What follows belongs to an exercise in optimizing a design on an open flow for small area, a short achievable clock period and few clock cycles; a production flow would make more cautious choices.
RTL that was checked went through simulation tests only; none was proved equivalent to the original.
Not every run is shown, and edits may drop behaviour that the tests do not exercise.
No functional check of the RTL was part of runs 2 and 5 to 7.
Power is estimated from default activity; no workload was simulated.

**config.mk**
```make
export PLATFORM = sky130hd
export DESIGN_NAME = ARM
export DESIGN_NICKNAME = ARM
export VERILOG_FILES = /design/flow/design.v
export SDC_FILE = /design/flow/constraint.sdc
export NUM_CORES = 4
export LEC_CHECK = 0
export CAP_MARGIN = 20
export CORE_MARGIN = 2
export CORE_UTILIZATION = 40
export SLEW_MARGIN = 20
```
**constraint.sdc**
```tcl
create_clock -name core_clock -period 20.0 [get_ports {clk}]
set_input_delay 4.0000 -clock core_clock [delete_from_list [all_inputs] [get_ports {clk}]]
set_output_delay 4.0000 -clock core_clock [all_outputs]
set_load 0.01 [all_outputs]
```
**design.v**
```verilog
module Adder #(parameter WIDTH = 32)(a, b, res);
    input [WIDTH-1:0] a, b;
    output [WIDTH-1:0] res;
    assign res = a + b;
endmodule
module Mux2To1 # (parameter WIDTH = 32)(out, in1, in2, sel);
    input [WIDTH - 1:0] in1, in2;
    input sel;
    output [WIDTH - 1:0] out;
    assign out = (sel == 1'b0) ? in1 : in2;
endmodule
module Mux3To1  #(parameter WIDTH=32)(in1, in2, in3, sel, out);
    input [WIDTH - 1 : 0] in1;
    input [WIDTH - 1 : 0] in2;
    input [WIDTH - 1 : 0] in3;
    input [1:0] sel;
    output reg [WIDTH - 1 : 0] out;
    always @(*) begin
        out = {WIDTH{1'b0}};
        if (sel == 2'b00)
            out = in1;
        else if (sel == 2'b01)
            out = in2;
        else if (sel == 2'b10)
            out = in3;
    end
endmodule
module ALU ( val1, val2, cin, EX_command, ALU_out, SR);
    input [32-1:0] val1, val2;
    input cin;
    input [3:0] EX_command;
    output reg [32-1:0] ALU_out;
    output [3:0] SR;
    reg V, C;
    wire N, Z;
    always @(*) begin
        {V, C} = 2'd0;
        case (EX_command)
            4'b0001: begin
                ALU_out = val2;
            end
            4'b1001: begin
                ALU_out = ~val2;
            end
            4'b0010: begin
                {C, ALU_out} = val1 + val2;
                V = ((val1[32 - 1] == val2[32 - 1]) & (ALU_out[32 - 1] != val1[32 - 1]));
            end
            4'b0011: begin
                {C, ALU_out} = val1 + val2 + {31'd0, cin};
                V = ((val1[32 - 1] == val2[32 - 1]) & (ALU_out[32 - 1] != val1[32 - 1]));
            end
            4'b0100: begin
               {C, ALU_out} = val1 - val2;
                V = ((val1[32 - 1] != val2[32 - 1]) & (ALU_out[32 - 1] != val1[32 - 1]));
            end
            4'b0101: begin
               {C, ALU_out} = val1 - val2 - {31'd0, ~cin};
                V = ((val1[32 - 1] != val2[32 - 1]) & (ALU_out[32 - 1] != val1[32 - 1]));
            end
            4'b0110: begin
                ALU_out = val1 & val2;
            end
            4'b0111: begin
                ALU_out = val1 | val2;
            end
            4'b1000: begin
                ALU_out = val1 ^ val2;
            end
            default: ALU_out = {32{1'b0}};
        endcase
    end
    assign SR = {Z, C, N, V};
    assign N = ALU_out[32-1];
    assign Z = |ALU_out ? 1'b0:1'b1;
endmodule
module Val2Generator(val_Rm, shift_operand, immediate, is_mem_cmd, val2_out);
    input [32-1:0] val_Rm;
    input [12-1:0] shift_operand;
    input immediate, is_mem_cmd;
    output reg [32-1:0] val2_out;
    reg [2 * (32) - 1 : 0] tmp;
    always @(val_Rm, shift_operand, immediate, is_mem_cmd) begin
        val2_out = 32'b0;
        tmp = 0;
        if (is_mem_cmd == 1'b0) begin
            if (immediate == 1'b1) begin
                tmp = {24'b0, shift_operand[7 : 0], 24'b0, shift_operand[7 : 0]} >> {shift_operand[11:8], 1'b0};
                val2_out = tmp[32-1:0];
            end 
            else if(immediate == 1'b0 && shift_operand[4] == 0) begin
                case(shift_operand[6:5])
                    2'b00 : begin
                        val2_out = val_Rm << shift_operand[11 : 7];
                    end
                    2'b01 : begin
                        val2_out = val_Rm >> shift_operand[11 : 7];
                    end
                    2'b10 : begin
                        val2_out = $signed(val_Rm) >>> shift_operand[11 : 7];
                    end
                    2'b11 : begin
                        tmp = {val_Rm, val_Rm} >> shift_operand[11 : 7];
                        val2_out = tmp[32-1:0];
                    end
                endcase
            end
        end 
        else  
        begin
            val2_out = { {20{shift_operand[11]}} , shift_operand}; 
        end
    end
endmodule
module Status_Register(clk, rst, ld, in, out);
    input clk;
    input rst;
    input ld;
    input [3:0] in;
    output reg [3:0] out;
    always@(negedge clk, posedge rst) 
	begin
		if (rst) 
            out <= 0;
		else 
        if (ld) 
            out <= in;
	end
endmodule
module Condition_Check(cond, status_register, condition);
    input  [3:0] cond, status_register;
    output condition;
    reg   condition_state;
    wire  Z, C, N, V;
    assign {Z, C, N, V} = status_register;
    parameter [3:0] EQ = 4'b0000,
                    NE = 4'b0001,
                    CS_HS = 4'b0010,
                    CC_LO = 4'b0011,
                    MI = 4'b0100,
                    PL = 4'b0101,
                    VS = 4'b0110,
                    VC = 4'b0111,
                    HI = 4'b1000,
                    LS = 4'b1001,
                    GE = 4'b1010,
                    LT = 4'b1011,
                    GT = 4'b1100,
                    LE = 4'b1101,
                    AL = 4'b1110;
    always @(cond, Z, C, N, V)begin
        case(cond)
            EQ:    condition_state = Z;
            NE:    condition_state = ~Z;
            CS_HS: condition_state = C;
            CC_LO: condition_state = ~C;
            MI:    condition_state = N;
            PL:    condition_state = ~N;
            VS:    condition_state = V;
            VC:    condition_state = ~V;
            HI:    condition_state = C & ~Z;
            LS:    condition_state = ~C | Z;
            GE:    condition_state = (N & V) | (~N & ~V);
            LT:    condition_state = N != V;
            GT:    condition_state = ~Z & ((N & V) | (~N & ~V));
            LE:    condition_state = Z | ((N & ~V) | (~N & V));
            AL:    condition_state = 1'b1;
            default: condition_state = 1'b0;
        endcase
    end
    assign condition = condition_state;
endmodule
module Control_Unit(S, mode, op_code, executeCommand, mem_read, mem_write, WB_Enable, B, status_update);
    input S;
    input [1:0] mode;
    input [3:0] op_code;
    output reg [3:0] executeCommand;
    output reg  mem_read, mem_write, WB_Enable, B;
    output status_update;
    always @(*) begin
        {mem_read, mem_write, WB_Enable, B} = 4'd0;
        executeCommand = 4'd0;
        case (mode)
            2'b10: begin
                B = 1'b1;
            end
            2'b01: begin
                case (S)
                    0: begin
                        executeCommand = 4'b0010;
                        mem_write = 1'b1;
                    end
                    1: begin
                        executeCommand = 4'b0010;
                        mem_read = 1'b1;
                        WB_Enable = 1'b1;
                    end
                endcase
            end
            2'b00: begin
                case (op_code)
                    4'b1101: begin
                        executeCommand = 4'b0001;
                        WB_Enable = 1'b1;
                    end
                    4'b1111: begin
                        executeCommand = 4'b1001;
                        WB_Enable = 1'b1;
                    end
                    4'b0100: begin
                        executeCommand = 4'b0010;
                        WB_Enable = 1'b1;
                    end
                    4'b0101: begin
                        executeCommand = 4'b0011;
                        WB_Enable = 1'b1;
                    end
                    4'b0010: begin
                        executeCommand = 4'b0100;
                        WB_Enable = 1'b1;
                    end
                    4'b0110: begin
                        executeCommand = 4'b0101;
                        WB_Enable = 1'b1;
                    end
                    4'b0000: begin
                        executeCommand = 4'b0110;
                        WB_Enable = 1'b1;
                    end
                    4'b1100: begin
                        executeCommand = 4'b0111;
                        WB_Enable = 1'b1;
                    end
                    4'b0001: begin
                        executeCommand = 4'b1000;
                        WB_Enable = 1'b1;
                    end
                    4'b1010: begin
                        executeCommand = 4'b0100;
                        WB_Enable = 1'b0;
                    end
                    4'b1000: begin
                        executeCommand = 4'b0110;
                        WB_Enable = 1'b0;
                    end
                endcase
            end
        endcase
    end
    assign status_update = S & (mode == 2'b00);
endmodule
module Register_File(reg1, reg2, result_WB, src1, src2, dest_wb, writeBackEn, rst, clk);
    input [32-1:0] result_WB;
    input [4-1:0] src1, src2, dest_wb;
    input clk, rst, writeBackEn;
    output [32-1:0] reg1, reg2;
    reg [32-1:0] registerFile [0:16-2];
    integer i;
    always@(negedge clk, posedge rst)begin
        if(rst)
            for(i = 0; i < 16 - 1; i = i + 1) 
                registerFile[i] <= i;
        else if(writeBackEn)
                registerFile[dest_wb] <= result_WB;
    end
    assign reg1 = registerFile[src1];
    assign reg2 = registerFile[src2];
endmodule
module PCRegister # (parameter WIDTH = 32)(out, in, rst, freeze, clk);
    input [WIDTH - 1:0] in;
    input rst, freeze, clk;
    output reg [WIDTH - 1:0] out;
    always@(posedge clk, posedge rst) begin
        if(rst)
            out <= {WIDTH{1'b0}};
        else if(~freeze)
            out <= in;
    end
endmodule
module IF_Stage(clk, rst, freeze, branch_taken, branchAddr, pc, instruction, inst_addr, inst_data);
    input clk, rst, freeze, branch_taken;
    input [31:0] branchAddr;
    output [31:0] pc, instruction;
    output [31:0] inst_addr;
    input [31:0] inst_data;
    wire [31:0] adderOut;
    wire [31:0] PCout;
    wire [31:0] muxIFout;
    Adder adder(.a(PCout), .b(32'd4), .res(adderOut));
    assign inst_addr = PCout;
    assign instruction = inst_data;
    Mux2To1 muxIF(.out(muxIFout),.in1(adderOut), .in2(branchAddr), .sel(branch_taken));
    PCRegister PCReg(.out(PCout), .in(muxIFout), .rst(rst), .freeze(freeze), .clk(clk));
    assign pc = adderOut;
endmodule
module IF_Stage_Reg #(parameter N = 32)(clk, rst, freeze, flush, pcIn, instructionIn, pcOut, instruction);
    input clk, rst, freeze, flush;
    input [N-1:0] pcIn;
    input [N-1:0] instructionIn;
    output reg [N-1:0] pcOut;
    output reg [N-1:0] instruction;
    always @(posedge clk or posedge rst) begin
        if(rst) begin
            pcOut <= 0;
            instruction <= 0;
        end  
        else if(flush) begin
            pcOut <= 0;
            instruction <= 0;
        end
        else if(~freeze) begin
            pcOut <= pcIn;
            instruction <= instructionIn;
        end    
    end
endmodule
module ID_Stage (clk, rst, freeze, reg_file_enable,  pc_in, instruction_in, reg_file_result_WB, reg_file_dest_wb, status_register,
                                    pcOut, val_Rn, val_Rm, signed_immediate, shifter_operand, reg_file_src1,
                                    reg_file_src2, reg_file_dst, execute_cmd_out, mem_read_out, mem_write_out, WB_en_out, Imm_out, B_out, status_update_out);
    input clk, rst, freeze, reg_file_enable;
    input [32-1:0] pc_in, instruction_in, reg_file_result_WB;
    input [3:0] reg_file_dest_wb, status_register;
    output [32-1:0] pcOut, val_Rn, val_Rm;
    output [24-1:0] signed_immediate;
	output [12-1:0] shifter_operand;
    output [4-1:0] reg_file_src1, reg_file_src2, reg_file_dst, execute_cmd_out;
    output mem_read_out, mem_write_out, WB_en_out, Imm_out, B_out, status_update_out;
    wire [8:0] ctrl_unit_mux_in, ctrl_unit_mux_out;
    wire[3:0] executeCommand;
    wire mem_read, mem_write, WB_Enable, B, status_update, condition_state;
	wire ctrl_unit_mux_enable;
    wire [32-1:0] val_Rn_temp, val_Rm_temp;
    Mux2To1 #(4) muxRegFile(.out(reg_file_src2),.in1(instruction_in[3:0]), .in2(instruction_in[15:12]), .sel(mem_write));
    Register_File regFile(.reg1(val_Rn_temp), .reg2(val_Rm_temp), .result_WB(reg_file_result_WB), .src1(reg_file_src1), .src2(reg_file_src2),
                         .dest_wb(reg_file_dest_wb), .writeBackEn(reg_file_enable), .rst(rst), .clk(clk));
    Mux2To1 #(9) muxCtrlUnit(.out(ctrl_unit_mux_out),.in1(ctrl_unit_mux_in), .in2(9'd0), .sel(ctrl_unit_mux_enable));
    Control_Unit ctrlUnit(.S(instruction_in[20]), .mode(instruction_in[27:26]), .op_code(instruction_in[24:21]), .executeCommand(executeCommand),
                          .mem_read(mem_read), .mem_write(mem_write), .WB_Enable(WB_Enable), .B(B), .status_update(status_update));
    Condition_Check condCheck(.cond(instruction_in[31:28]), .status_register(status_register), .condition(condition_state));
    wire isRn15, isRm15;
    assign isRn15 = &reg_file_src1;
    assign isRm15 = &reg_file_src2;
    Mux2To1 #(32) muxRnVal(.out(val_Rn),.in1(val_Rn_temp), .in2(pc_in), .sel(isRn15));
    Mux2To1 #(32) muxRmVal(.out(val_Rm),.in1(val_Rm_temp), .in2(pc_in), .sel(isRm15));
    assign pcOut = pc_in;
    assign ctrl_unit_mux_in = {status_update, B, executeCommand, mem_write, mem_read, WB_Enable};
    assign {status_update_out, B_out, execute_cmd_out, mem_write_out, mem_read_out, WB_en_out} = ctrl_unit_mux_out;
    assign ctrl_unit_mux_enable = (~condition_state) | freeze;
    assign shifter_operand = instruction_in[11:0];
	assign reg_file_dst = instruction_in[15:12];
	assign reg_file_src1 = instruction_in[19:16];
	assign signed_immediate = instruction_in[23:0];
	assign Imm_out = instruction_in[25];
endmodule
module ID_Stage_Reg #(parameter N = 32)(clk, rst, flush, mem_read_in, mem_write_in, WB_Enable_in, Imm_in, B_in, status_update_in, 
                                        reg_file_dst_in, executeCommand_in, status_register_in, reg_file_src1_in, reg_file_src2_in, 
                                        shifter_operand_in, signed_immediate_in, pc_in, val_Rn_in, val_Rm_in, mem_read_out, 
                                        mem_write_out, WB_Enable_out, Imm_out, B_out, status_update_out, reg_file_dst_out, execute_cmd_out,
                                        status_register_out, reg_file_src1_out, reg_file_src2_out, shifter_operand_out, signed_immediate_out,
                                        pc_out, val_Rn_out, val_Rm_out);
    input clk, rst, flush, mem_read_in, mem_write_in, WB_Enable_in, Imm_in, B_in, status_update_in;
    input [3:0] reg_file_dst_in, executeCommand_in, status_register_in, reg_file_src1_in, reg_file_src2_in;
    input [12-1:0] shifter_operand_in;
    input [24-1:0] signed_immediate_in;
    input [32-1:0] pc_in, val_Rn_in, val_Rm_in;
    output reg mem_read_out, mem_write_out, WB_Enable_out, Imm_out, B_out, status_update_out;
    output reg [3:0] reg_file_dst_out, execute_cmd_out, status_register_out, reg_file_src1_out, reg_file_src2_out;
    output reg [12-1:0] shifter_operand_out;
    output reg [24-1:0] signed_immediate_out;
    output reg [32-1:0] pc_out, val_Rn_out, val_Rm_out;
   always @(posedge clk, posedge rst) begin
    if (rst) 
        begin
            pc_out <= 0;
            reg_file_dst_out <= 0;
            val_Rn_out <= 0;
            val_Rm_out <=0;
            signed_immediate_out <= 0;
            shifter_operand_out <= 0;
            execute_cmd_out <= 0;
            status_register_out <= 0;
            mem_read_out <= 0;
            mem_write_out <= 0;
            WB_Enable_out <= 0;
            Imm_out <= 0;
            B_out <= 0;
            status_update_out <= 0;
            reg_file_src1_out <= 0;
            reg_file_src2_out <= 0;
        end
    else if (flush) 
        begin
            pc_out <= 0;
            reg_file_dst_out <= 0;
            val_Rn_out <= 0;
            val_Rm_out <=0;
            signed_immediate_out <= 0;
            shifter_operand_out <= 0;
            execute_cmd_out <= 0;
            status_register_out <= 0;
            mem_read_out <= 0;
            mem_write_out <= 0;
            WB_Enable_out <= 0;
            Imm_out <= 0;
            B_out <= 0;
            status_update_out <= 0;
            reg_file_src1_out <= 0;
            reg_file_src2_out <= 0;
        end
    else 
        begin
            pc_out <= pc_in;
            reg_file_dst_out <= reg_file_dst_in;
            val_Rn_out <= val_Rn_in;
            val_Rm_out <= val_Rm_in;
            signed_immediate_out <= signed_immediate_in;
            shifter_operand_out <= shifter_operand_in;
            execute_cmd_out <= executeCommand_in;
            status_register_out <= status_register_in;
            mem_read_out <= mem_read_in;
            mem_write_out <= mem_write_in;
            WB_Enable_out <= WB_Enable_in;
            Imm_out <= Imm_in;
            B_out <= B_in;
            status_update_out <= status_update_in;
            reg_file_src1_out <= reg_file_src1_in;
            reg_file_src2_out <= reg_file_src2_in;
        end
  end
endmodule
module Exec_Stage(clk, rst, pc_in, mem_read_in, mem_write_in, S, B, WB_en_in, execute_cmd_in, immediate_in, signed_immediate_24_in, shift_operand_in,
				 val_Rn_in, val_Rm_in, SR_in, dst_in, alu_res_in_MEM, wb_value_WB, alu_mux_src_1_sel, alu_mux_src_2_sel, alu_out, branch_address, 
				 status_reg_out, branch_taken_out, WB_en_out, mem_read_out, mem_write_out, dst_out, val_Rm_out);
	input clk, rst;
	input [32-1: 0] pc_in;
	input mem_read_in, mem_write_in, S, B, WB_en_in;
	input [3:0] execute_cmd_in;
	input immediate_in;
	input [24-1:0] signed_immediate_24_in;
	input [12 - 1 : 0] shift_operand_in;
	input [32 - 1: 0] val_Rn_in, val_Rm_in;
	input [3:0] SR_in; 
	input [4-1:0] dst_in;
	input [32 - 1 : 0] alu_res_in_MEM, wb_value_WB;
	input [1:0] alu_mux_src_1_sel;
	input [1:0] alu_mux_src_2_sel;
	output [32 - 1 : 0] alu_out;
	output [32 - 1 : 0] branch_address;
	output [3:0] status_reg_out;
	output branch_taken_out, WB_en_out, mem_read_out, mem_write_out;
	output [4-1:0] dst_out;
	output [32 - 1 : 0] val_Rm_out;
	wire [3:0] status_bits;
	wire [32 - 1 : 0] val2out;
	wire [32 - 1 : 0] alu_mux_Rn_out, alu_mux_Rm_out;
	ALU alu(.val1(alu_mux_Rn_out), .val2(val2out), .cin(SR_in[2]), .EX_command(execute_cmd_in), .ALU_out(alu_out), .SR(status_bits));
	Mux3To1 #(32) alu_mux_src_1(.in1(val_Rn_in), .in2(alu_res_in_MEM), .in3(wb_value_WB), .sel(alu_mux_src_1_sel), .out(alu_mux_Rn_out)); 
	Mux3To1 #(32) alu_mux_src_2(.in1(val_Rm_in), .in2(alu_res_in_MEM), .in3(wb_value_WB), .sel(alu_mux_src_2_sel), .out(alu_mux_Rm_out));
	wire is_mem_cmd;
	assign is_mem_cmd = mem_read_in | mem_write_in;
	assign dst_out = dst_in;
	assign branch_taken_out = B;
	assign mem_read_out = mem_read_in;
	assign mem_write_out = mem_write_in;
	assign WB_en_out = WB_en_in;
	Status_Register status_ref(.clk(clk), .rst(rst), .ld(S), .in(status_bits), .out(status_reg_out));
	assign val_Rm_out = alu_mux_Rm_out; 
    Val2Generator v2g(.val_Rm(alu_mux_Rm_out), .shift_operand(shift_operand_in), .immediate(immediate_in), .is_mem_cmd(is_mem_cmd), .val2_out(val2out));
	wire [32 - 1 : 0] sign_immediate_extended = { {8{signed_immediate_24_in[23]}}, signed_immediate_24_in}; 
    wire [32 - 1 : 0] sign_immediate_extended_xfour = sign_immediate_extended << 2;
    Adder adderPc(.a(pc_in), .b(sign_immediate_extended_xfour), .res(branch_address));
endmodule 
module Exec_Stage_Reg (clk, rst, dst_in, mem_read_in, mem_write_in, WB_en_in, val_Rm_in, ALU_res_in, dst_out, ALU_res_out, val_Rm_out, mem_read_out, mem_write_out, WB_en_out);
    input clk, rst;
    input  [4-1:0] dst_in;
    input  mem_read_in, mem_write_in, WB_en_in;
    input  [32-1:0] val_Rm_in;
    input [32-1:0] ALU_res_in;
    output reg [4-1:0] dst_out;
    output reg [32-1:0] ALU_res_out;
    output reg [32-1:0] val_Rm_out;
    output reg mem_read_out, mem_write_out, WB_en_out;
    always @(posedge clk, posedge rst) begin
        if(rst) begin
        dst_out <= 0;
        ALU_res_out <= 0;
        val_Rm_out <= 0;
        mem_read_out <= 0;
        mem_write_out <= 0;
        WB_en_out <= 0;
        end
        else begin
        dst_out <= dst_in;
        ALU_res_out <= ALU_res_in;
        val_Rm_out <= val_Rm_in;
        mem_read_out <= mem_read_in;
        mem_write_out <= mem_write_in;
        WB_en_out <= WB_en_in;
        end
    end
endmodule
module Mem_Stage (clk, rst, dst, ALU_res, val_Rm, mem_read, mem_write, WB_en, dst_out, ALU_res_out, mem_out, mem_read_out, WB_en_out,
                  data_addr, data_wdata, data_we, data_re, data_rdata);
    input clk, rst;
    input [4-1:0] dst;
    input [32-1:0] ALU_res;
    input [32-1:0] val_Rm;
    input mem_read, mem_write, WB_en;
    output [4-1:0] dst_out;
    output [32-1:0] ALU_res_out;
    output [32-1:0] mem_out;
    output mem_read_out, WB_en_out;
    output [32-1:0] data_addr, data_wdata;
    output data_we, data_re;
    input [32-1:0] data_rdata;
    assign dst_out = dst;
    assign mem_read_out = mem_read;
    assign WB_en_out = WB_en;
    assign ALU_res_out = ALU_res;
    assign data_addr = ALU_res;
    assign data_wdata = val_Rm;
    assign data_we = mem_write;
    assign data_re = mem_read;
    assign mem_out = data_rdata;
endmodule
module Mem_Stage_Reg (clk, rst, dst, ALU_res, mem_data, mem_read, WB_en, dst_out, ALU_res_out, mem_data_out, mem_read_out, WB_en_out);
    input clk, rst;
    input [4-1:0] dst;
    input [32-1:0] ALU_res;
    input [32-1:0] mem_data;
    input mem_read, WB_en;
    output reg [4-1:0] dst_out;
    output reg [32-1:0] ALU_res_out;
    output reg [32-1:0] mem_data_out;
    output reg mem_read_out, WB_en_out;
    always @(posedge clk, posedge rst) begin
        if(rst) begin
            dst_out <= 0;
            ALU_res_out <= 0;
            mem_data_out <= 0;
            mem_read_out <= 0;
            WB_en_out <= 0;
        end
        else begin
            dst_out <= dst;
            ALU_res_out <= ALU_res;
            mem_data_out <= mem_data;
            mem_read_out <= mem_read;
            WB_en_out <= WB_en;
        end
    end
endmodule
module WB_Stage(clk, rst, dst, ALU_res, mem_data, mem_read, WB_en, WB_dst, WB_en_out, WB_value);
    input clk, rst;
    input [4-1:0] dst;
    input [32-1:0] ALU_res;
    input [32-1:0] mem_data;
    input mem_read, WB_en;
    output [4-1:0] WB_dst;
    output WB_en_out;
    output [32-1:0] WB_value;
    assign WB_dst = dst;
    assign WB_en_out = WB_en;
    Mux2To1 #(32) MUX_2_to_1_Reg_File (.out(WB_value), .in1(ALU_res), .in2(mem_data), .sel(mem_read));
endmodule
module Hazard_Detector (src1, src2, exe_wb_dest, mem_wb_dest, two_src,  exe_wb_enable, mem_wb_enable, forward_en, EXE_mem_read_en, hazard);  
    input [4 - 1:0] src1, src2;
    input [4 - 1:0] exe_wb_dest;
    input [4 - 1:0] mem_wb_dest;
    input two_src, exe_wb_enable, mem_wb_enable;
    input forward_en, EXE_mem_read_en;
    output reg hazard;
    always @(*)
    begin
        if (~forward_en) begin
            if ((src1 == exe_wb_dest) && (exe_wb_enable == 1'b1))
                hazard = 1'b1;
            else
            if ((src1 == mem_wb_dest) && (mem_wb_enable == 1'b1))
                hazard = 1'b1;
            else
            if ((src2 == exe_wb_dest) && (exe_wb_enable == 1'b1) && (two_src == 1'b1))
                hazard = 1'b1;            
            else
            if ((src2 == mem_wb_dest) && (mem_wb_enable == 1'b1) && (two_src == 1'b1))
                hazard = 1'b1;    
            else
                hazard = 1'b0;
        end
        else  begin
            if ((src1 == exe_wb_dest) && EXE_mem_read_en)
                hazard = 1'b1;
            else
            if ((src2 == exe_wb_dest) && (two_src == 1'b1) && EXE_mem_read_en)
                hazard = 1'b1;
            else
                hazard = 1'b0;
        end
    end
endmodule
module Forwarding_Unit (forward_en, WB_wb_en, MEM_wb_en, MEM_dst, WB_dst, src1_in, src2_in, sel_src1, sel_src2);
    input forward_en;
	input WB_wb_en, MEM_wb_en;
    input [4 - 1:0] MEM_dst, WB_dst, src1_in, src2_in;
    output reg [1:0] sel_src1, sel_src2;
	always@(*) begin
		{sel_src1, sel_src2} = 4'd0;
        if (forward_en && WB_wb_en) begin
            if (WB_dst == src1_in) begin
                sel_src1 = 2'b10; 
            end
            if (WB_dst == src2_in) begin
                sel_src2 = 2'b10; 
            end
        end
        if (forward_en && MEM_wb_en) begin
            if (MEM_dst == src1_in) begin
                sel_src1 = 2'b01;
            end
            if (MEM_dst == src2_in) begin
                sel_src2 = 2'b01;
            end
        end
	end
endmodule
module ARM(clk, rst, inst_addr, inst_data, data_addr, data_wdata, data_we, data_re, data_rdata);
    input clk, rst;
    output [32-1:0] inst_addr;
    input  [32-1:0] inst_data;
    output [32-1:0] data_addr, data_wdata;
    output data_we, data_re;
    input  [32-1:0] data_rdata;
    wire forward_en = 1'b1;
    wire freeze, branch_taken;
    wire  [32-1:0] branchAddr, IFStagePcOut, IFRegPcOut, IFStageInstructionOut, IFRegInstructionOut;
    wire  [32-1:0] ID_pc_out, ID_val_Rn, ID_val_Rm;
    wire [24-1:0] ID_signed_immediate;
    wire [12-1:0] ID_shifter_operand;
    wire [4-1:0] ID_regFile_src1, ID_regFile_src2, ID_regFile_dst;
    wire [3:0] ID_execute_cmd_out, status_reg_out;
    wire ID_mem_read_out, ID_mem_write_out, ID_WB_en_out, ID_imm_out, ID_B_out, ID_status_update_out;
    wire IDreg_mem_read_out, IDreg_mem_write_out, IDreg_WB_en_out, IDreg_imm_out, IDreg_B_out, IDreg_S_out;
    wire [4-1:0] IDreg_regFile_dst;
    wire [3:0] IDreg_execute_cmd_out, IDreg_status_reg_out;
    wire [4-1:0] IDreg_regFile_src1, IDreg_regFile_src2;
    wire [12-1:0] IDreg_shifter_operand;
    wire [24-1:0] IDreg_signed_immediate;
    wire [32-1:0] IDreg_pc_out, IDreg_val_Rn, IDreg_val_Rm;
    wire EXE_wb_en_out, EXE_mem_read_out, EXE_mem_write_out;
    wire [32-1:0] EXE_alu_out, EXE_val_Rm_out;
    wire [4-1:0] EXE_dst_out;
    wire EXEreg_wb_en_out, EXEreg_mem_read_out, EXEreg_mem_write_out;
    wire [32-1:0] EXEreg_alu_out, EXEreg_val_Rm_out;
    wire [4-1:0] EXEreg_dst_out;
    wire MEM_wb_en_out, MEM_mem_read_out;
    wire [32-1:0] MEM_alu_out;
    wire [4-1:0] MEM_dst_out;
    wire [32-1:0] mem_out;
    wire MEMreg_wb_en_out, MEMreg_mem_read_out;
    wire [32-1:0] MEMreg_alu_out;
    wire [4-1:0] MEMreg_dst_out;
    wire [32-1:0] MEMreg_mem_out;
    wire WB_WB_en_out;
    wire [32-1:0] WB_value;
    wire [4-1:0] WB_dst_out;
    wire two_src;
    wire [1 : 0] FWD_sel_src1, FWD_sel_src2;
    IF_Stage IF_stage(.clk(clk), .rst(rst), .freeze(freeze), .branch_taken(branch_taken), .branchAddr(branchAddr), .pc(IFStagePcOut),
                      .instruction(IFStageInstructionOut), .inst_addr(inst_addr), .inst_data(inst_data));
    IF_Stage_Reg IF_stage_reg(.clk(clk), .rst(rst), .freeze(freeze), .flush(branch_taken), .pcIn(IFStagePcOut), .instructionIn(IFStageInstructionOut),
                              .pcOut(IFRegPcOut), .instruction(IFRegInstructionOut));
    ID_Stage ID_stage(.clk(clk), .rst(rst), .freeze(freeze), .reg_file_enable(WB_WB_en_out),  .pc_in(IFRegPcOut), .instruction_in(IFRegInstructionOut),
                      .reg_file_result_WB(WB_value), .reg_file_dest_wb(WB_dst_out), .status_register(status_reg_out), .pcOut(ID_pc_out),
                      .val_Rn(ID_val_Rn), .val_Rm(ID_val_Rm), .signed_immediate(ID_signed_immediate), .shifter_operand(ID_shifter_operand), 
                      .reg_file_src1(ID_regFile_src1), .reg_file_src2(ID_regFile_src2), .reg_file_dst(ID_regFile_dst),
                      .execute_cmd_out(ID_execute_cmd_out), .mem_read_out(ID_mem_read_out), .mem_write_out(ID_mem_write_out),
                      .WB_en_out(ID_WB_en_out), .Imm_out(ID_imm_out), .B_out(ID_B_out), .status_update_out(ID_status_update_out));
    ID_Stage_Reg ID_stage_reg(.clk(clk), .rst(rst), .flush(branch_taken), .mem_read_in(ID_mem_read_out), .mem_write_in(ID_mem_write_out),
                              .WB_Enable_in(ID_WB_en_out), .Imm_in(ID_imm_out), .B_in(ID_B_out), .status_update_in(ID_status_update_out), 
                              .reg_file_dst_in(ID_regFile_dst), .executeCommand_in(ID_execute_cmd_out), .status_register_in(status_reg_out),
                              .reg_file_src1_in(ID_regFile_src1), .reg_file_src2_in(ID_regFile_src2), .shifter_operand_in(ID_shifter_operand),
                              .signed_immediate_in(ID_signed_immediate), .pc_in(ID_pc_out), .val_Rn_in(ID_val_Rn), .val_Rm_in(ID_val_Rm),
                              .mem_read_out(IDreg_mem_read_out), .mem_write_out(IDreg_mem_write_out), .WB_Enable_out(IDreg_WB_en_out),
                              .Imm_out(IDreg_imm_out), .B_out(IDreg_B_out), .status_update_out(IDreg_S_out),
                              .reg_file_dst_out(IDreg_regFile_dst), .execute_cmd_out(IDreg_execute_cmd_out), .status_register_out(IDreg_status_reg_out),
                              .reg_file_src1_out(IDreg_regFile_src1), .reg_file_src2_out(IDreg_regFile_src2), .shifter_operand_out(IDreg_shifter_operand),
                              .signed_immediate_out(IDreg_signed_immediate), .pc_out(IDreg_pc_out), 
                              .val_Rn_out(IDreg_val_Rn), .val_Rm_out(IDreg_val_Rm));
    Exec_Stage exec_stage(.clk(clk), .rst(rst), .pc_in(IDreg_pc_out), .mem_read_in(IDreg_mem_read_out), .mem_write_in(IDreg_mem_write_out), .S(IDreg_S_out), .B(IDreg_B_out),
                          .WB_en_in(IDreg_WB_en_out), .execute_cmd_in(IDreg_execute_cmd_out), .immediate_in(IDreg_imm_out), .signed_immediate_24_in(IDreg_signed_immediate),
                          .shift_operand_in(IDreg_shifter_operand), .val_Rn_in(IDreg_val_Rn), .val_Rm_in(IDreg_val_Rm), .SR_in(IDreg_status_reg_out), .dst_in(IDreg_regFile_dst),
                          .alu_res_in_MEM(MEM_alu_out), .wb_value_WB(WB_value), .alu_mux_src_1_sel(FWD_sel_src1), .alu_mux_src_2_sel(FWD_sel_src2),
                          .alu_out(EXE_alu_out), .branch_address(branchAddr), .status_reg_out(status_reg_out), .branch_taken_out(branch_taken), .WB_en_out(EXE_wb_en_out), 
                          .mem_read_out(EXE_mem_read_out), .mem_write_out(EXE_mem_write_out), .dst_out(EXE_dst_out), .val_Rm_out(EXE_val_Rm_out));
    Exec_Stage_Reg Exec_stage_reg(.clk(clk), .rst(rst), .dst_in(EXE_dst_out), .mem_read_in(EXE_mem_read_out), .mem_write_in(EXE_mem_write_out), .WB_en_in(EXE_wb_en_out),
                                  .val_Rm_in(EXE_val_Rm_out), .ALU_res_in(EXE_alu_out), .dst_out(EXEreg_dst_out), .ALU_res_out(EXEreg_alu_out), .val_Rm_out(EXEreg_val_Rm_out),
                                  .mem_read_out(EXEreg_mem_read_out), .mem_write_out(EXEreg_mem_write_out), .WB_en_out(EXEreg_wb_en_out));
    Mem_Stage Mem_stage(.clk(clk), .rst(rst), .dst(EXEreg_dst_out), .ALU_res(EXEreg_alu_out), .val_Rm(EXEreg_val_Rm_out), .mem_read(EXEreg_mem_read_out), .mem_write(EXEreg_mem_write_out),
                        .WB_en(EXEreg_wb_en_out), .dst_out(MEM_dst_out), .ALU_res_out(MEM_alu_out), .mem_out(mem_out), .mem_read_out(MEM_mem_read_out), .WB_en_out(MEM_wb_en_out),
                        .data_addr(data_addr), .data_wdata(data_wdata), .data_we(data_we), .data_re(data_re), .data_rdata(data_rdata));
    Mem_Stage_Reg Mem_stage_reg(.clk(clk), .rst(rst), .dst(MEM_dst_out), .ALU_res(MEM_alu_out), .mem_data(mem_out), .mem_read(MEM_mem_read_out), .WB_en(MEM_wb_en_out),
                                .dst_out(MEMreg_dst_out), .ALU_res_out(MEMreg_alu_out), .mem_data_out(MEMreg_mem_out), .mem_read_out(MEMreg_mem_read_out), .WB_en_out(MEMreg_wb_en_out));
    WB_Stage wb_stage(.clk(clk), .rst(rst), .dst(MEMreg_dst_out), .ALU_res(MEMreg_alu_out), .mem_data(MEMreg_mem_out), .mem_read(MEMreg_mem_read_out), .WB_en(MEMreg_wb_en_out),
                      .WB_dst(WB_dst_out), .WB_en_out(WB_WB_en_out), .WB_value(WB_value));
    wire ID_is_store = (IFRegInstructionOut[27:26] == 2'b01) & ~IFRegInstructionOut[20];
    assign two_src = ID_is_store | ~ID_imm_out;
    Hazard_Detector hazard_detector(.src1(ID_regFile_src1), .src2(ID_regFile_src2), .exe_wb_dest(EXE_dst_out), .mem_wb_dest(MEM_dst_out), .two_src(two_src),  .exe_wb_enable(EXE_wb_en_out),
                                    .mem_wb_enable(MEM_wb_en_out), .forward_en(forward_en), .EXE_mem_read_en(IDreg_mem_read_out), .hazard(freeze));  
    Forwarding_Unit forwarding_unit(.forward_en(forward_en), .WB_wb_en(WB_WB_en_out), .MEM_wb_en(MEM_wb_en_out), .MEM_dst(MEM_dst_out), .WB_dst(WB_dst_out), .src1_in(IDreg_regFile_src1), 
                                    .src2_in(IDreg_regFile_src2), .sel_src1(FWD_sel_src1), .sel_src2(FWD_sel_src2));
endmodule
```
**run.sh**
```bash
#!/bin/bash
# synth_recipe.tcl (not shown) runs the flow's synth.tcl, then flattens the netlist and writes it again
# the make line also repeats each setting of config.mk as NAME=value (left out here)
make -C /OpenROAD-flow-scripts/flow DESIGN_CONFIG=/design/flow/config.mk WORK_HOME=/design/flow/orfs CLKGATE_MAP_FILE= SYNTH_SCRIPT=/design/flow/synth_recipe.tcl finish
```
run_1/pdn.png
Scale: 1 px per um. Pins as bars on the die edge. Tap cells in gray.
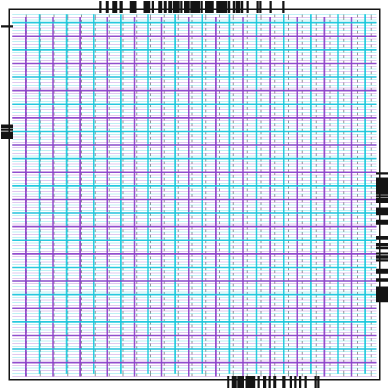
legend:
  purple:
    net: VSS
  cyan:
    net: VDD
met1 rails: 134
met4 straps: 26
met5 straps: 26
die height: 369.0 um
core box area: 131,800 um^2

run_1/cell_classes.png
Scale: 1 px per um. Fill, decap, tap and diode cells in gray.
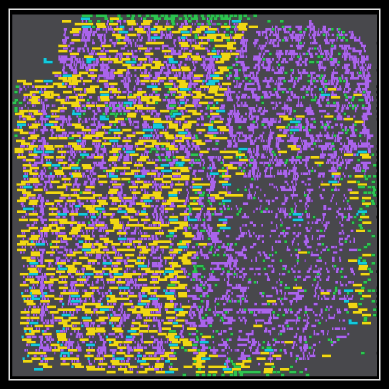
legend:
  green:
    class: other buffers and delay cells
    cells: 547
  cyan:
    class: clock drivers and dummy loads
    cells: 210
  purple:
    class: all other logic
    cells: 4,967
  yellow:
    class: flip-flops
    cells: 856
design area: 62,220 um^2
fraction of area in registers: 34.51%
post-layout util: 47.21%
num rows: 133

run_1/clock_map.png
Scale: 1.5 px per um.
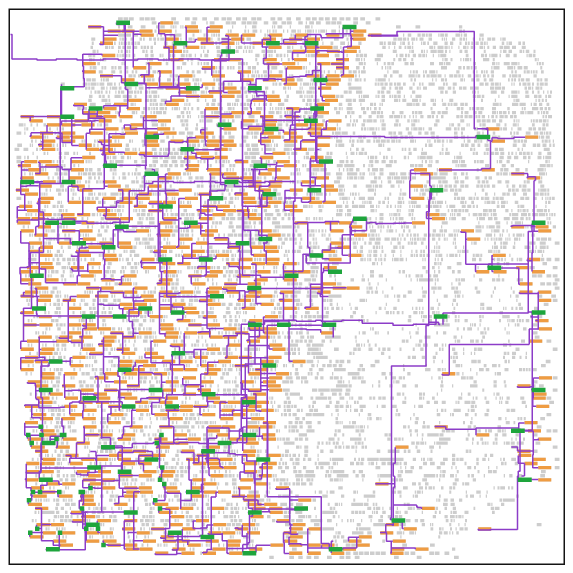
legend:
  purple:
    item: clock wires
    length: 12,700 um
  orange:
    item: flip-flops
    count: 856
  green:
    item: cells driving clock nets
    count: 124
routed clock nets: 125
power in the clock group: 1930 uW
Clock power frac: 16.6%
Clk Latency, worst-skew pair: 0.75 ns

==> out/metrics.cfg, run 1 <==
[yosys]
syn_avg_cell_area_um2 = 8.427
ys_warn_count = 15
synth_mux_area_share_pct = 3.527
synthesis.area_um2 = 53280
synth_edf_count = 0
synth_cells = 6323
synth_fa_ha_area_share_pct = 3.283
ys_seq_area_share_pct = 40.27
yosysMostFrequentCell = nor2_1
synth_xor_area_share_pct = 2.907
synthArstFlopShare_pct = 100.0
synth_seq_cells = 856
synth_compound_area_share_pct = 26.49
synth_top_family_by_area = compound AO/OA/AOI/OAI gates
synthDistinctLibCells = 111
synth_area_leaders = dfrtn_1 (21%), dfrtp_1 (17%), a21oi_1 (5.8%)
synth-simple-area-share_pct = 18.66
synth_top_area_cell = dfrtn_1
netlist_top_cells_count = nor2_1 (811), nand2_1 (630), a21oi_1 (614), dfrtn_1 (456), o21ai_0 (448)
yosysTopAreaCellShare_pct = 21.42
synthFlopType = dfrtn_1

[route]
vias = 55570
first_pass_iters = 8
avgViaCountPerCell = 6.662
wl_um = 284000
post-route-drc-count = 0
drt-met1-wl_um = 105600
drt_first_iter_violations = 8176
final_antenna_net_count = 0
wl_per_cell_um = 34.05
wl_met3_um = 32510
dr_wl_met2_um = 120300
routed.top_layer = met5

[cts]
clock-sinks = 856
cts_buffer_depth = 3
root_buffer = clkbuf_16
hold_buffers = 0
cts_resized = 0
cts_tree = done
numCtsBuffers = 96
cts_max_level = 3
clkSlewWorstSetupHoldPaths_ns = 0.06
post_cts_buffers = 0

[power_and_ir_drop]
maxPowerGroup = combinational cells
p_sw_uw = 5884
vdd_ir_drop_max_uv = 91.34
p_seq_share_pct = 24.9
power_frac_comb_pct = 58.5
p_leak_uw = 0.02608
comb_power_uw = 6830
powerSeq_uw = 2910
power_density_nw_per_um2 = 187.6
p_int_uw = 5790
p_sw_share_pct = 50.40
p_total_uw = 11670

[worst_hold_path]
hp-class = flip-flop to flip-flop
holdPathEnd = Exec_stage_reg.WB_en_out$_DFF_PP0_
whs_path_depth = 0
holdCritStartpoint = ID_stage_reg.WB_Enable_out$_DFF_PP0_

[critical_path]
critPathRequiredTime_ns = 10.69
r2r_slack_ns = 0.22
crit_arrival_ns = 10.47
start_kind = flip-flop
reg2reg_from = Mem_stage_reg.dst_out[1]$_DFF_PP0_
critPathTopFamily = simple AND/OR/NAND/NOR gates
critical_path.endpoint = exec_stage.status_ref.out[3]$_DFFE_NP0P_
path_class = flip-flop to flip-flop
startpoint = Mem_stage_reg.dst_out[1]$_DFF_PP0_
cp-end-kind = flip-flop
ff2ff_path_depth = 28
cpMaxStageDelayCell = nor4_1
cp_num_buf_inv = 3
max_stage_delay_ns = 0.94
cp_max_fo = 20
cp_num_cells = 28
r2r_end = exec_stage.status_ref.out[3]$_DFFE_NP0P_

[layout]
clkbuf_count = 151
n_sequential_cell = 856
final_cell_mix = nor2_1 (773), nand2_1 (629), a21oi_1 (613)
drive_above_1_share_pct = 12.16
regArea_um2 = 21470
area_share_nonclk_buffers_pct = 7.416
finish.net_count = 6700
clockNetworkAreaShare_pct = 5.659
synthToLayoutAreaGrowth_pct = 16.77
multi_input_gates = 4801
multi_input_area_share_pct = 47.86
largest_reg_flops = 480
fin_cells = 8341
antenna_cells = 6
inv_count = 166
n_all_buffers = 547
final_common_cell = nor2_1
largest_register = ID_stage.regFile.registerFile
fill_cells = 12915
largest_class = multi-input gates
multi_input_area_um2 = 29780

[floorplanning]
die_w_um = 369.0
nWellTaps = 1755
pin_count = 164
start_util_pct = 40.43
dieArea_um2 = 136100

[global_route]
grt_max_degree = 155
met3_usage_pct = 11.94
grt.met1_usage_pct = 50.89
grt_pass1_wl_um = 400700
met2_usage_pct = 60.23
grt_use_total_pct = 40.80
overflow = 0
antenna_found_initial = 19
grt_busiest_layer = met2
grt_pass1_vias = 52806

[placement]
gp_congestion = 1.082
place_ws_ns = 0.5623
dp_hpwl_um = 196500
dp_cells = 8125
port_buffers = 163
placedInstanceArea_um2 = 58660

[outcome]
status = timing/DRC/antenna clean

[timing]
worstMarginPinSlew_ns = 1.310
hold_viol = 0
clock_skew_ns = 0.08640
rsz0062_at_grt = no
finalMaxSlewViolations = 0
final.setup.tns_ns = 0
finalSetupViolations = 0
maxSlewHeadroom_pct = 11.71
fin_ws_ns = 0.2169
fin_worst_hold_slack_ns = 0.4137

[flow_run]
maxCapViolations = 0

Testbench counts for the RTL of run 1, summed over its fixed seeds: cycles 99,171.
--- run 2 (changed files replaced; the others as in run 1) ---
==> design.v <==
module ARM(clk, rst, inst_addr, inst_data, data_addr, data_wdata, data_we, data_re, data_rdata);
    input clk, rst;
    output [31:0] inst_addr;
    input  [31:0] inst_data;
    output [31:0] data_addr, data_wdata;
    output data_we, data_re;
    input  [31:0] data_rdata;
    reg [31:0] pc;
    reg [31:0] ir;
    reg [3:0]  ra2;               
    reg        e_v;
    reg        fZ, fC, fN, fV;
    reg [31:0] m_res, m_wd;
    reg [3:0]  m_dst;
    reg        m_wb, m_ld, m_st;
    wire [31:0] rf_q [0:15];
    wire [31:0] wb_val = m_ld ? data_rdata : m_res;
    genvar gi;
    generate
        for (gi = 0; gi < 15; gi = gi + 1) begin : g_rf
            reg [31:0] r;
            always @(posedge clk or posedge rst)
                if (rst) r <= gi;
                else if (m_wb && m_dst == gi) r <= wb_val;
            assign rf_q[gi] = r;
        end
    endgenerate
    assign rf_q[15] = pc;
    wire [3:0] cond = ir[31:28];
    wire is_dp  = ir[27:26] == 2'b00;
    wire is_mem = ir[27:26] == 2'b01;
    wire is_br  = ir[27:26] == 2'b10;
    wire I      = ir[25];
    wire [3:0] opc = ir[24:21];
    wire S      = ir[20];
    wire [3:0] rn = ir[19:16];
    wire [3:0] rd = ir[15:12];
    wire is_ld  = is_mem & ir[20];
    wire is_st  = is_mem & ~ir[20];
    wire op_and = opc == 4'b0000, op_eor = opc == 4'b0001, op_sub = opc == 4'b0010,
         op_add = opc == 4'b0100, op_adc = opc == 4'b0101, op_sbc = opc == 4'b0110,
         op_tst = opc == 4'b1000, op_cmp = opc == 4'b1010, op_orr = opc == 4'b1100,
         op_mov = opc == 4'b1101, op_mvn = opc == 4'b1111;
    wire dp_wb   = is_dp & (op_and | op_eor | op_sub | op_add | op_adc | op_sbc | op_orr | op_mov | op_mvn);
    wire uses_rn = is_mem | (is_dp & ~op_mov & ~op_mvn);
    wire uses_rm = is_dp & ~I & ~ir[4];
    reg cond_ok;
    always @(*) begin
        case (cond)
            4'd0:  cond_ok = fZ;
            4'd1:  cond_ok = ~fZ;
            4'd2:  cond_ok = fC;
            4'd3:  cond_ok = ~fC;
            4'd4:  cond_ok = fN;
            4'd5:  cond_ok = ~fN;
            4'd6:  cond_ok = fV;
            4'd7:  cond_ok = ~fV;
            4'd8:  cond_ok = fC & ~fZ;
            4'd9:  cond_ok = ~fC | fZ;
            4'd10: cond_ok = fN == fV;
            4'd11: cond_ok = fN != fV;
            4'd12: cond_ok = ~fZ & (fN == fV);
            4'd13: cond_ok = fZ | (fN != fV);
            4'd14: cond_ok = 1'b1;
            default: cond_ok = 1'b0;
        endcase
    end
    wire stall = e_v & m_ld & ((uses_rn & (rn == m_dst)) | (uses_rm & (ra2 == m_dst)));
    wire fwd_a = m_wb & (m_dst == rn);
    wire fwd_b = m_wb & (m_dst == ra2);
    wire [31:0] val_a = fwd_a ? m_res : rf_q[rn];
    wire [31:0] val_b = fwd_b ? m_res : rf_q[ra2];
    wire [31:0] st_data = (m_ld & (m_dst == ra2)) ? data_rdata : val_b;
    wire [4:0] sh   = ir[11:7];
    wire [1:0] styp = ir[6:5];
    wire [4:0] ramt = I ? {ir[11:8], 1'b0} : ((styp == 2'b00) ? (5'd0 - sh) : sh);
    wire [31:0] rin = I ? {24'd0, ir[7:0]} : val_b;
    wire [63:0] rdbl = {rin, rin} >> ramt;
    wire [31:0] rot = rdbl[31:0];
    wire [31:0] ones = 32'hFFFFFFFF;
    wire [31:0] hi_m = ~(ones >> sh);           
    wire [31:0] lo_m = ~(ones << sh);           
    wire [31:0] shifted =
        (I | styp == 2'b11) ? rot :
        (styp == 2'b00) ? (rot & ~lo_m) :
        (styp == 2'b01) ? (rot & ~hi_m) :
                          ((rot & ~hi_m) | (hi_m & {32{val_b[31]}}));
    wire [31:0] op2 = is_mem ? {{20{ir[11]}}, ir[11:0]} :
                      (~I & ir[4]) ? 32'd0 : shifted;
    wire sub  = is_dp & (op_sub | op_sbc | op_cmp);
    wire arith = is_mem | (is_dp & (op_sub | op_sbc | op_cmp | op_add | op_adc));
    wire cin  = (is_dp & (op_adc | op_sbc)) ? fC : sub;
    wire [31:0] bx = op2 ^ {32{sub}};
    wire [32:0] sum = {1'b0, val_a} + {1'b0, bx} + {32'd0, cin};
    reg [31:0] logic_res;
    always @(*) begin
        case (opc)
            4'b0000, 4'b1000: logic_res = val_a & op2;
            4'b0001:          logic_res = val_a ^ op2;
            4'b1100:          logic_res = val_a | op2;
            4'b1101:          logic_res = op2;
            4'b1111:          logic_res = ~op2;
            default:          logic_res = 32'd0;
        endcase
    end
    wire [31:0] res = arith ? sum[31:0] : logic_res;
    wire nC = arith & (sum[32] ^ sub);
    wire nV = arith & (val_a[31] == bx[31]) & (sum[31] != val_a[31]);
    wire nN = res[31];
    wire nZ = ~|res;
    wire exec  = e_v & cond_ok & ~stall;
    wire br_tk = e_v & cond_ok & is_br;
    wire [31:0] br_target = pc + {{6{ir[23]}}, ir[23:0], 2'b00};
    assign inst_addr  = pc;
    assign data_addr  = m_res;
    assign data_wdata = m_wd;
    assign data_we    = m_st;
    assign data_re    = m_ld;
    always @(posedge clk or posedge rst) begin
        if (rst) begin
            pc <= 32'd0;
            e_v <= 1'b0;
            fZ <= 1'b0; fC <= 1'b0; fN <= 1'b0; fV <= 1'b0;
            m_wb <= 1'b0; m_ld <= 1'b0; m_st <= 1'b0;
        end else begin
            if (br_tk) begin
                pc <= br_target;
                e_v <= 1'b0;
            end else if (!stall) begin
                pc <= pc + 32'd4;
                e_v <= 1'b1;
            end
            if (exec & is_dp & S) begin
                fZ <= nZ; fC <= nC; fN <= nN; fV <= nV;
            end
            m_wb <= exec & (dp_wb | is_ld);
            m_ld <= exec & is_ld;
            m_st <= exec & is_st;
        end
    end
    always @(posedge clk) begin
        if (!stall) begin
            ir  <= inst_data;
            ra2 <= (inst_data[27:26] == 2'b01 && !inst_data[20]) ? inst_data[15:12] : inst_data[3:0];
        end
        m_res <= res;
        m_wd  <= st_data;
        m_dst <= rd;
    end
endmodule
==> out/metrics.cfg, run 2 <==
[outcome]
status = timing/DRC/antenna clean

[critical_path]
critPathTopFamily = compound AO/OA/AOI/OAI gates
critPathRequiredTime_ns = 20.57  ; +9.88 ns
startpoint = ra2[1]$_DFFE_PN_
cpMaxStageDelayCell = nor2b_1
reg2reg_from = ra2[1]$_DFFE_PN_
start_kind = flip-flop
cp_max_fo = 67  ; +240%
max_stage_delay_ns = 1.00  ; +0.06 ns

[yosys]
synth_edf_count = 36  ; +36
synth_area_leaders = dfrtp_1 (30%), a21oi_1 (6.4%), nor2_1 (4.9%)
synthFlopType = dfrtp_1
synth_xor_area_share_pct = 2.008  ; -0.90 points
synthesis.area_um2 = 41000  ; -23%
synth_top_family_by_area = compound AO/OA/AOI/OAI gates
synthArstFlopShare_pct = 83.28  ; -17 points
synthDistinctLibCells = 110  ; -0.90%
synth_compound_area_share_pct = 28.42  ; +1.9 points
synth-simple-area-share_pct = 17.71  ; -0.96 points
synth_cells = 4849  ; -23%

[route]
first_pass_iters = 9  ; +1
drt_first_iter_violations = 6503  ; -20%
vias = 43152  ; -22%
final_antenna_net_count = 0  ; unchanged
routed.top_layer = met5
post-route-drc-count = 0  ; unchanged
dr_wl_met2_um = 86610  ; -28%

[global_route]
met2_usage_pct = 55.63  ; -4.6 points
grt_pass1_wl_um = 303700  ; -24%
grt_pass1_vias = 39637  ; -25%
antenna_found_initial = 20  ; +1
met3_usage_pct = 17.04  ; +5.1 points

[placement]
dp_hpwl_um = 151200  ; -23%
place_ws_ns = 10.16  ; +9.595 ns
placedInstanceArea_um2 = 44190  ; -25%

[layout]
multi_input_area_um2 = 23700  ; -20%
regArea_um2 = 15440  ; -28%
synthToLayoutAreaGrowth_pct = 13.95
multi_input_area_share_pct = 50.74  ; +2.9 points
largest_class = multi-input gates
clockNetworkAreaShare_pct = 5.220  ; -0.44 points
final_common_cell = a21oi_1
clkbuf_count = 107  ; -29%
n_sequential_cell = 622  ; -27%
drive_above_1_share_pct = 10.90  ; -1.3 points
final_cell_mix = a21oi_1 (525), nor2_1 (511), dfrtp_1 (489)
multi_input_gates = 3705  ; -23%
finish.net_count = 5049  ; -25%
utilization_pct = 45.92  ; -1.3 points

[power_and_ir_drop]
p_total_uw = 5537  ; -53%
power_frac_comb_pct = 36.7  ; -22 points
maxPowerGroup = sequential cells
p_clk_share_pct = 25.1  ; +8.5 points
p_int_uw = 3187  ; -45%
powerSeq_uw = 2110  ; -27%

[cts]
cts_buffer_depth = 3  ; unchanged
clk_latency_ns = 0.68  ; -0.07 ns
numCtsBuffers = 74  ; -23%
root_buffer = clkbuf_16
post_cts_buffers = 0  ; unchanged

[worst_hold_path]
hp-class = flip-flop to flip-flop
holdPathEnd = m_dst[3]$_DFF_P_

[floorplanning]
nWellTaps = 1368  ; -22%
row_count = 117  ; -12%

[timing]
fin_worst_hold_slack_ns = 0.3717  ; -0.04204 ns
worstMarginPinSlew_ns = 1.237  ; -0.07377 ns
fin_ws_ns = 9.703  ; +9.486 ns

run_2/metal_stack.png
Scale: 2 px per um. Two of the layers only.
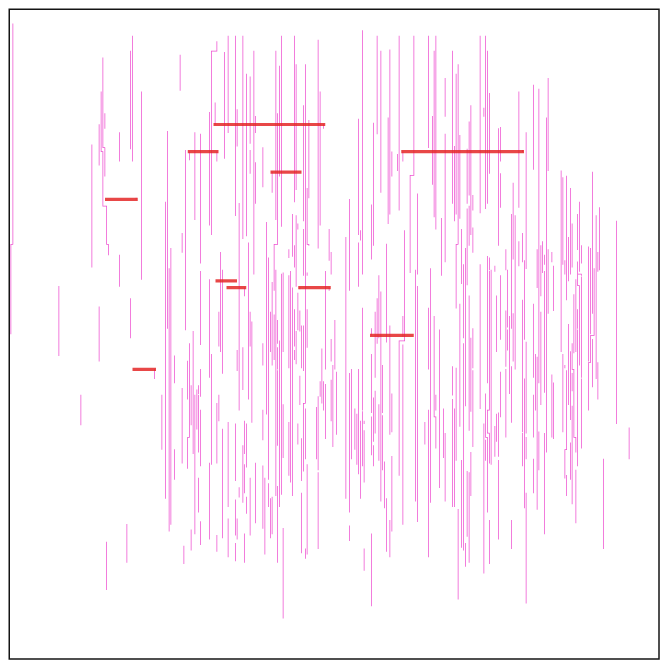
legend:
  magenta:
    layer: met4
    wire_length: 15,800 um
  red:
    layer: met5
    wire_length: 219 um
Post-Route WL: 217,700 um
Wirelength per Cell: 34.64 um

run_2/pdn.png
Scale: 1.5 px per um. Pins as bars on the die edge. Tap cells in gray.
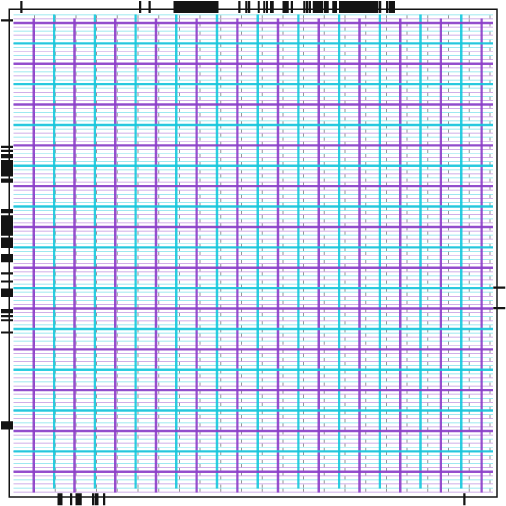
legend:
  cyan:
    net: VDD
  purple:
    net: VSS
met5 straps: 23
rows: 117
met4 straps: 23
met1 rails: 118
die height: 324.1 um
core box area: 101,700 um^2

--- run 3 (changed files replaced; the others as in run 2) ---
removed: run.sh
==> design.v <==
module ARM(clk, rst, inst_addr, inst_data, data_addr, data_wdata, data_we, data_re, data_rdata);
    input clk, rst;
    output [31:0] inst_addr;
    input  [31:0] inst_data;
    output [31:0] data_addr, data_wdata;
    output data_we, data_re;
    input  [31:0] data_rdata;
    reg [31:0] pc, alt_pc;
    reg [31:0] ir;
    reg        e_v, e_pred;
    reg [3:0]  ra2;               
    reg [14:0] sa_rf, sb_rf;      
    reg        sa_pc, sb_pc;      
    reg        sa_fw, sb_fw;      
    reg        sa_k, sb_k;        
    reg [4:0]  ramt;              
    reg        fZr, zsel, fC, fN, fV;
    reg [31:0] m_res, m_wd;
    reg [3:0]  m_dst;
    reg        m_wb, m_ld, m_st;
    reg [14:0] rv;                
    wire [31:0] wb_val = m_ld ? data_rdata : m_res;
    wire [14:0] we;
    wire [31:0] rf_q [0:14];
    genvar gi;
    generate
        for (gi = 0; gi < 15; gi = gi + 1) begin : g_rf
            reg [31:0] r;
            assign we[gi] = m_wb & (m_dst == gi);
            always @(posedge clk)
                if (we[gi]) r <= wb_val;
            assign rf_q[gi] = r;
        end
    endgenerate
    function [31:0] rd_port;
        input [14:0] s;
        input spc, sfw, sk;
        input [3:0] idx;
        input [31:0] pcv, fwv;
        integer k;
        begin
            rd_port = ({32{spc}} & pcv) | ({32{sfw}} & fwv) | {28'd0, {4{sk}} & idx};
            for (k = 0; k < 15; k = k + 1)
                rd_port = rd_port | ({32{s[k]}} & rf_q[k]);
        end
    endfunction
    wire [3:0] cond = ir[31:28];
    wire is_dp  = ir[27:26] == 2'b00;
    wire is_mem = ir[27:26] == 2'b01;
    wire is_br  = ir[27:26] == 2'b10;
    wire I      = ir[25];
    wire [3:0] opc = ir[24:21];
    wire S      = ir[20];
    wire [3:0] rn = ir[19:16];
    wire [3:0] rd = ir[15:12];
    wire is_ld  = is_mem & ir[20];
    wire is_st  = is_mem & ~ir[20];
    wire op_and = opc == 4'b0000, op_eor = opc == 4'b0001, op_sub = opc == 4'b0010,
         op_add = opc == 4'b0100, op_adc = opc == 4'b0101, op_sbc = opc == 4'b0110,
         op_tst = opc == 4'b1000, op_cmp = opc == 4'b1010, op_orr = opc == 4'b1100,
         op_mov = opc == 4'b1101, op_mvn = opc == 4'b1111;
    wire dp_wb   = is_dp & (op_and | op_eor | op_sub | op_add | op_adc | op_sbc | op_orr | op_mov | op_mvn);
    wire uses_rn = is_mem | (is_dp & ~op_mov & ~op_mvn);
    wire uses_rm = is_dp & ~I & ~ir[4];
    wire fZ = zsel ? ~|m_res : fZr;
    function cond_pass;
        input [3:0] c;
        input z, cy, n, v;
        begin
            case (c)
                4'd0:  cond_pass = z;
                4'd1:  cond_pass = ~z;
                4'd2:  cond_pass = cy;
                4'd3:  cond_pass = ~cy;
                4'd4:  cond_pass = n;
                4'd5:  cond_pass = ~n;
                4'd6:  cond_pass = v;
                4'd7:  cond_pass = ~v;
                4'd8:  cond_pass = cy & ~z;
                4'd9:  cond_pass = ~cy | z;
                4'd10: cond_pass = n == v;
                4'd11: cond_pass = n != v;
                4'd12: cond_pass = ~z & (n == v);
                4'd13: cond_pass = z | (n != v);
                4'd14: cond_pass = 1'b1;
                default: cond_pass = 1'b0;
            endcase
        end
    endfunction
    wire cond_ok = cond_pass(cond, fZ, fC, fN, fV);
    wire stall = e_v & m_ld & ((uses_rn & (rn == m_dst)) | (uses_rm & (ra2 == m_dst)));
    wire [31:0] val_a = rd_port(sa_rf, sa_pc, sa_fw, sa_k, rn,  pc, m_res);
    wire [31:0] val_b = rd_port(sb_rf, sb_pc, sb_fw, sb_k, ra2, pc, m_res);
    wire [31:0] st_data = (m_ld & (m_dst == ra2)) ? data_rdata : val_b;
    wire [4:0] sh   = ir[11:7];
    wire [1:0] styp = ir[6:5];
    wire [31:0] rin = I ? {24'd0, ir[7:0]} : val_b;
    wire [63:0] rdbl = {rin, rin} >> ramt;
    wire [31:0] rot = rdbl[31:0];
    wire [31:0] ones = 32'hFFFFFFFF;
    wire [31:0] hi_m = ~(ones >> sh);           
    wire [31:0] lo_m = ~(ones << sh);           
    wire [31:0] keep = (I | styp == 2'b11) ? ones : (styp == 2'b00) ? ~lo_m : ~hi_m;
    wire [31:0] fill = (~I & styp == 2'b10) ? hi_m : 32'd0;
    wire [31:0] shifted = (rot & keep) | (fill & {32{val_b[31]}});
    wire [31:0] op2 = is_mem ? {{20{ir[11]}}, ir[11:0]} :
                      (~I & ir[4]) ? 32'd0 : shifted;
    wire sub  = is_dp & (op_sub | op_sbc | op_cmp);
    wire arith = is_mem | (is_dp & (op_sub | op_sbc | op_cmp | op_add | op_adc));
    wire cin  = (is_dp & (op_adc | op_sbc)) ? fC : sub;
    wire [31:0] bx = op2 ^ {32{sub}};
    wire [32:0] sum = {1'b0, val_a} + {1'b0, bx} + {32'd0, cin};
    reg [31:0] logic_res;
    always @(*) begin
        case (opc)
            4'b0000, 4'b1000: logic_res = val_a & op2;
            4'b0001:          logic_res = val_a ^ op2;
            4'b1100:          logic_res = val_a | op2;
            4'b1101:          logic_res = op2;
            4'b1111:          logic_res = ~op2;
            default:          logic_res = 32'd0;
        endcase
    end
    wire [31:0] res = arith ? sum[31:0] : logic_res;
    wire nC = arith & (sum[32] ^ sub);
    wire nV = arith & (val_a[31] == bx[31]) & (sum[31] != val_a[31]);
    wire nN = res[31];
    wire exec    = e_v & cond_ok & ~stall;
    wire setf    = exec & is_dp & S;
    wire e_wr    = exec & (dp_wb | is_ld);
    wire mispred = e_v & is_br & (cond_ok != e_pred);
    wire [31:0] nx = stall ? ir : inst_data;
    wire nx_st = nx[27:26] == 2'b01 && !nx[20];
    wire [3:0] nx_a = nx[19:16];
    wire [3:0] nx_b = nx_st ? nx[15:12] : nx[3:0];
    wire [14:0] rv_n = rv | we;
    wire [15:0] rv16 = {1'b1, rv_n};
    wire fw_a = e_wr & (rd == nx_a);
    wire fw_b = e_wr & (rd == nx_b);
    wire [4:0] nx_sh = nx[11:7];
    wire [4:0] nx_ramt = nx[25] ? {nx[11:8], 1'b0} : (nx[6:5] == 2'b00) ? (5'd0 - nx_sh) : nx_sh;
    wire f_br = inst_data[27:26] == 2'b10;
    wire [3:0] f_cond = inst_data[31:28];
    wire f_pend = e_v & is_dp & S & cond_ok;
    wire f_static = (f_cond == 4'd14) | ((f_cond != 4'd15) & inst_data[23]);
    wire f_taken = f_br & (f_pend ? f_static : cond_pass(f_cond, fZ, fC, fN, fV));
    wire [31:0] seq = pc + 32'd4;
    wire [29:0] tgt_w = pc[31:2] + {{6{inst_data[23]}}, inst_data[23:0]} + 30'd1;
    wire [31:0] tgt = {tgt_w, 2'b00};
    assign inst_addr  = pc;
    assign data_addr  = m_res;
    assign data_wdata = m_wd;
    assign data_we    = m_st;
    assign data_re    = m_ld;
    integer k;
    always @(posedge clk or posedge rst) begin
        if (rst) begin
            pc <= 32'd0;
            e_v <= 1'b0;
            fZr <= 1'b0; zsel <= 1'b0; fC <= 1'b0; fN <= 1'b0; fV <= 1'b0;
            m_wb <= 1'b0; m_ld <= 1'b0; m_st <= 1'b0;
            rv <= 15'd0;
        end else begin
            if (mispred) begin
                pc <= alt_pc;
                e_v <= 1'b0;
            end else if (!stall) begin
                pc <= f_taken ? tgt : seq;
                e_v <= 1'b1;
            end
            if (setf) begin
                zsel <= 1'b1; fC <= nC; fN <= nN; fV <= nV;
            end else if (zsel) begin
                zsel <= 1'b0; fZr <= ~|m_res;
            end
            m_wb <= e_wr;
            m_ld <= exec & is_ld;
            m_st <= exec & is_st;
            rv <= rv_n;
        end
    end
    always @(posedge clk) begin
        if (!stall) begin
            ir  <= inst_data;
            e_pred <= f_taken;
            alt_pc <= f_taken ? seq : tgt;
        end
        ra2 <= nx_b;
        ramt <= nx_ramt;
        for (k = 0; k < 15; k = k + 1) begin
            sa_rf[k] <= (nx_a == k) & rv_n[k] & ~fw_a;
            sb_rf[k] <= (nx_b == k) & rv_n[k] & ~fw_b;
        end
        sa_pc <= nx_a == 4'd15;
        sb_pc <= nx_b == 4'd15;
        sa_fw <= fw_a & (nx_a != 4'd15);
        sb_fw <= fw_b & (nx_b != 4'd15);
        sa_k  <= ~rv16[nx_a] & ~fw_a;
        sb_k  <= ~rv16[nx_b] & ~fw_b;
        m_res <= res;
        m_wd  <= st_data;
        m_dst <= rd;
    end
endmodule
==> flow/run.sh <==
#!/bin/bash
set -euo pipefail
MARGIN=$(cat flow/margin.txt)
bash standard.sh SETUP_SLACK_MARGIN=$MARGIN finish > standard_flow.log 2>&1
==> flow/margin.txt <==
14
==> standard.sh <==
#!/bin/bash
# synth_recipe.tcl (not shown) runs the flow's synth.tcl, then flattens the netlist and writes it again
# the make line also repeats each setting of config.mk as NAME=value (left out here)
make -C /OpenROAD-flow-scripts/flow DESIGN_CONFIG=/design/flow/config.mk WORK_HOME=/design/flow/orfs CLKGATE_MAP_FILE= SYNTH_SCRIPT=/design/flow/synth_recipe.tcl "${@:-finish}"
==> out/metrics.cfg, run 3 <==
[outcome]
status = timing/DRC/antenna clean

[layout]
area_share_nonclk_buffers_pct = 8.066
finish.net_count = 4203  ; -17%
final_cell_mix = edfxtp_1 (522), a22oi_1 (294), nand2_1 (285)
final_common_cell = edfxtp_1
synthToLayoutAreaGrowth_pct = 23.25
multi_input_area_um2 = 20020  ; -16%
fin_cells = 5366
inv_count = 134
multi_input_area_share_pct = 40.92  ; -9.8 points
largest_class = multi-input gates
clkbuf_count = 95  ; -11%
largest_register = g_rf.r
clockNetworkAreaShare_pct = 6.067  ; +0.85 points
drive_above_1_share_pct = 19.14  ; +8.2 points
n_all_buffers = 417
antenna_cells = 3
regArea_um2 = 19850  ; +29%
fill_cells = 8758
multi_input_gates = 2661  ; -28%
n_sequential_cell = 714  ; +15%

[critical_path]
cpMaxStageDelayCell = a221o_1
ff2ff_path_depth = 25
critPathTopFamily = compound AO/OA/AOI/OAI gates
start_kind = input pin
r2r_slack_ns = 14.06
cp-end-kind = flip-flop
reg2reg_from = sb_fw$_DFF_P_
cp_num_buf_inv = 3
max_stage_delay_ns = 0.37  ; -0.63 ns
crit_chain = buf_12 -> inv_12 -> ha_4 -> inv_2 -> fa_2 -> a211oi_2 -> o211ai_1 -> a311oi_2 -> nand2_1 -> a221o_1 -> a221oi_2 -> nand2b_1 -> a21oi_2 -> xor2_1 -> mux2i_1
r2r_end = fN$_DFFE_PP0P_
critPathRequiredTime_ns = 20.40  ; -0.17 ns
crit_arrival_ns = 6.83
startpoint = inst_data[0]
cp_num_cells = 15
cp_max_fo = 3  ; -96%

[power_and_ir_drop]
pg_clk_uw = 1670
powerSeq_uw = 1880  ; -11%
p_int_uw = 3469  ; +8.9%
p_clk_share_pct = 31.3  ; +6.2 points
comb_power_uw = 1780
p_sw_share_pct = 34.91
power_frac_comb_pct = 33.4  ; -3.3 points
p_leak_uw = 0.01758
p_seq_share_pct = 35.3
vdd_ir_drop_max_uv = 61.70
p_total_uw = 5330  ; -3.7%
p_sw_uw = 1861
power_density_nw_per_um2 = 108.9
maxPowerGroup = sequential cells

[yosys]
yosysTopAreaCellShare_pct = 39.48
synth_xor_area_share_pct = 3.132  ; +1.1 points
synthesis.area_um2 = 39710  ; -3.1%
synth_top_area_cell = edfxtp_1
synthDistinctLibCells = 86  ; -22%
synth_area_leaders = edfxtp_1 (39%), dfxtp_1 (6.9%), a22oi_1 (5.6%)
synthArstFlopShare_pct = 7.843  ; -75 points
ys_warn_count = 1
synth_top_family_by_area = compound AO/OA/AOI/OAI gates
netlist_top_cells_count = edfxtp_1 (522), nand2_1 (296), a22oi_1 (294), a21oi_1 (235), nor2_1 (225)
yosysMostFrequentCell = edfxtp_1
synthFlopType = edfxtp_1
synth_cells = 3763  ; -22%
synth_compound_area_share_pct = 23.52  ; -4.9 points
synth-simple-area-share_pct = 11.24  ; -6.5 points
synth_fa_ha_area_share_pct = 4.122
synth_edf_count = 522  ; +1400%
syn_avg_cell_area_um2 = 10.55
synth_mux_area_share_pct = 3.970
ys_seq_area_share_pct = 49.86

[floorplanning]
die_h_um = 319.1  ; -1.6%
pin_count = 164
nWellTaps = 1287  ; -5.9%
die_w_um = 319.1
start_util_pct = 40.35
dieArea_um2 = 101800

[placement]
dp_cells = 5102
place_ws_ns = 12.24  ; +2.084 ns
dp_hpwl_um = 113300  ; -25%
gp_congestion = 1.024
port_buffers = 163
placedInstanceArea_um2 = 43150  ; -2.4%

[global_route]
grt_pass1_wl_um = 257700  ; -15%
grt_busiest_layer = met2
grt_max_degree = 64
met2_usage_pct = 49.53  ; -6.1 points
met3_usage_pct = 12.66  ; -4.4 points
antenna_found_initial = 6  ; -70%
grt_pass1_vias = 35083  ; -11%
grt.met1_usage_pct = 46.47

[worst_hold_path]
holdPathEnd = m_dst[1]$_DFF_P_
whs_path_depth = 0
holdCritStartpoint = ir[13]$_DFF_P_
hp-class = flip-flop to flip-flop

[cts]
root_buffer = clkbuf_16
cts_buffer_depth = 3  ; unchanged
clock-sinks = 714
clkSlewWorstSetupHoldPaths_ns = 0.06
cts_resized = 291
hold_buffers = 0
cts_tree = done
cts_max_level = 3
post_cts_buffers = 61  ; +61
clk_latency_ns = 0.67  ; about the same
numCtsBuffers = 80  ; +8.1%

[route]
first_pass_iters = 10  ; +1
routed.top_layer = met5
wl_per_cell_um = 34.78  ; +0.42%
dr_wl_met2_um = 75260  ; -13%
wl_um = 186700  ; -14%
vias = 37258  ; -14%
wl_met3_um = 29570
avgViaCountPerCell = 6.943
drt_first_iter_violations = 6393  ; -1.7%
final_antenna_net_count = 0  ; unchanged
post-route-drc-count = 0  ; unchanged
drt-met1-wl_um = 68780

[timing]
worstMarginPinSlew_ns = 1.195  ; -0.04187 ns
rsz0062_at_grt = yes
fin_ws_ns = 13.57  ; +3.866 ns
fin_worst_hold_slack_ns = 0.4457  ; +0.07404 ns
clock_skew_ns = 0.02904
max_freq_ghz = 0.1555
finalSetupViolations = 0
finalCritPeriodShare_pct = 32.16
hold_viol = 0
finalCriticalPeriod_ns = 6.431

Testbench counts for the RTL of run 3, summed over its fixed seeds: cycles 81,880.
run_3/clock_map.png
Scale: 2 px per um.
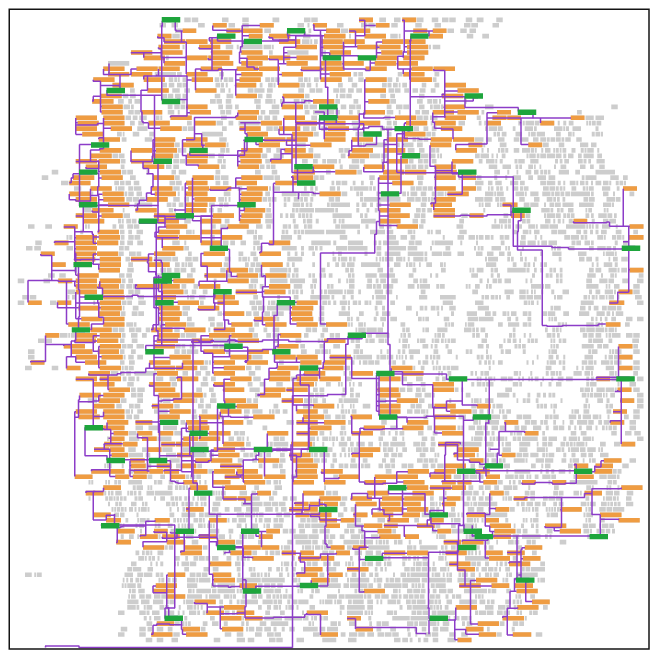
legend:
  orange:
    item: flip-flops
    count: 714
  green:
    item: cells driving clock nets
    count: 80
  purple:
    item: clock wires
    length: 9,250 um
routed clock nets: 81

run_3/cell_classes.png
Scale: 1 px per um. Fill, decap, tap and diode cells in gray.
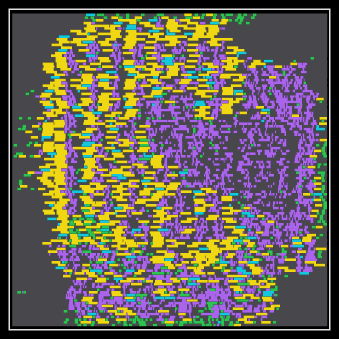
legend:
  cyan:
    class: clock drivers and dummy loads
    cells: 150
  purple:
    class: all other logic
    cells: 2,795
  green:
    class: other buffers and delay cells
    cells: 417
  yellow:
    class: flip-flops
    cells: 714
post-layout util: 49.73%
design area: 48,940 um^2
core box area: 98,420 um^2
num rows: 115
fraction of area in registers: 40.57%

==> run 4: changes to the inputs <==
==> flow/run.sh (replaced) <==
#!/bin/bash
set -euo pipefail
KNOBS=()
while IFS= read -r line; do
  [[ -z "$line" || "$line" == \#* ]] && continue
  KNOBS+=("$line")
done < flow/knobs.txt
bash standard.sh "${KNOBS[@]}" finish > standard_flow.log 2>&1
==> flow/knobs.txt (new file) <==
SETUP_SLACK_MARGIN=14
removed: flow/margin.txt
==> out/metrics.cfg, run 4 <==
[layout]
fin_cells = 5366  ; unchanged
final_common_cell = edfxtp_1
multi_input_area_share_pct = 40.92  ; unchanged
seq_share_pct = 40.57  ; unchanged
utilization_pct = 49.73  ; unchanged
largest_class = multi-input gates
fin_area_um2 = 48940  ; unchanged
n_all_buffers = 417  ; unchanged
finish.net_count = 4203  ; unchanged
final_cell_mix = edfxtp_1 (522), a22oi_1 (294), nand2_1 (285)
n_sequential_cell = 714  ; unchanged
multi_input_gates = 2661  ; unchanged
synthToLayoutAreaGrowth_pct = 23.25  ; unchanged
drive_above_1_share_pct = 19.14  ; unchanged
antenna_cells = 3  ; unchanged
fill_cells = 8758  ; unchanged
inv_count = 134  ; unchanged
clockNetworkAreaShare_pct = 6.067  ; unchanged

[outcome]
status = timing/DRC/antenna clean

[route]
wl_met3_um = 29570  ; unchanged
dr_wl_met2_um = 75260  ; unchanged
drt-met1-wl_um = 68780  ; unchanged
routed.top_layer = met5
first_pass_iters = 10  ; unchanged
final_antenna_net_count = 0  ; unchanged

[yosys]
synth_mux_area_share_pct = 3.970  ; unchanged
synthFlopType = edfxtp_1
synth-simple-area-share_pct = 11.24  ; unchanged
ys_seq_area_share_pct = 49.86  ; unchanged
synth_edf_count = 522  ; unchanged
syn_avg_cell_area_um2 = 10.55  ; unchanged
synth_cells = 3763  ; unchanged
synthArstFlopShare_pct = 7.843  ; unchanged
synth_top_family_by_area = compound AO/OA/AOI/OAI gates
synth_xor_area_share_pct = 3.132  ; unchanged
synth_area_leaders = edfxtp_1 (39%), dfxtp_1 (6.9%), a22oi_1 (5.6%)
synth_compound_area_share_pct = 23.52  ; unchanged
yosysTopAreaCellShare_pct = 39.48  ; unchanged
synth_fa_ha_area_share_pct = 4.122  ; unchanged

[critical_path]
startpoint = inst_data[0]
cpMaxStageDelayCell = a221o_1
cp_num_cells = 15  ; unchanged
cp_max_fo = 3  ; unchanged
r2r_slack_ns = 14.06  ; about the same
crit_chain = buf_12 -> inv_12 -> ha_4 -> inv_2 -> fa_2 -> a211oi_2 -> o211ai_1 -> a311oi_2 -> nand2_1 -> a221o_1 -> a221oi_2 -> nand2b_1 -> a21oi_2 -> xor2_1 -> mux2i_1
start_kind = input pin
critPathTopFamily = compound AO/OA/AOI/OAI gates
r2r_end = fN$_DFFE_PP0P_
critPathRequiredTime_ns = 20.40  ; about the same
max_stage_delay_ns = 0.37  ; about the same
reg2reg_from = sb_fw$_DFF_P_
ff2ff_path_depth = 25  ; unchanged

[global_route]
grt_pass1_vias = 35083  ; unchanged
grt_pass1_wl_um = 257700  ; unchanged
met2_usage_pct = 49.53  ; unchanged
grt_max_degree = 64  ; unchanged

[cts]
clkSlewWorstSetupHoldPaths_ns = 0.06  ; about the same
root_buffer = clkbuf_16
post_cts_buffers = 61  ; unchanged
cts_tree = done
hold_buffers = 0  ; unchanged
clock-sinks = 714  ; unchanged
clk_latency_ns = 0.67  ; about the same

[worst_hold_path]
hp-class = flip-flop to flip-flop
holdCritStartpoint = ir[13]$_DFF_P_
whs_path_depth = 0  ; unchanged
holdPathEnd = m_dst[1]$_DFF_P_

[power_and_ir_drop]
p_clk_share_pct = 31.3  ; about the same
vdd_ir_drop_max_uv = 61.70  ; unchanged
p_int_uw = 3469  ; unchanged
maxPowerGroup = sequential cells
p_sw_share_pct = 34.91  ; unchanged
power_frac_comb_pct = 33.4  ; about the same
p_seq_share_pct = 35.3  ; about the same
comb_power_uw = 1780  ; about the same
pg_clk_uw = 1670  ; about the same
powerSeq_uw = 1880  ; about the same
p_total_uw = 5330  ; unchanged

[timing]
clock_skew_ns = 0.02904  ; unchanged
rsz0062_at_grt = yes
worstMarginPinSlew_ns = 1.195  ; unchanged
hold_viol = 0  ; unchanged
finalCritPeriodShare_pct = 32.16  ; unchanged

[floorplanning]
nWellTaps = 1287  ; unchanged
start_util_pct = 40.35  ; unchanged
core_um2 = 98420  ; unchanged
die_w_um = 319.1  ; unchanged
die_h_um = 319.1  ; unchanged
pin_count = 164  ; unchanged

[placement]
dp_hpwl_um = 113300  ; unchanged
placedInstanceArea_um2 = 43150  ; unchanged
gp_congestion = 1.024  ; unchanged
port_buffers = 163  ; unchanged
place_ws_ns = 12.24  ; unchanged
dp_cells = 5102  ; unchanged

run_4/pdn.png
Scale: 1.5 px per um. Pins as bars on the die edge. Tap cells in gray.
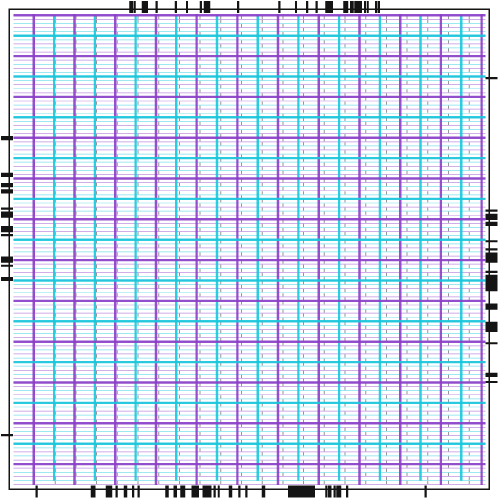
legend:
  purple:
    net: VSS
  cyan:
    net: VDD
met1 rails: 116
met5 straps: 23

run_4/final_congestion.png
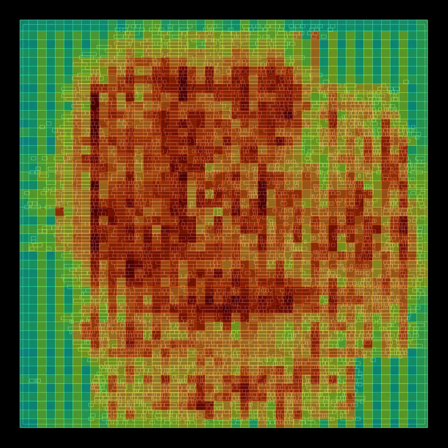
grt met3 use: 12.66%
GRT Total Usage: 35.05%
busiest grt layer: met2
met1 Use GR: 46.47%
Wirelength per Cell: 34.78 um

==> run 5: changes to the inputs <==
--- a/design.v
+++ b/design.v
@@ -129,6 +129,17 @@
     wire setf    = exec & is_dp & S;
     wire e_wr    = exec & (dp_wb | is_ld);
     wire mispred = e_v & is_br & (cond_ok != e_pred);
+    wire [31:0] e_tgt = alt_pc + {{6{ir[23]}}, ir[23:0], 2'b00};
+    wire [21:0] pc_hi    = pc[31:10];
+    wire [21:0] pc_hi_p1 = pc_hi + 22'd1;
+    wire [21:0] pc_hi_m1 = pc_hi - 22'd1;
+    wire [8:0]  lo_inc   = {1'b0, pc[9:2]} + 9'd1;
+    wire [31:0] seq      = {lo_inc[8] ? pc_hi_p1 : pc_hi, lo_inc[7:0], 2'b00};
+    wire [8:0]  lo_tgt   = {1'b0, pc[9:2]} + {1'b0, inst_data[7:0]} + 9'd1;
+    wire f_off_pos = ~|inst_data[23:8];
+    wire f_off_neg = &inst_data[23:8];
+    wire [21:0] hi_tgt = f_off_neg ? (lo_tgt[8] ? pc_hi : pc_hi_m1) : (lo_tgt[8] ? pc_hi_p1 : pc_hi);
+    wire [31:0] tgt = {hi_tgt, lo_tgt[7:0], 2'b00};
     wire [31:0] nx = stall ? ir : inst_data;
     wire nx_st = nx[27:26] == 2'b01 && !nx[20];
     wire [3:0] nx_a = nx[19:16];
@@ -143,10 +154,7 @@
     wire [3:0] f_cond = inst_data[31:28];
     wire f_pend = e_v & is_dp & S & cond_ok;
     wire f_static = (f_cond == 4'd14) | ((f_cond != 4'd15) & inst_data[23]);
-    wire f_taken = f_br & (f_pend ? f_static : cond_pass(f_cond, fZ, fC, fN, fV));
-    wire [31:0] seq = pc + 32'd4;
-    wire [29:0] tgt_w = pc[31:2] + {{6{inst_data[23]}}, inst_data[23:0]} + 30'd1;
-    wire [31:0] tgt = {tgt_w, 2'b00};
+    wire f_taken = f_br & (f_off_pos | f_off_neg) & (f_pend ? f_static : cond_pass(f_cond, fZ, fC, fN, fV));
     assign inst_addr  = pc;
     assign data_addr  = m_res;
     assign data_wdata = m_wd;
@@ -162,7 +170,7 @@
             rv <= 15'd0;
         end else begin
             if (mispred) begin
-                pc <= alt_pc;
+                pc <= e_pred ? alt_pc : e_tgt;
                 e_v <= 1'b0;
             end else if (!stall) begin
                 pc <= f_taken ? tgt : seq;
@@ -183,7 +191,7 @@
         if (!stall) begin
             ir  <= inst_data;
             e_pred <= f_taken;
-            alt_pc <= f_taken ? seq : tgt;
+            alt_pc <= seq;
         end
         ra2 <= nx_b;
         ramt <= nx_ramt;
==> flow/run.sh (replaced) <==
#!/bin/bash
set -euo pipefail
KNOBS=$(grep -v '^#' flow/knobs.txt | tr '\n' ' ')
bash standard.sh $KNOBS finish > standard_flow.log 2>&1
==> out/metrics.cfg, run 5 <==
[power_and_ir_drop]
p_sw_share_pct = 36.11  ; +1.2 points
pg_clk_uw = 1550  ; -7%
p_seq_share_pct = 36.3  ; +1.0 points
vdd_ir_drop_max_uv = 60.02  ; -2.7%
p_int_uw = 3281  ; -5.4%
maxPowerGroup = sequential cells
powerSeq_uw = 1870  ; about the same
power_frac_comb_pct = 33.5  ; about the same
p_clk_share_pct = 30.2  ; -1.1 points
comb_power_uw = 1720  ; -3%

[floorplanning]
core_um2 = 101700  ; +3.4%
nWellTaps = 1368  ; +6.3%
die_w_um = 324.4  ; +1.7%
start_util_pct = 40.36  ; about the same
die_h_um = 324.4  ; +1.7%
pin_count = 164  ; unchanged

[placement]
port_buffers = 161  ; -1.2%
dp_hpwl_um = 119100  ; +5.2%
placedInstanceArea_um2 = 44640  ; +3.5%
dp_cells = 5316  ; +4.2%
place_ws_ns = 11.39  ; -0.8512 ns
gp_congestion = 1.011  ; -1.3%

[timing]
finalCritPeriodShare_pct = 31.09  ; -1.1 points
worstMarginPinSlew_ns = 1.123  ; -0.07141 ns
hold_viol = 0  ; unchanged
fin_ws_ns = 13.78
clock_skew_ns = 0.05760  ; +0.02856 ns
rsz0062_at_grt = yes

[route]
final_antenna_net_count = 0  ; unchanged
routed.top_layer = met4
dr_wl_met2_um = 81730  ; +8.6%
drt-met1-wl_um = 73390  ; +6.7%
wl_per_cell_um = 35.44  ; +1.9%
first_pass_iters = 9  ; -1
wl_met3_um = 30730  ; +3.9%

[worst_hold_path]
holdCritStartpoint = rv[4]$_DFF_PP0_
hp-class = flip-flop to flip-flop
holdPathEnd = rv[4]$_DFF_PP0_

[layout]
largest_class = multi-input gates
fill_cells = 9065  ; +3.5%
clockNetworkAreaShare_pct = 5.246  ; -0.82 points
final_common_cell = edfxtp_1
fin_area_um2 = 51820  ; +5.9%
antenna_cells = 7  ; +4
finish.net_count = 4467  ; +6.3%
drive_above_1_share_pct = 21.23  ; +2.1 points
multi_input_gates = 2769  ; +4.1%
n_sequential_cell = 710  ; -0.56%
seq_share_pct = 38.17  ; -2.4 points
utilization_pct = 50.94  ; +1.2 points
inv_count = 153  ; +14%
final_cell_mix = edfxtp_1 (520), buf_4 (295), a22oi_1 (286)
fin_cells = 5703  ; +6.3%
multi_input_area_share_pct = 41.16  ; +0.24 points
n_all_buffers = 546  ; +31%

[global_route]
grt_max_degree = 65  ; +1.6%
met2_usage_pct = 51.18  ; +1.7 points
grt_pass1_wl_um = 277700  ; +7.8%
grt_busiest_layer = met2
grt_pass1_vias = 37521  ; +6.9%
grt.met1_usage_pct = 46.22  ; -0.25 points
met3_usage_pct = 14.41  ; +1.7 points
grt_use_total_pct = 36.63  ; +1.6 points

[yosys]
syn_avg_cell_area_um2 = 10.52  ; -0.32%
synth_top_family_by_area = compound AO/OA/AOI/OAI gates
yosysTopAreaCellShare_pct = 38.02  ; -1.5 points
synth_xor_area_share_pct = 2.965  ; -0.17 points
ys_seq_area_share_pct = 47.94  ; -1.9 points
synth_area_leaders = edfxtp_1 (38%), dfxtp_1 (6.6%), a22oi_1 (5.2%)
synthFlopType = edfxtp_1
synth_compound_area_share_pct = 24.56  ; +1.0 points
synth_mux_area_share_pct = 4.302  ; +0.33 points
synth_fa_ha_area_share_pct = 4.339  ; +0.22 points
synth_cells = 3904  ; +3.7%
synth-simple-area-share_pct = 11.58  ; +0.34 points
synthArstFlopShare_pct = 7.606  ; -0.24 points

[cts]
clock-sinks = 710  ; -0.56%
clkSlewWorstSetupHoldPaths_ns = 0.06  ; about the same
cts_tree = done
hold_buffers = 0  ; unchanged
cts_max_level = 3
root_buffer = clkbuf_16

[critical_path]
r2r_end = fC$_DFFE_PP0P_
max_stage_delay_ns = 0.45  ; +0.08 ns
cp_num_cells = 16  ; +1
path_class = input pin to flip-flop
start_kind = input pin
r2r_slack_ns = 13.79  ; -0.27 ns
startpoint = inst_data[0]
cpMaxStageDelayCell = a2111o_1
critPathRequiredTime_ns = 20.54  ; +0.14 ns
reg2reg_from = sb_rf[3]$_DFF_P_
cp_max_fo = 6  ; +3
critPathTopFamily = compound AO/OA/AOI/OAI gates
ff2ff_path_depth = 25  ; unchanged
crit_chain = buf_12 -> inv_12 -> ha_4 -> inv_2 -> fa_2 -> a21o_1 -> a21oi_2 -> o21bai_2 -> a21oi_2 -> o21ai_4 -> xor2_4 -> a2111o_1 -> o21ai_4 -> buf_6 -> a21oi_2 -> o22a_1
crit_arrival_ns = 6.76

[outcome]
status = timing/DRC/antenna clean

run_5/cell_classes.png
Scale: 1 px per um. Fill, decap, tap and diode cells in gray.
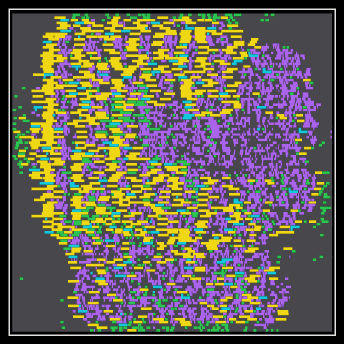
legend:
  yellow:
    class: flip-flops
    cells: 710
  cyan:
    class: clock drivers and dummy loads
    cells: 150
  green:
    class: other buffers and delay cells
    cells: 546
  purple:
    class: all other logic
    cells: 2,922

run_5/clock_map.png
Scale: 2 px per um.
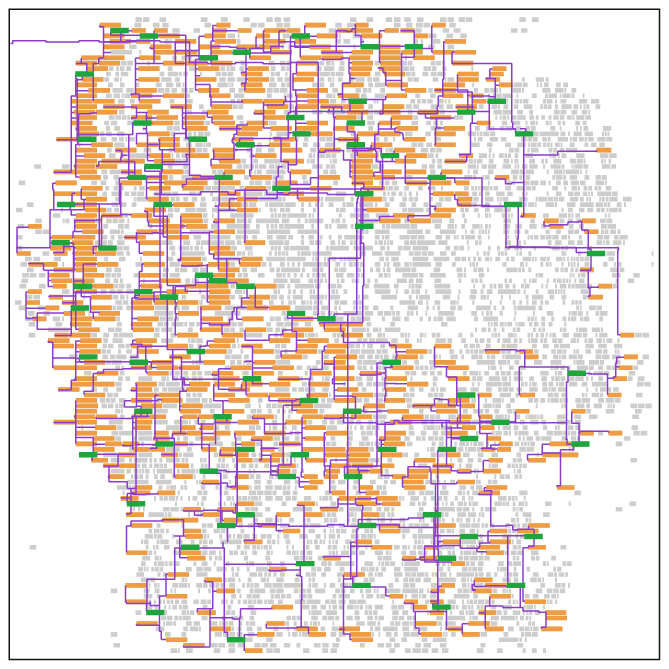
legend:
  green:
    item: cells driving clock nets
    count: 81
  purple:
    item: clock wires
    length: 9,890 um
  orange:
    item: flip-flops
    count: 710
routed clock nets: 82

==> run 6: changes to the inputs <==
--- a/design.v
+++ b/design.v
@@ -5,7 +5,7 @@
     output [31:0] data_addr, data_wdata;
     output data_we, data_re;
     input  [31:0] data_rdata;
-    reg [31:0] pc, alt_pc;
+    reg [31:0] pc;
     reg [31:0] ir;
     reg        e_v, e_pred;
     reg [3:0]  ra2;               
@@ -13,6 +13,7 @@
     reg        sa_pc, sb_pc;      
     reg        sa_fw, sb_fw;      
     reg        sa_k, sb_k;        
+    reg        sb_im;             
     reg [4:0]  ramt;              
     reg        fZr, zsel, fC, fN, fV;
     reg [31:0] m_res, m_wd;
@@ -90,11 +91,11 @@
     wire cond_ok = cond_pass(cond, fZ, fC, fN, fV);
     wire stall = e_v & m_ld & ((uses_rn & (rn == m_dst)) | (uses_rm & (ra2 == m_dst)));
     wire [31:0] val_a = rd_port(sa_rf, sa_pc, sa_fw, sa_k, rn,  pc, m_res);
-    wire [31:0] val_b = rd_port(sb_rf, sb_pc, sb_fw, sb_k, ra2, pc, m_res);
+    wire [31:0] val_b = rd_port(sb_rf, sb_pc, sb_fw, sb_k, ra2, pc, m_res) | {24'd0, {8{sb_im}} & ir[7:0]};
     wire [31:0] st_data = (m_ld & (m_dst == ra2)) ? data_rdata : val_b;
     wire [4:0] sh   = ir[11:7];
     wire [1:0] styp = ir[6:5];
-    wire [31:0] rin = I ? {24'd0, ir[7:0]} : val_b;
+    wire [31:0] rin = val_b;
     wire [63:0] rdbl = {rin, rin} >> ramt;
     wire [31:0] rot = rdbl[31:0];
     wire [31:0] ones = 32'hFFFFFFFF;
@@ -129,7 +130,8 @@
     wire setf    = exec & is_dp & S;
     wire e_wr    = exec & (dp_wb | is_ld);
     wire mispred = e_v & is_br & (cond_ok != e_pred);
-    wire [31:0] e_tgt = alt_pc + {{6{ir[23]}}, ir[23:0], 2'b00};
+    wire [31:0] e_off = {{6{ir[23]}}, ir[23:0], 2'b00};
+    wire [31:0] e_fix = pc + (e_off ^ {32{e_pred}}) + {31'd0, e_pred};
     wire [21:0] pc_hi    = pc[31:10];
     wire [21:0] pc_hi_p1 = pc_hi + 22'd1;
     wire [21:0] pc_hi_m1 = pc_hi - 22'd1;
@@ -147,7 +149,8 @@
     wire [14:0] rv_n = rv | we;
     wire [15:0] rv16 = {1'b1, rv_n};
     wire fw_a = e_wr & (rd == nx_a);
-    wire fw_b = e_wr & (rd == nx_b);
+    wire nx_imm = nx[27:26] == 2'b00 && nx[25];
+    wire fw_b = e_wr & (rd == nx_b) & ~nx_imm;
     wire [4:0] nx_sh = nx[11:7];
     wire [4:0] nx_ramt = nx[25] ? {nx[11:8], 1'b0} : (nx[6:5] == 2'b00) ? (5'd0 - nx_sh) : nx_sh;
     wire f_br = inst_data[27:26] == 2'b10;
@@ -170,7 +173,7 @@
             rv <= 15'd0;
         end else begin
             if (mispred) begin
-                pc <= e_pred ? alt_pc : e_tgt;
+                pc <= e_fix;
                 e_v <= 1'b0;
             end else if (!stall) begin
                 pc <= f_taken ? tgt : seq;
@@ -191,20 +194,20 @@
         if (!stall) begin
             ir  <= inst_data;
             e_pred <= f_taken;
-            alt_pc <= seq;
         end
         ra2 <= nx_b;
         ramt <= nx_ramt;
         for (k = 0; k < 15; k = k + 1) begin
             sa_rf[k] <= (nx_a == k) & rv_n[k] & ~fw_a;
-            sb_rf[k] <= (nx_b == k) & rv_n[k] & ~fw_b;
+            sb_rf[k] <= (nx_b == k) & rv_n[k] & ~fw_b & ~nx_imm;
         end
         sa_pc <= nx_a == 4'd15;
-        sb_pc <= nx_b == 4'd15;
+        sb_pc <= (nx_b == 4'd15) & ~nx_imm;
+        sb_im <= nx_imm;
         sa_fw <= fw_a & (nx_a != 4'd15);
         sb_fw <= fw_b & (nx_b != 4'd15);
         sa_k  <= ~rv16[nx_a] & ~fw_a;
-        sb_k  <= ~rv16[nx_b] & ~fw_b;
+        sb_k  <= ~rv16[nx_b] & ~fw_b & ~nx_imm;
         m_res <= res;
         m_wd  <= st_data;
         m_dst <= rd;
==> out/metrics.cfg, run 6 <==
[yosys]
ys_seq_area_share_pct = 48.02  ; +0.078 points
synth_cells = 3536  ; -9.4%
synth_compound_area_share_pct = 20.58  ; -4.0 points
synth_edf_count = 490
ys_warn_count = 1
synth_xor_area_share_pct = 3.836  ; +0.87 points
syn_avg_cell_area_um2 = 11.11  ; +5.6%
yosysTopAreaCellShare_pct = 37.47  ; -0.55 points
synthesis.area_um2 = 39270
synth_fa_ha_area_share_pct = 4.633  ; +0.29 points
synth_top_family_by_area = compound AO/OA/AOI/OAI gates
synth_area_leaders = edfxtp_1 (37%), a22oi_1 (7.1%), dfxtp_1 (7.0%)
synth_mux_area_share_pct = 8.708  ; +4.4 points
synth_seq_cells = 683
synthDistinctLibCells = 97
synthFlopType = edfxtp_1
synth-simple-area-share_pct = 10.21  ; -1.4 points
synthArstFlopShare_pct = 8.199  ; +0.59 points

[route]
drt-met1-wl_um = 63150  ; -14%
wl_per_cell_um = 34.86  ; -1.6%
routed.top_layer = met5
dr_wl_met2_um = 74100  ; -9.3%
post-route-drc-count = 0
final_antenna_net_count = 0  ; unchanged
first_pass_iters = 13  ; +4
vias = 35226
wl_met3_um = 27470  ; -11%
drt_first_iter_violations = 6194

[layout]
drive_above_1_share_pct = 20.69  ; -0.55 points
clockNetworkAreaShare_pct = 5.973  ; +0.73 points
multi_input_gates = 2463  ; -11%
area_share_nonclk_buffers_pct = 8.299
multi_input_area_share_pct = 41.80  ; +0.64 points
n_all_buffers = 412  ; -25%
final_common_cell = edfxtp_1
largest_class = multi-input gates
fill_cells = 8515  ; -6.1%
finish.net_count = 3990  ; -11%
fin_cells = 5128  ; -10%
inv_count = 142  ; -7.2%
seq_share_pct = 39.43  ; +1.3 points
fin_area_um2 = 47990  ; -7.4%
final_cell_mix = edfxtp_1 (490), a22oi_1 (371), nand2_1 (207)
n_sequential_cell = 683  ; -3.8%
antenna_cells = 4  ; -3

[floorplanning]
dieArea_um2 = 100700
nWellTaps = 1276  ; -6.7%
die_h_um = 317.3  ; -2.2%
core_um2 = 96990  ; -4.7%
start_util_pct = 40.49  ; +0.12 points
die_w_um = 317.3  ; -2.2%
pin_count = 164  ; unchanged

[critical_path]
path_class = input pin to flip-flop
r2r_end = fC$_DFFE_PP0P_
critPathRequiredTime_ns = 20.53  ; about the same
crit_chain = buf_12 -> inv_12 -> ha_4 -> inv_2 -> fa_2 -> a21o_1 -> a21oi_2 -> o21ai_2 -> o41ai_2 -> xor2_1 -> nor2_2 -> and4_1 -> a41o_4 -> o31ai_4 -> buf_12 -> o21ba_1 -> o22a_1
cp_num_buf_inv = 4
r2r_slack_ns = 14.02  ; +0.23 ns
max_stage_delay_ns = 0.36  ; -0.09 ns
cp_max_fo = 15  ; +9
crit_arrival_ns = 6.89  ; +0.13 ns
start_kind = input pin
cp_num_cells = 17  ; +1
startpoint = inst_data[0]
reg2reg_from = sb_rf[1]$_DFF_P_
critical_path.endpoint = pc[19]$_DFFE_PP0P_
critPathTopFamily = compound AO/OA/AOI/OAI gates
ff2ff_path_depth = 26  ; +4.0%
cpMaxStageDelayCell = fa_2

[power_and_ir_drop]
power_frac_comb_pct = 33.9  ; +0.4 points
p_clk_share_pct = 31.2  ; +1.0 points
p_sw_share_pct = 35.81  ; -0.30 points
comb_power_uw = 1740  ; about the same
vdd_ir_drop_max_uv = 67.74  ; +13%
powerSeq_uw = 1790  ; -4%
power_density_nw_per_um2 = 107.1
p_int_uw = 3300  ; +0.58%
p_total_uw = 5141
maxPowerGroup = sequential cells
pg_clk_uw = 1600  ; +3%
p_seq_share_pct = 34.9  ; -1.4 points

[placement]
dp_hpwl_um = 107700  ; -9.6%
placedInstanceArea_um2 = 42710  ; -4.3%
port_buffers = 163  ; +1.2%
place_ws_ns = 11.97  ; +0.5822 ns
gp_congestion = 1.035  ; +2.5%
dp_cells = 4861  ; -8.6%

[worst_hold_path]
holdCritStartpoint = fZr$_DFFE_PP0N_
hp-class = flip-flop to flip-flop
holdPathEnd = fZr$_DFFE_PP0N_
whs_path_depth = 2

[global_route]
grt.met1_usage_pct = 43.08  ; -3.1 points
grt_max_degree = 58  ; -11%
met2_usage_pct = 49.98  ; -1.2 points
grt_use_total_pct = 34.56  ; -2.1 points
grt_busiest_layer = met2
grt_pass1_vias = 33386  ; -11%
grt_pass1_wl_um = 247400  ; -11%

[cts]
cts_max_level = 3  ; unchanged
numCtsBuffers = 79
cts_tree = done
hold_buffers = 0  ; unchanged
clkSlewWorstSetupHoldPaths_ns = 0.06  ; about the same
root_buffer = clkbuf_16
clock-sinks = 683  ; -3.8%

[timing]
finalSetupViolations = 0
rsz0062_at_grt = yes
hold_viol = 0  ; unchanged
clock_skew_ns = 0.05033  ; -0.007270 ns
finalCritPeriodShare_pct = 31.81  ; +0.71 points
worstMarginPinSlew_ns = 1.114  ; -0.008978 ns
fin_ws_ns = 13.64  ; -0.1427 ns
finalCriticalPeriod_ns = 6.361

[outcome]
status = timing/DRC/antenna clean

[flow_run]
maxCapViolations = 0

run_6/final_congestion.png
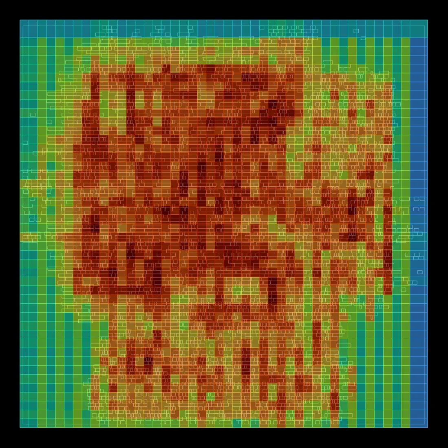
grt met3 use: 13.07%
post-layout util: 49.48%

run_6/clock_map.png
Scale: 2 px per um.
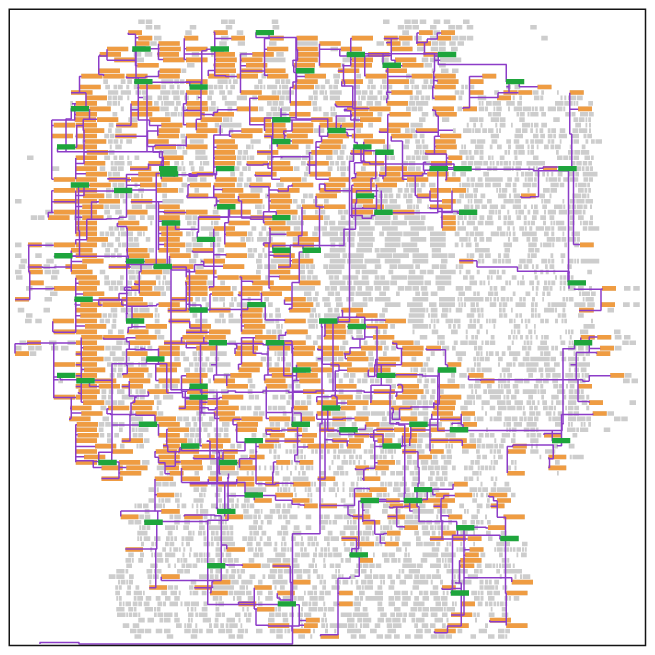
legend:
  green:
    item: cells driving clock nets
    count: 79
  orange:
    item: flip-flops
    count: 683
  purple:
    item: clock wires
    length: 9,130 um
routed clock nets: 80

==> run 7: changes to the inputs <==
--- a/design.v
+++ b/design.v
@@ -1,3 +1,24 @@
+module add32(a, b, ci, s, co);
+    input  [31:0] a, b;
+    input  ci;
+    output [31:0] s;
+    output co;
+    assign {co, s} = {1'b0, a} + {1'b0, b} + {32'd0, ci};
+endmodule
+module add8p1(a, b, s, co);
+    input  [7:0] a, b;
+    output [7:0] s;
+    output co;
+    assign {co, s} = {1'b0, a} + {1'b0, b} + 9'd1;
+endmodule
+module pick_taken(ok_f, ok_b, cond, back, br, near, taken);
+    input  [15:0] ok_f, ok_b;
+    input  [3:0] cond;
+    input  back, br, near;
+    output taken;
+    wire [15:0] ok = back ? ok_b : ok_f;
+    assign taken = br & near & ok[cond];
+endmodule
 module ARM(clk, rst, inst_addr, inst_data, data_addr, data_wdata, data_we, data_re, data_rdata);
     input clk, rst;
     output [31:0] inst_addr;
@@ -110,7 +131,8 @@
     wire arith = is_mem | (is_dp & (op_sub | op_sbc | op_cmp | op_add | op_adc));
     wire cin  = (is_dp & (op_adc | op_sbc)) ? fC : sub;
     wire [31:0] bx = op2 ^ {32{sub}};
-    wire [32:0] sum = {1'b0, val_a} + {1'b0, bx} + {32'd0, cin};
+    wire [32:0] sum;
+    add32 alu_add(.a(val_a), .b(bx), .ci(cin), .s(sum[31:0]), .co(sum[32]));
     reg [31:0] logic_res;
     always @(*) begin
         case (opc)
@@ -137,7 +159,8 @@
     wire [21:0] pc_hi_m1 = pc_hi - 22'd1;
     wire [8:0]  lo_inc   = {1'b0, pc[9:2]} + 9'd1;
     wire [31:0] seq      = {lo_inc[8] ? pc_hi_p1 : pc_hi, lo_inc[7:0], 2'b00};
-    wire [8:0]  lo_tgt   = {1'b0, pc[9:2]} + {1'b0, inst_data[7:0]} + 9'd1;
+    wire [8:0]  lo_tgt;
+    add8p1 tgt_add(.a(pc[9:2]), .b(inst_data[7:0]), .s(lo_tgt[7:0]), .co(lo_tgt[8]));
     wire f_off_pos = ~|inst_data[23:8];
     wire f_off_neg = &inst_data[23:8];
     wire [21:0] hi_tgt = f_off_neg ? (lo_tgt[8] ? pc_hi : pc_hi_m1) : (lo_tgt[8] ? pc_hi_p1 : pc_hi);
@@ -156,8 +179,18 @@
     wire f_br = inst_data[27:26] == 2'b10;
     wire [3:0] f_cond = inst_data[31:28];
     wire f_pend = e_v & is_dp & S & cond_ok;
-    wire f_static = (f_cond == 4'd14) | ((f_cond != 4'd15) & inst_data[23]);
-    wire f_taken = f_br & (f_off_pos | f_off_neg) & (f_pend ? f_static : cond_pass(f_cond, fZ, fC, fN, fV));
+    reg [15:0] ok_f, ok_b;
+    integer c;
+    always @(*)
+        for (c = 0; c < 16; c = c + 1) begin
+            ok_f[c] = f_pend ? (c == 14) : cond_pass(c, fZ, fC, fN, fV);
+            ok_b[c] = f_pend ? (c != 15) : cond_pass(c, fZ, fC, fN, fV);
+        end
+    wire f_taken;
+    pick_taken pt(.ok_f(ok_f), .ok_b(ok_b), .cond(f_cond), .back(inst_data[23]), .br(f_br),
+                  .near(f_off_pos | f_off_neg), .taken(f_taken));
+    wire [31:0] pc_other = mispred ? e_fix : stall ? pc : seq;
+    wire f_follow = f_taken & ~mispred & ~stall;
     assign inst_addr  = pc;
     assign data_addr  = m_res;
     assign data_wdata = m_wd;
@@ -172,13 +205,9 @@
             m_wb <= 1'b0; m_ld <= 1'b0; m_st <= 1'b0;
             rv <= 15'd0;
         end else begin
-            if (mispred) begin
-                pc <= e_fix;
-                e_v <= 1'b0;
-            end else if (!stall) begin
-                pc <= f_taken ? tgt : seq;
-                e_v <= 1'b1;
-            end
+            pc <= f_follow ? tgt : pc_other;
+            if (mispred) e_v <= 1'b0;
+            else if (!stall) e_v <= 1'b1;
             if (setf) begin
                 zsel <= 1'b1; fC <= nC; fN <= nN; fV <= nV;
             end else if (zsel) begin
==> flow/run.sh (replaced) <==
#!/bin/bash
set -euo pipefail
KNOBS=()
while IFS= read -r line; do
  [[ -z "$line" || "$line" == \#* ]] && continue
  KNOBS+=("$line")
done < flow/knobs.txt
bash standard.sh "${KNOBS[@]}" finish > standard_flow.log 2>&1
--- a/config.mk
+++ b/config.mk
@@ -9,3 +9,4 @@
 export CORE_MARGIN = 2
 export CORE_UTILIZATION = 40
 export SLEW_MARGIN = 20
+export SYNTH_HIERARCHICAL = 1
==> out/metrics.cfg, run 7 <==
[outcome]
status = timing/DRC/antenna clean

[floorplanning]
start_util_pct = 40.37  ; -0.11 points
dieArea_um2 = 103500  ; +2.8%
pin_count = 164  ; unchanged
die_w_um = 321.7  ; +1.4%
core_um2 = 100000  ; +3.1%
die_h_um = 321.7  ; +1.4%
nWellTaps = 1298  ; +1.7%

[timing]
finalCritPeriodShare_pct = 30.46  ; -1.3 points
maxSlewHeadroom_pct = 22.72
fin_ws_ns = 13.91  ; +0.2689 ns
hold_viol = 0  ; unchanged
finalMaxSlewViolations = 0
finalSetupViolations = 0  ; unchanged
worstMarginPinSlew_ns = 1.127  ; +0.01254 ns
finalCriticalPeriod_ns = 6.092  ; -0.2689 ns
clock_skew_ns = 0.06390  ; +0.01357 ns
rsz0062_at_grt = yes

[route]
wl_per_cell_um = 35.41  ; +1.6%
post-route-drc-count = 0  ; unchanged
drt_first_iter_violations = 7049  ; +14%
avgViaCountPerCell = 6.991
routed.top_layer = met5
drt-met1-wl_um = 69120  ; +9.4%
dr_wl_met2_um = 79630  ; +7.5%
wl_met3_um = 31830  ; +16%
vias = 38396  ; +9.0%
final_antenna_net_count = 0  ; unchanged
first_pass_iters = 8  ; -5

[power_and_ir_drop]
p_sw_share_pct = 37.20  ; +1.4 points
p_seq_share_pct = 34.7  ; -0.2 points
maxPowerGroup = combinational cells
p_leak_uw = 0.01828
comb_power_uw = 1810  ; +4%
pg_clk_uw = 1550  ; -3%
power_frac_comb_pct = 35.2  ; +1.3 points
p_int_uw = 3224  ; -2.3%
p_clk_share_pct = 30.1  ; -1.1 points
powerSeq_uw = 1780  ; about the same
vdd_ir_drop_max_uv = 69.80  ; +3.0%
power_density_nw_per_um2 = 104.0  ; -2.9%
p_total_uw = 5135  ; -0.11%

[layout]
multi_input_gates = 2747  ; +12%
area_share_nonclk_buffers_pct = 9.329  ; +1.0 points
final_common_cell = edfxtp_1
inv_count = 152  ; +7.0%
seq_share_pct = 38.37  ; -1.1 points
final_cell_mix = edfxtp_1 (490), a22oi_1 (340), nand2_1 (322)
multi_input_area_share_pct = 42.19  ; +0.39 points
n_all_buffers = 458  ; +11%
antenna_cells = 4  ; unchanged
drive_above_1_share_pct = 19.64  ; -1.0 points
finish.net_count = 4330  ; +8.5%
n_sequential_cell = 683  ; unchanged
largest_register = g_rf.r
fin_area_um2 = 49380  ; +2.9%
clockNetworkAreaShare_pct = 5.648  ; -0.33 points
largest_reg_flops = 480
fin_cells = 5492  ; +7.1%
largest_class = multi-input gates
fill_cells = 8834  ; +3.7%

[yosys]
synth_edf_count = 490  ; unchanged
synthesis.area_um2 = 40370  ; +2.8%
synth_xor_area_share_pct = 3.403  ; -0.43 points
synth_fa_ha_area_share_pct = 4.457  ; -0.18 points
synth_cells = 3846  ; +8.8%
synthArstFlopShare_pct = 8.199  ; unchanged
ys_warn_count = 7  ; +6
yosysTopAreaCellShare_pct = 36.45  ; -1.0 points
ys_seq_area_share_pct = 46.71  ; -1.3 points
synth_area_leaders = edfxtp_1 (36%), dfxtp_1 (6.8%), a22oi_1 (6.4%)
synth-simple-area-share_pct = 12.67  ; +2.5 points
syn_avg_cell_area_um2 = 10.50  ; -5.5%
synth_compound_area_share_pct = 21.93  ; +1.3 points
synth_mux_area_share_pct = 6.437  ; -2.3 points
synthDistinctLibCells = 102  ; +5.2%
synth_top_family_by_area = compound AO/OA/AOI/OAI gates
synthFlopType = edfxtp_1
synth_seq_cells = 683  ; unchanged

[critical_path]
path_class = input pin to flip-flop
startpoint = inst_data[23]
cp_max_fo = 6  ; -9
reg2reg_from = sb_rf[2]$_DFF_P_
critPathTopFamily = simple AND/OR/NAND/NOR gates
start_kind = input pin
cp_num_buf_inv = 4  ; unchanged
crit_arrival_ns = 6.66  ; -0.23 ns
ff2ff_path_depth = 20  ; -23%
r2r_slack_ns = 14.00  ; -0.02 ns
crit_chain = buf_12 -> nand4_1 -> or4_4 -> nand2_4 -> o311ai_4 -> a211oi_2 -> buf_6 -> and2_4 -> nand2_8 -> buf_12 -> buf_8 -> nor3_4 -> a41oi_2 -> a211o_1 -> a21oi_2
r2r_end = m_res[29]$_DFF_P_
cp_num_cells = 15  ; -2
max_stage_delay_ns = 0.56  ; +0.20 ns
critical_path.endpoint = pc[26]$_DFFE_PP0P_
critPathRequiredTime_ns = 20.57  ; +0.04 ns
cpMaxStageDelayCell = or4_4

[cts]
clock-sinks = 683  ; unchanged
hold_buffers = 0  ; unchanged
cts_tree = done
cts_max_level = 3  ; unchanged
cts_buffer_depth = 3
root_buffer = clkbuf_16
clkSlewWorstSetupHoldPaths_ns = 0.05  ; about the same
numCtsBuffers = 80  ; +1.3%

[global_route]
grt_busiest_layer = met2
grt_max_degree = 65  ; +12%
antenna_found_initial = 7
grt_pass1_vias = 35060  ; +5.0%
grt_pass1_wl_um = 260100  ; +5.1%

[placement]
gp_congestion = 1.054  ; +1.8%
dp_cells = 5174  ; +6.4%
placedInstanceArea_um2 = 43680  ; +2.3%
port_buffers = 163  ; unchanged
place_ws_ns = 11.86  ; -0.1080 ns
dp_hpwl_um = 118700  ; +10%

[worst_hold_path]
hp-class = flip-flop to flip-flop
whs_path_depth = 1  ; -1
holdCritStartpoint = fZr$_DFFE_PP0N_
holdPathEnd = fZr$_DFFE_PP0N_

[flow_run]
maxCapViolations = 0  ; unchanged

run_7/final_congestion.png
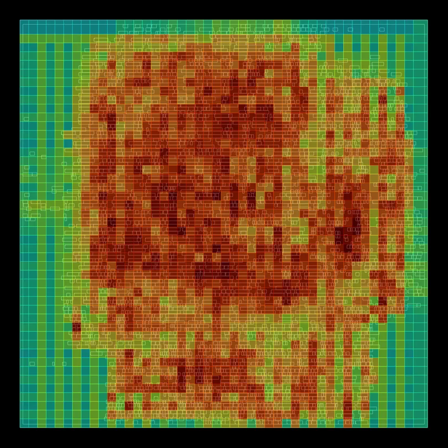
GRT Total Usage: 35.27%
met2 Track Usage GR: 51.24%
grt met3 use: 14.23%
post-layout util: 49.38%
met1 Use GR: 44.91%

run_7/metal_stack.png
Scale: 2 px per um. Two of the layers only.
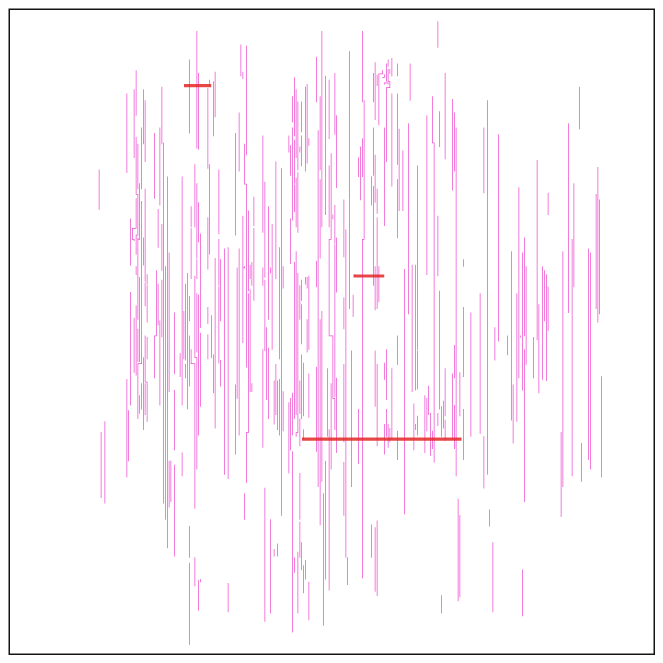
legend:
  red:
    layer: met5
    wire_length: 104 um
  magenta:
    layer: met4
    wire_length: 13,800 um

==> run 8: changes to the inputs <==
--- a/design.v
+++ b/design.v
@@ -156,15 +156,13 @@
     wire [31:0] e_fix = pc + (e_off ^ {32{e_pred}}) + {31'd0, e_pred};
     wire [21:0] pc_hi    = pc[31:10];
     wire [21:0] pc_hi_p1 = pc_hi + 22'd1;
-    wire [21:0] pc_hi_m1 = pc_hi - 22'd1;
     wire [8:0]  lo_inc   = {1'b0, pc[9:2]} + 9'd1;
     wire [31:0] seq      = {lo_inc[8] ? pc_hi_p1 : pc_hi, lo_inc[7:0], 2'b00};
     wire [8:0]  lo_tgt;
     add8p1 tgt_add(.a(pc[9:2]), .b(inst_data[7:0]), .s(lo_tgt[7:0]), .co(lo_tgt[8]));
     wire f_off_pos = ~|inst_data[23:8];
     wire f_off_neg = &inst_data[23:8];
-    wire [21:0] hi_tgt = f_off_neg ? (lo_tgt[8] ? pc_hi : pc_hi_m1) : (lo_tgt[8] ? pc_hi_p1 : pc_hi);
-    wire [31:0] tgt = {hi_tgt, lo_tgt[7:0], 2'b00};
+    wire f_near = ~lo_inc[8] & ((f_off_pos & ~lo_tgt[8]) | (f_off_neg & lo_tgt[8]));
     wire [31:0] nx = stall ? ir : inst_data;
     wire nx_st = nx[27:26] == 2'b01 && !nx[20];
     wire [3:0] nx_a = nx[19:16];
@@ -188,7 +186,7 @@
         end
     wire f_taken;
     pick_taken pt(.ok_f(ok_f), .ok_b(ok_b), .cond(f_cond), .back(inst_data[23]), .br(f_br),
-                  .near(f_off_pos | f_off_neg), .taken(f_taken));
+                  .near(f_near), .taken(f_taken));
     wire [31:0] pc_other = mispred ? e_fix : stall ? pc : seq;
     wire f_follow = f_taken & ~mispred & ~stall;
     assign inst_addr  = pc;
@@ -205,7 +203,8 @@
             m_wb <= 1'b0; m_ld <= 1'b0; m_st <= 1'b0;
             rv <= 15'd0;
         end else begin
-            pc <= f_follow ? tgt : pc_other;
+            pc[31:10] <= pc_other[31:10];
+            pc[9:0]   <= f_follow ? {lo_tgt[7:0], 2'b00} : pc_other[9:0];
             if (mispred) e_v <= 1'b0;
             else if (!stall) e_v <= 1'b1;
             if (setf) begin
==> out/metrics.cfg, run 8 <==
[outcome]
status = timing/DRC/antenna clean

[floorplanning]
nWellTaps = 1298  ; unchanged
start_util_pct = 40.24  ; -0.13 points
core_um2 = 99860  ; -0.15%
dieArea_um2 = 103000  ; -0.46%
row_count = 116
die_h_um = 321.0  ; -0.23%
pin_count = 164  ; unchanged
die_w_um = 321.0  ; -0.23%

[layout]
multi_input_area_um2 = 20480
synthToLayoutAreaGrowth_pct = 19.42
drive_above_1_share_pct = 15.94  ; -3.7 points
fin_area_um2 = 47990  ; -2.8%
final_cell_mix = edfxtp_1 (490), nand2_1 (362), a22oi_1 (349)
n_all_buffers = 382  ; -17%
multi_input_gates = 2828  ; +2.9%
clockNetworkAreaShare_pct = 5.358  ; -0.29 points
area_share_nonclk_buffers_pct = 7.830  ; -1.5 points
largest_class = multi-input gates
multi_input_area_share_pct = 42.67  ; +0.48 points
fill_cells = 9170  ; +3.8%
largest_reg_flops = 480  ; unchanged
inv_count = 157  ; +3.3%
regArea_um2 = 18940
largest_register = g_rf.r
n_sequential_cell = 683  ; unchanged
clkbuf_count = 105
seq_share_pct = 39.47  ; +1.1 points
finish.net_count = 4338  ; +0.18%
antenna_cells = 5  ; +1
final_common_cell = edfxtp_1
fin_cells = 5501  ; +0.16%

[critical_path]
ff2ff_path_depth = 24  ; +20%
critPathRequiredTime_ns = 20.52  ; -0.05 ns
cp_num_cells = 12  ; -3
cp_num_buf_inv = 4  ; unchanged
max_stage_delay_ns = 0.63  ; +0.07 ns
cp-end-kind = flip-flop
critPathTopFamily = multiplexers
cp_common_cell = a21oi_1
cp_max_fo = 9  ; +3
path_class = input pin to flip-flop
critical_path.endpoint = pc[6]$_DFFE_PP0P_
crit_chain = clkdlybuf4s15_1 -> mux4_1 -> mux2_2 -> o311ai_4 -> a211oi_4 -> buf_4 -> buf_6 -> buf_6 -> a21oi_1 -> nor2_1 -> a21oi_1 -> a21oi_1
r2r_end = fV$_DFFE_PP0P_
startpoint = inst_data[23]
start_kind = input pin
r2r_slack_ns = 14.06  ; +0.06 ns
crit_arrival_ns = 6.55  ; -0.11 ns
reg2reg_from = sb_rf[5]$_DFF_P_
cpMaxStageDelayCell = mux4_1

[yosys]
synth_edf_count = 490  ; unchanged
syn_avg_cell_area_um2 = 10.25  ; -2.3%
synthDistinctLibCells = 106  ; +3.9%
synth_area_leaders = edfxtp_1 (37%), dfxtp_1 (6.8%), a22oi_1 (6.6%)
synth_xor_area_share_pct = 3.736  ; +0.33 points
synthesis.area_um2 = 40180  ; -0.47%
synth_mux_area_share_pct = 4.400  ; -2.0 points
synth_top_area_cell = edfxtp_1
synth_fa_ha_area_share_pct = 4.446  ; -0.010 points
synth_compound_area_share_pct = 22.79  ; +0.86 points
yosysTopAreaCellShare_pct = 36.62  ; +0.17 points
ys_warn_count = 7  ; unchanged
synthFlopType = edfxtp_1
ys_seq_area_share_pct = 46.93  ; +0.22 points
synth-simple-area-share_pct = 13.39  ; +0.72 points
netlist_top_cells_count = edfxtp_1 (490), nand2_1 (370), a22oi_1 (353), nor2_1 (256), a21oi_1 (176)
synthArstFlopShare_pct = 8.199  ; unchanged
synth_seq_cells = 683  ; unchanged
synth_cells = 3920  ; +1.9%
synth_top_family_by_area = compound AO/OA/AOI/OAI gates
yosysMostFrequentCell = edfxtp_1

[power_and_ir_drop]
p_sw_share_pct = 37.69  ; +0.48 points
powerSeq_uw = 1800  ; about the same
comb_power_uw = 1790  ; about the same
maxPowerGroup = sequential cells
p_sw_uw = 1897
power_frac_comb_pct = 35.5  ; +0.3 points
p_leak_uw = 0.01773  ; -3.0%
p_total_uw = 5035  ; -1.9%
vdd_ir_drop_max_uv = 69.39  ; -0.59%
power_density_nw_per_um2 = 104.9  ; +0.90%
p_int_uw = 3137  ; -2.7%
p_seq_share_pct = 35.7  ; +1.0 points

[route]
drt_first_iter_violations = 7268  ; +3.1%
final_antenna_net_count = 0  ; unchanged
wl_met3_um = 29830  ; -6.3%
first_pass_iters = 10  ; +2
wl_um = 194700
post-route-drc-count = 0  ; unchanged
drt-met1-wl_um = 70680  ; +2.3%
routed.top_layer = met5
vias = 38083  ; -0.82%
wl_per_cell_um = 35.40  ; about the same
dr_wl_met2_um = 79140  ; -0.62%
avgViaCountPerCell = 6.923  ; -0.98%

[timing]
max_freq_ghz = 0.1659
finalCritPeriodShare_pct = 30.15  ; -0.31 points
finalMaxSlewViolations = 0  ; unchanged
maxSlewHeadroom_pct = 31.20  ; +8.5 points
finalSetupViolations = 0  ; unchanged
final.setup.tns_ns = 0
rsz0062_at_grt = yes
worstMarginPinSlew_ns = 1.032  ; -0.09490 ns
hold_viol = 0  ; unchanged
fin_worst_hold_slack_ns = 0.5099
finalCriticalPeriod_ns = 6.029  ; -0.06280 ns
fin_ws_ns = 13.97  ; +0.06280 ns

[worst_hold_path]
whs_path_depth = 2  ; +1
hp-class = flip-flop to flip-flop
holdCritStartpoint = rv[8]$_DFF_PP0_
holdPathEnd = rv[8]$_DFF_PP0_

[cts]
clock-sinks = 683  ; unchanged
cts_buffer_depth = 3  ; unchanged
cts_resized = 137
cts_max_level = 3  ; unchanged
hold_buffers = 0  ; unchanged
post_cts_buffers = 14
root_buffer = clkbuf_16
clk_latency_ns = 0.69
numCtsBuffers = 79  ; -1.3%
clkSlewWorstSetupHoldPaths_ns = 0.06  ; about the same
cts_tree = done

[global_route]
grt.met1_usage_pct = 46.51  ; +1.6 points
grt_use_total_pct = 36.21  ; +0.94 points
grt_busiest_layer = met2
grt_max_degree = 63  ; -3.1%
grt_pass1_vias = 35253  ; +0.55%
grt_pass1_wl_um = 266000  ; +2.3%
overflow = 0
antenna_found_initial = 9  ; +2

[flow_run]
maxCapViolations = 0  ; unchanged

[placement]
placedInstanceArea_um2 = 43560  ; -0.28%
gp_congestion = 1.043  ; -1.0%
place_ws_ns = 12.24  ; +0.3811 ns
port_buffers = 163  ; unchanged
dp_cells = 5269  ; +1.8%
dp_hpwl_um = 122600  ; +3.3%

Testbench counts for the RTL of run 8, summed over its fixed seeds: cycles 81,948.
run_8/clock_map.png
Scale: 2 px per um.
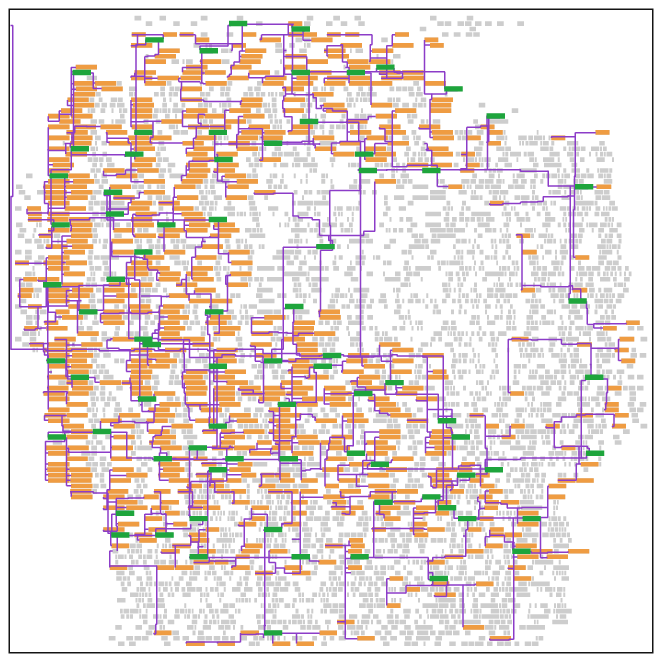
legend:
  green:
    item: cells driving clock nets
    count: 79
  purple:
    item: clock wires
    length: 9,260 um
  orange:
    item: flip-flops
    count: 683
flops lie: spread over the die
Clock Skew: 0.05004 ns
power in the clock group: 1450 uW
Clock power frac: 28.8%

run_8/final_congestion.png
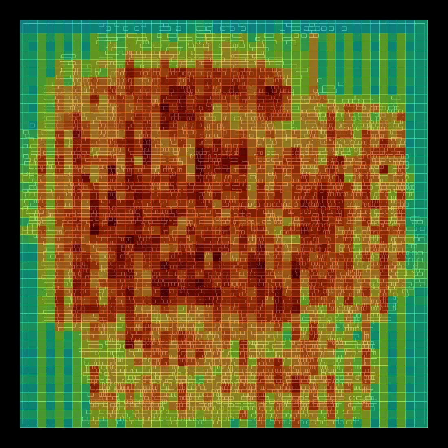
post-layout util: 48.06%
met2 Track Usage GR: 52.02%
grt met3 use: 12.82%


==> notes/layouts.md <==
Pictures saved along the way, in no particular order.

Track usage over the die.
picture 1
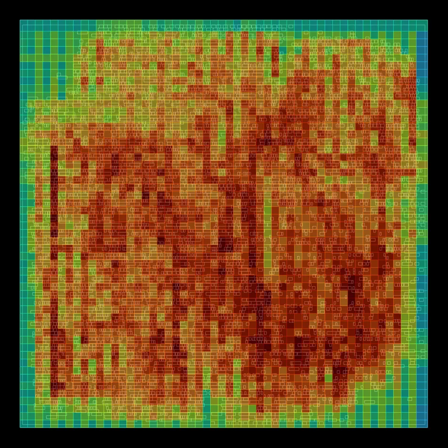
picture 2
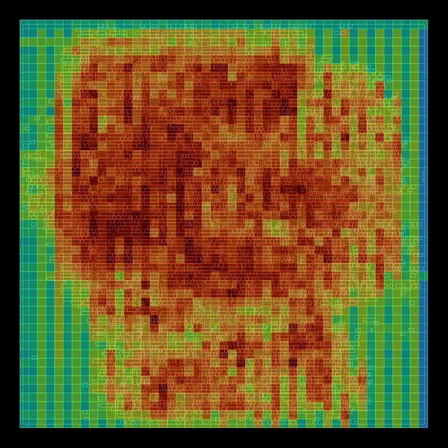
picture 3
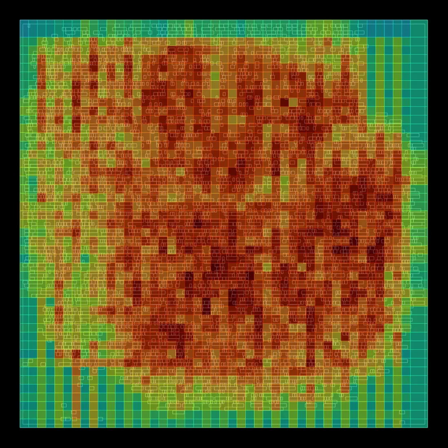
- run 1 = picture 1
- run 5 = picture 2
- run 2 = picture 3


==> screenshots <==
Power grid.
Scale: 1.5 px per um. Pins as bars on the die edge. Tap cells in gray.
(a)
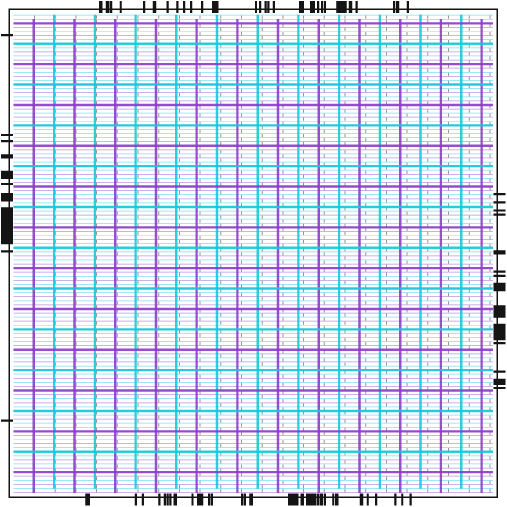
(b)
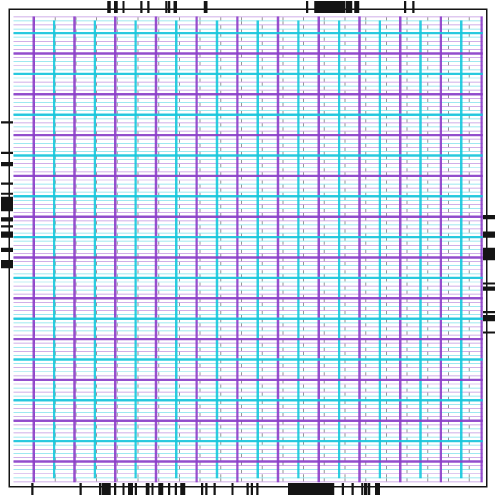
(c)
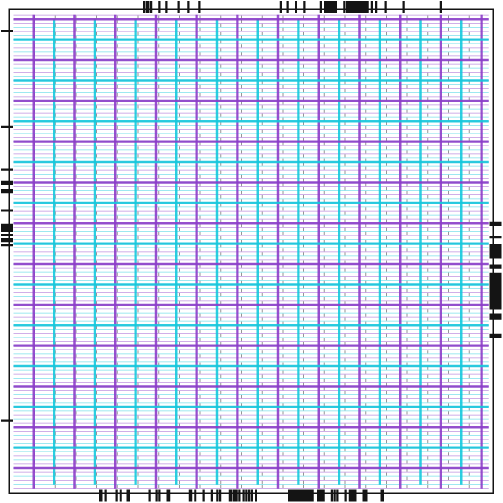
Run 7 is (c).
Run 6 is (b).
Run 5 is (a).

Key to (b):
legend:
  cyan:
    net: VDD
  purple:
    net: VSS
signal pins: 164
met5 straps: 22
rows: 114
tap cells: 1,276
met1 rails: 115

static timing again, ports no longer ideal:
How much do the figures lean on ideal ports? The routed layouts below were timed once more, with nothing changed but the port constraints. Step 1 sets driving cells, clkbuf_16 on the clock port and buf_2 on the other inputs (assumed; they add their load-dependent delay and slew). Step 2, shift: input delay + t, output delay - t, t = (earliest + latest rising clock arrival at the registers) / 2. This alone moves slack from input paths to output paths. a / b / c = ideal ports / drivers / drivers and shift; a / b = the first two.
run	t (ns)	setup slack, ns	worst data-port slew with drivers (ns)	pins driven straight from the clock port
run 2	0.736	9.703 / 9.703 / 9.703	0.12	1
run 3	0.724	13.569 / 13.590 / 12.866	0.08	1
run 4	0.724	13.569 / 13.590 / 12.866	0.08	1
run 5	0.744	13.782 / 13.788 / 13.065	0.10	1
run 6	0.720	13.639 / 13.658 / 12.938	0.11	1
run 7	0.740	13.908 / 13.904 / 13.164	0.08	1
run 8	0.732	13.971 / 13.934 / 13.283	0.06	1
After both steps every run listed still meets setup and hold. For run 7, which loses most, drivers alone change the setup slack by -0.004 ns; drivers and shift together by -0.744 ns.
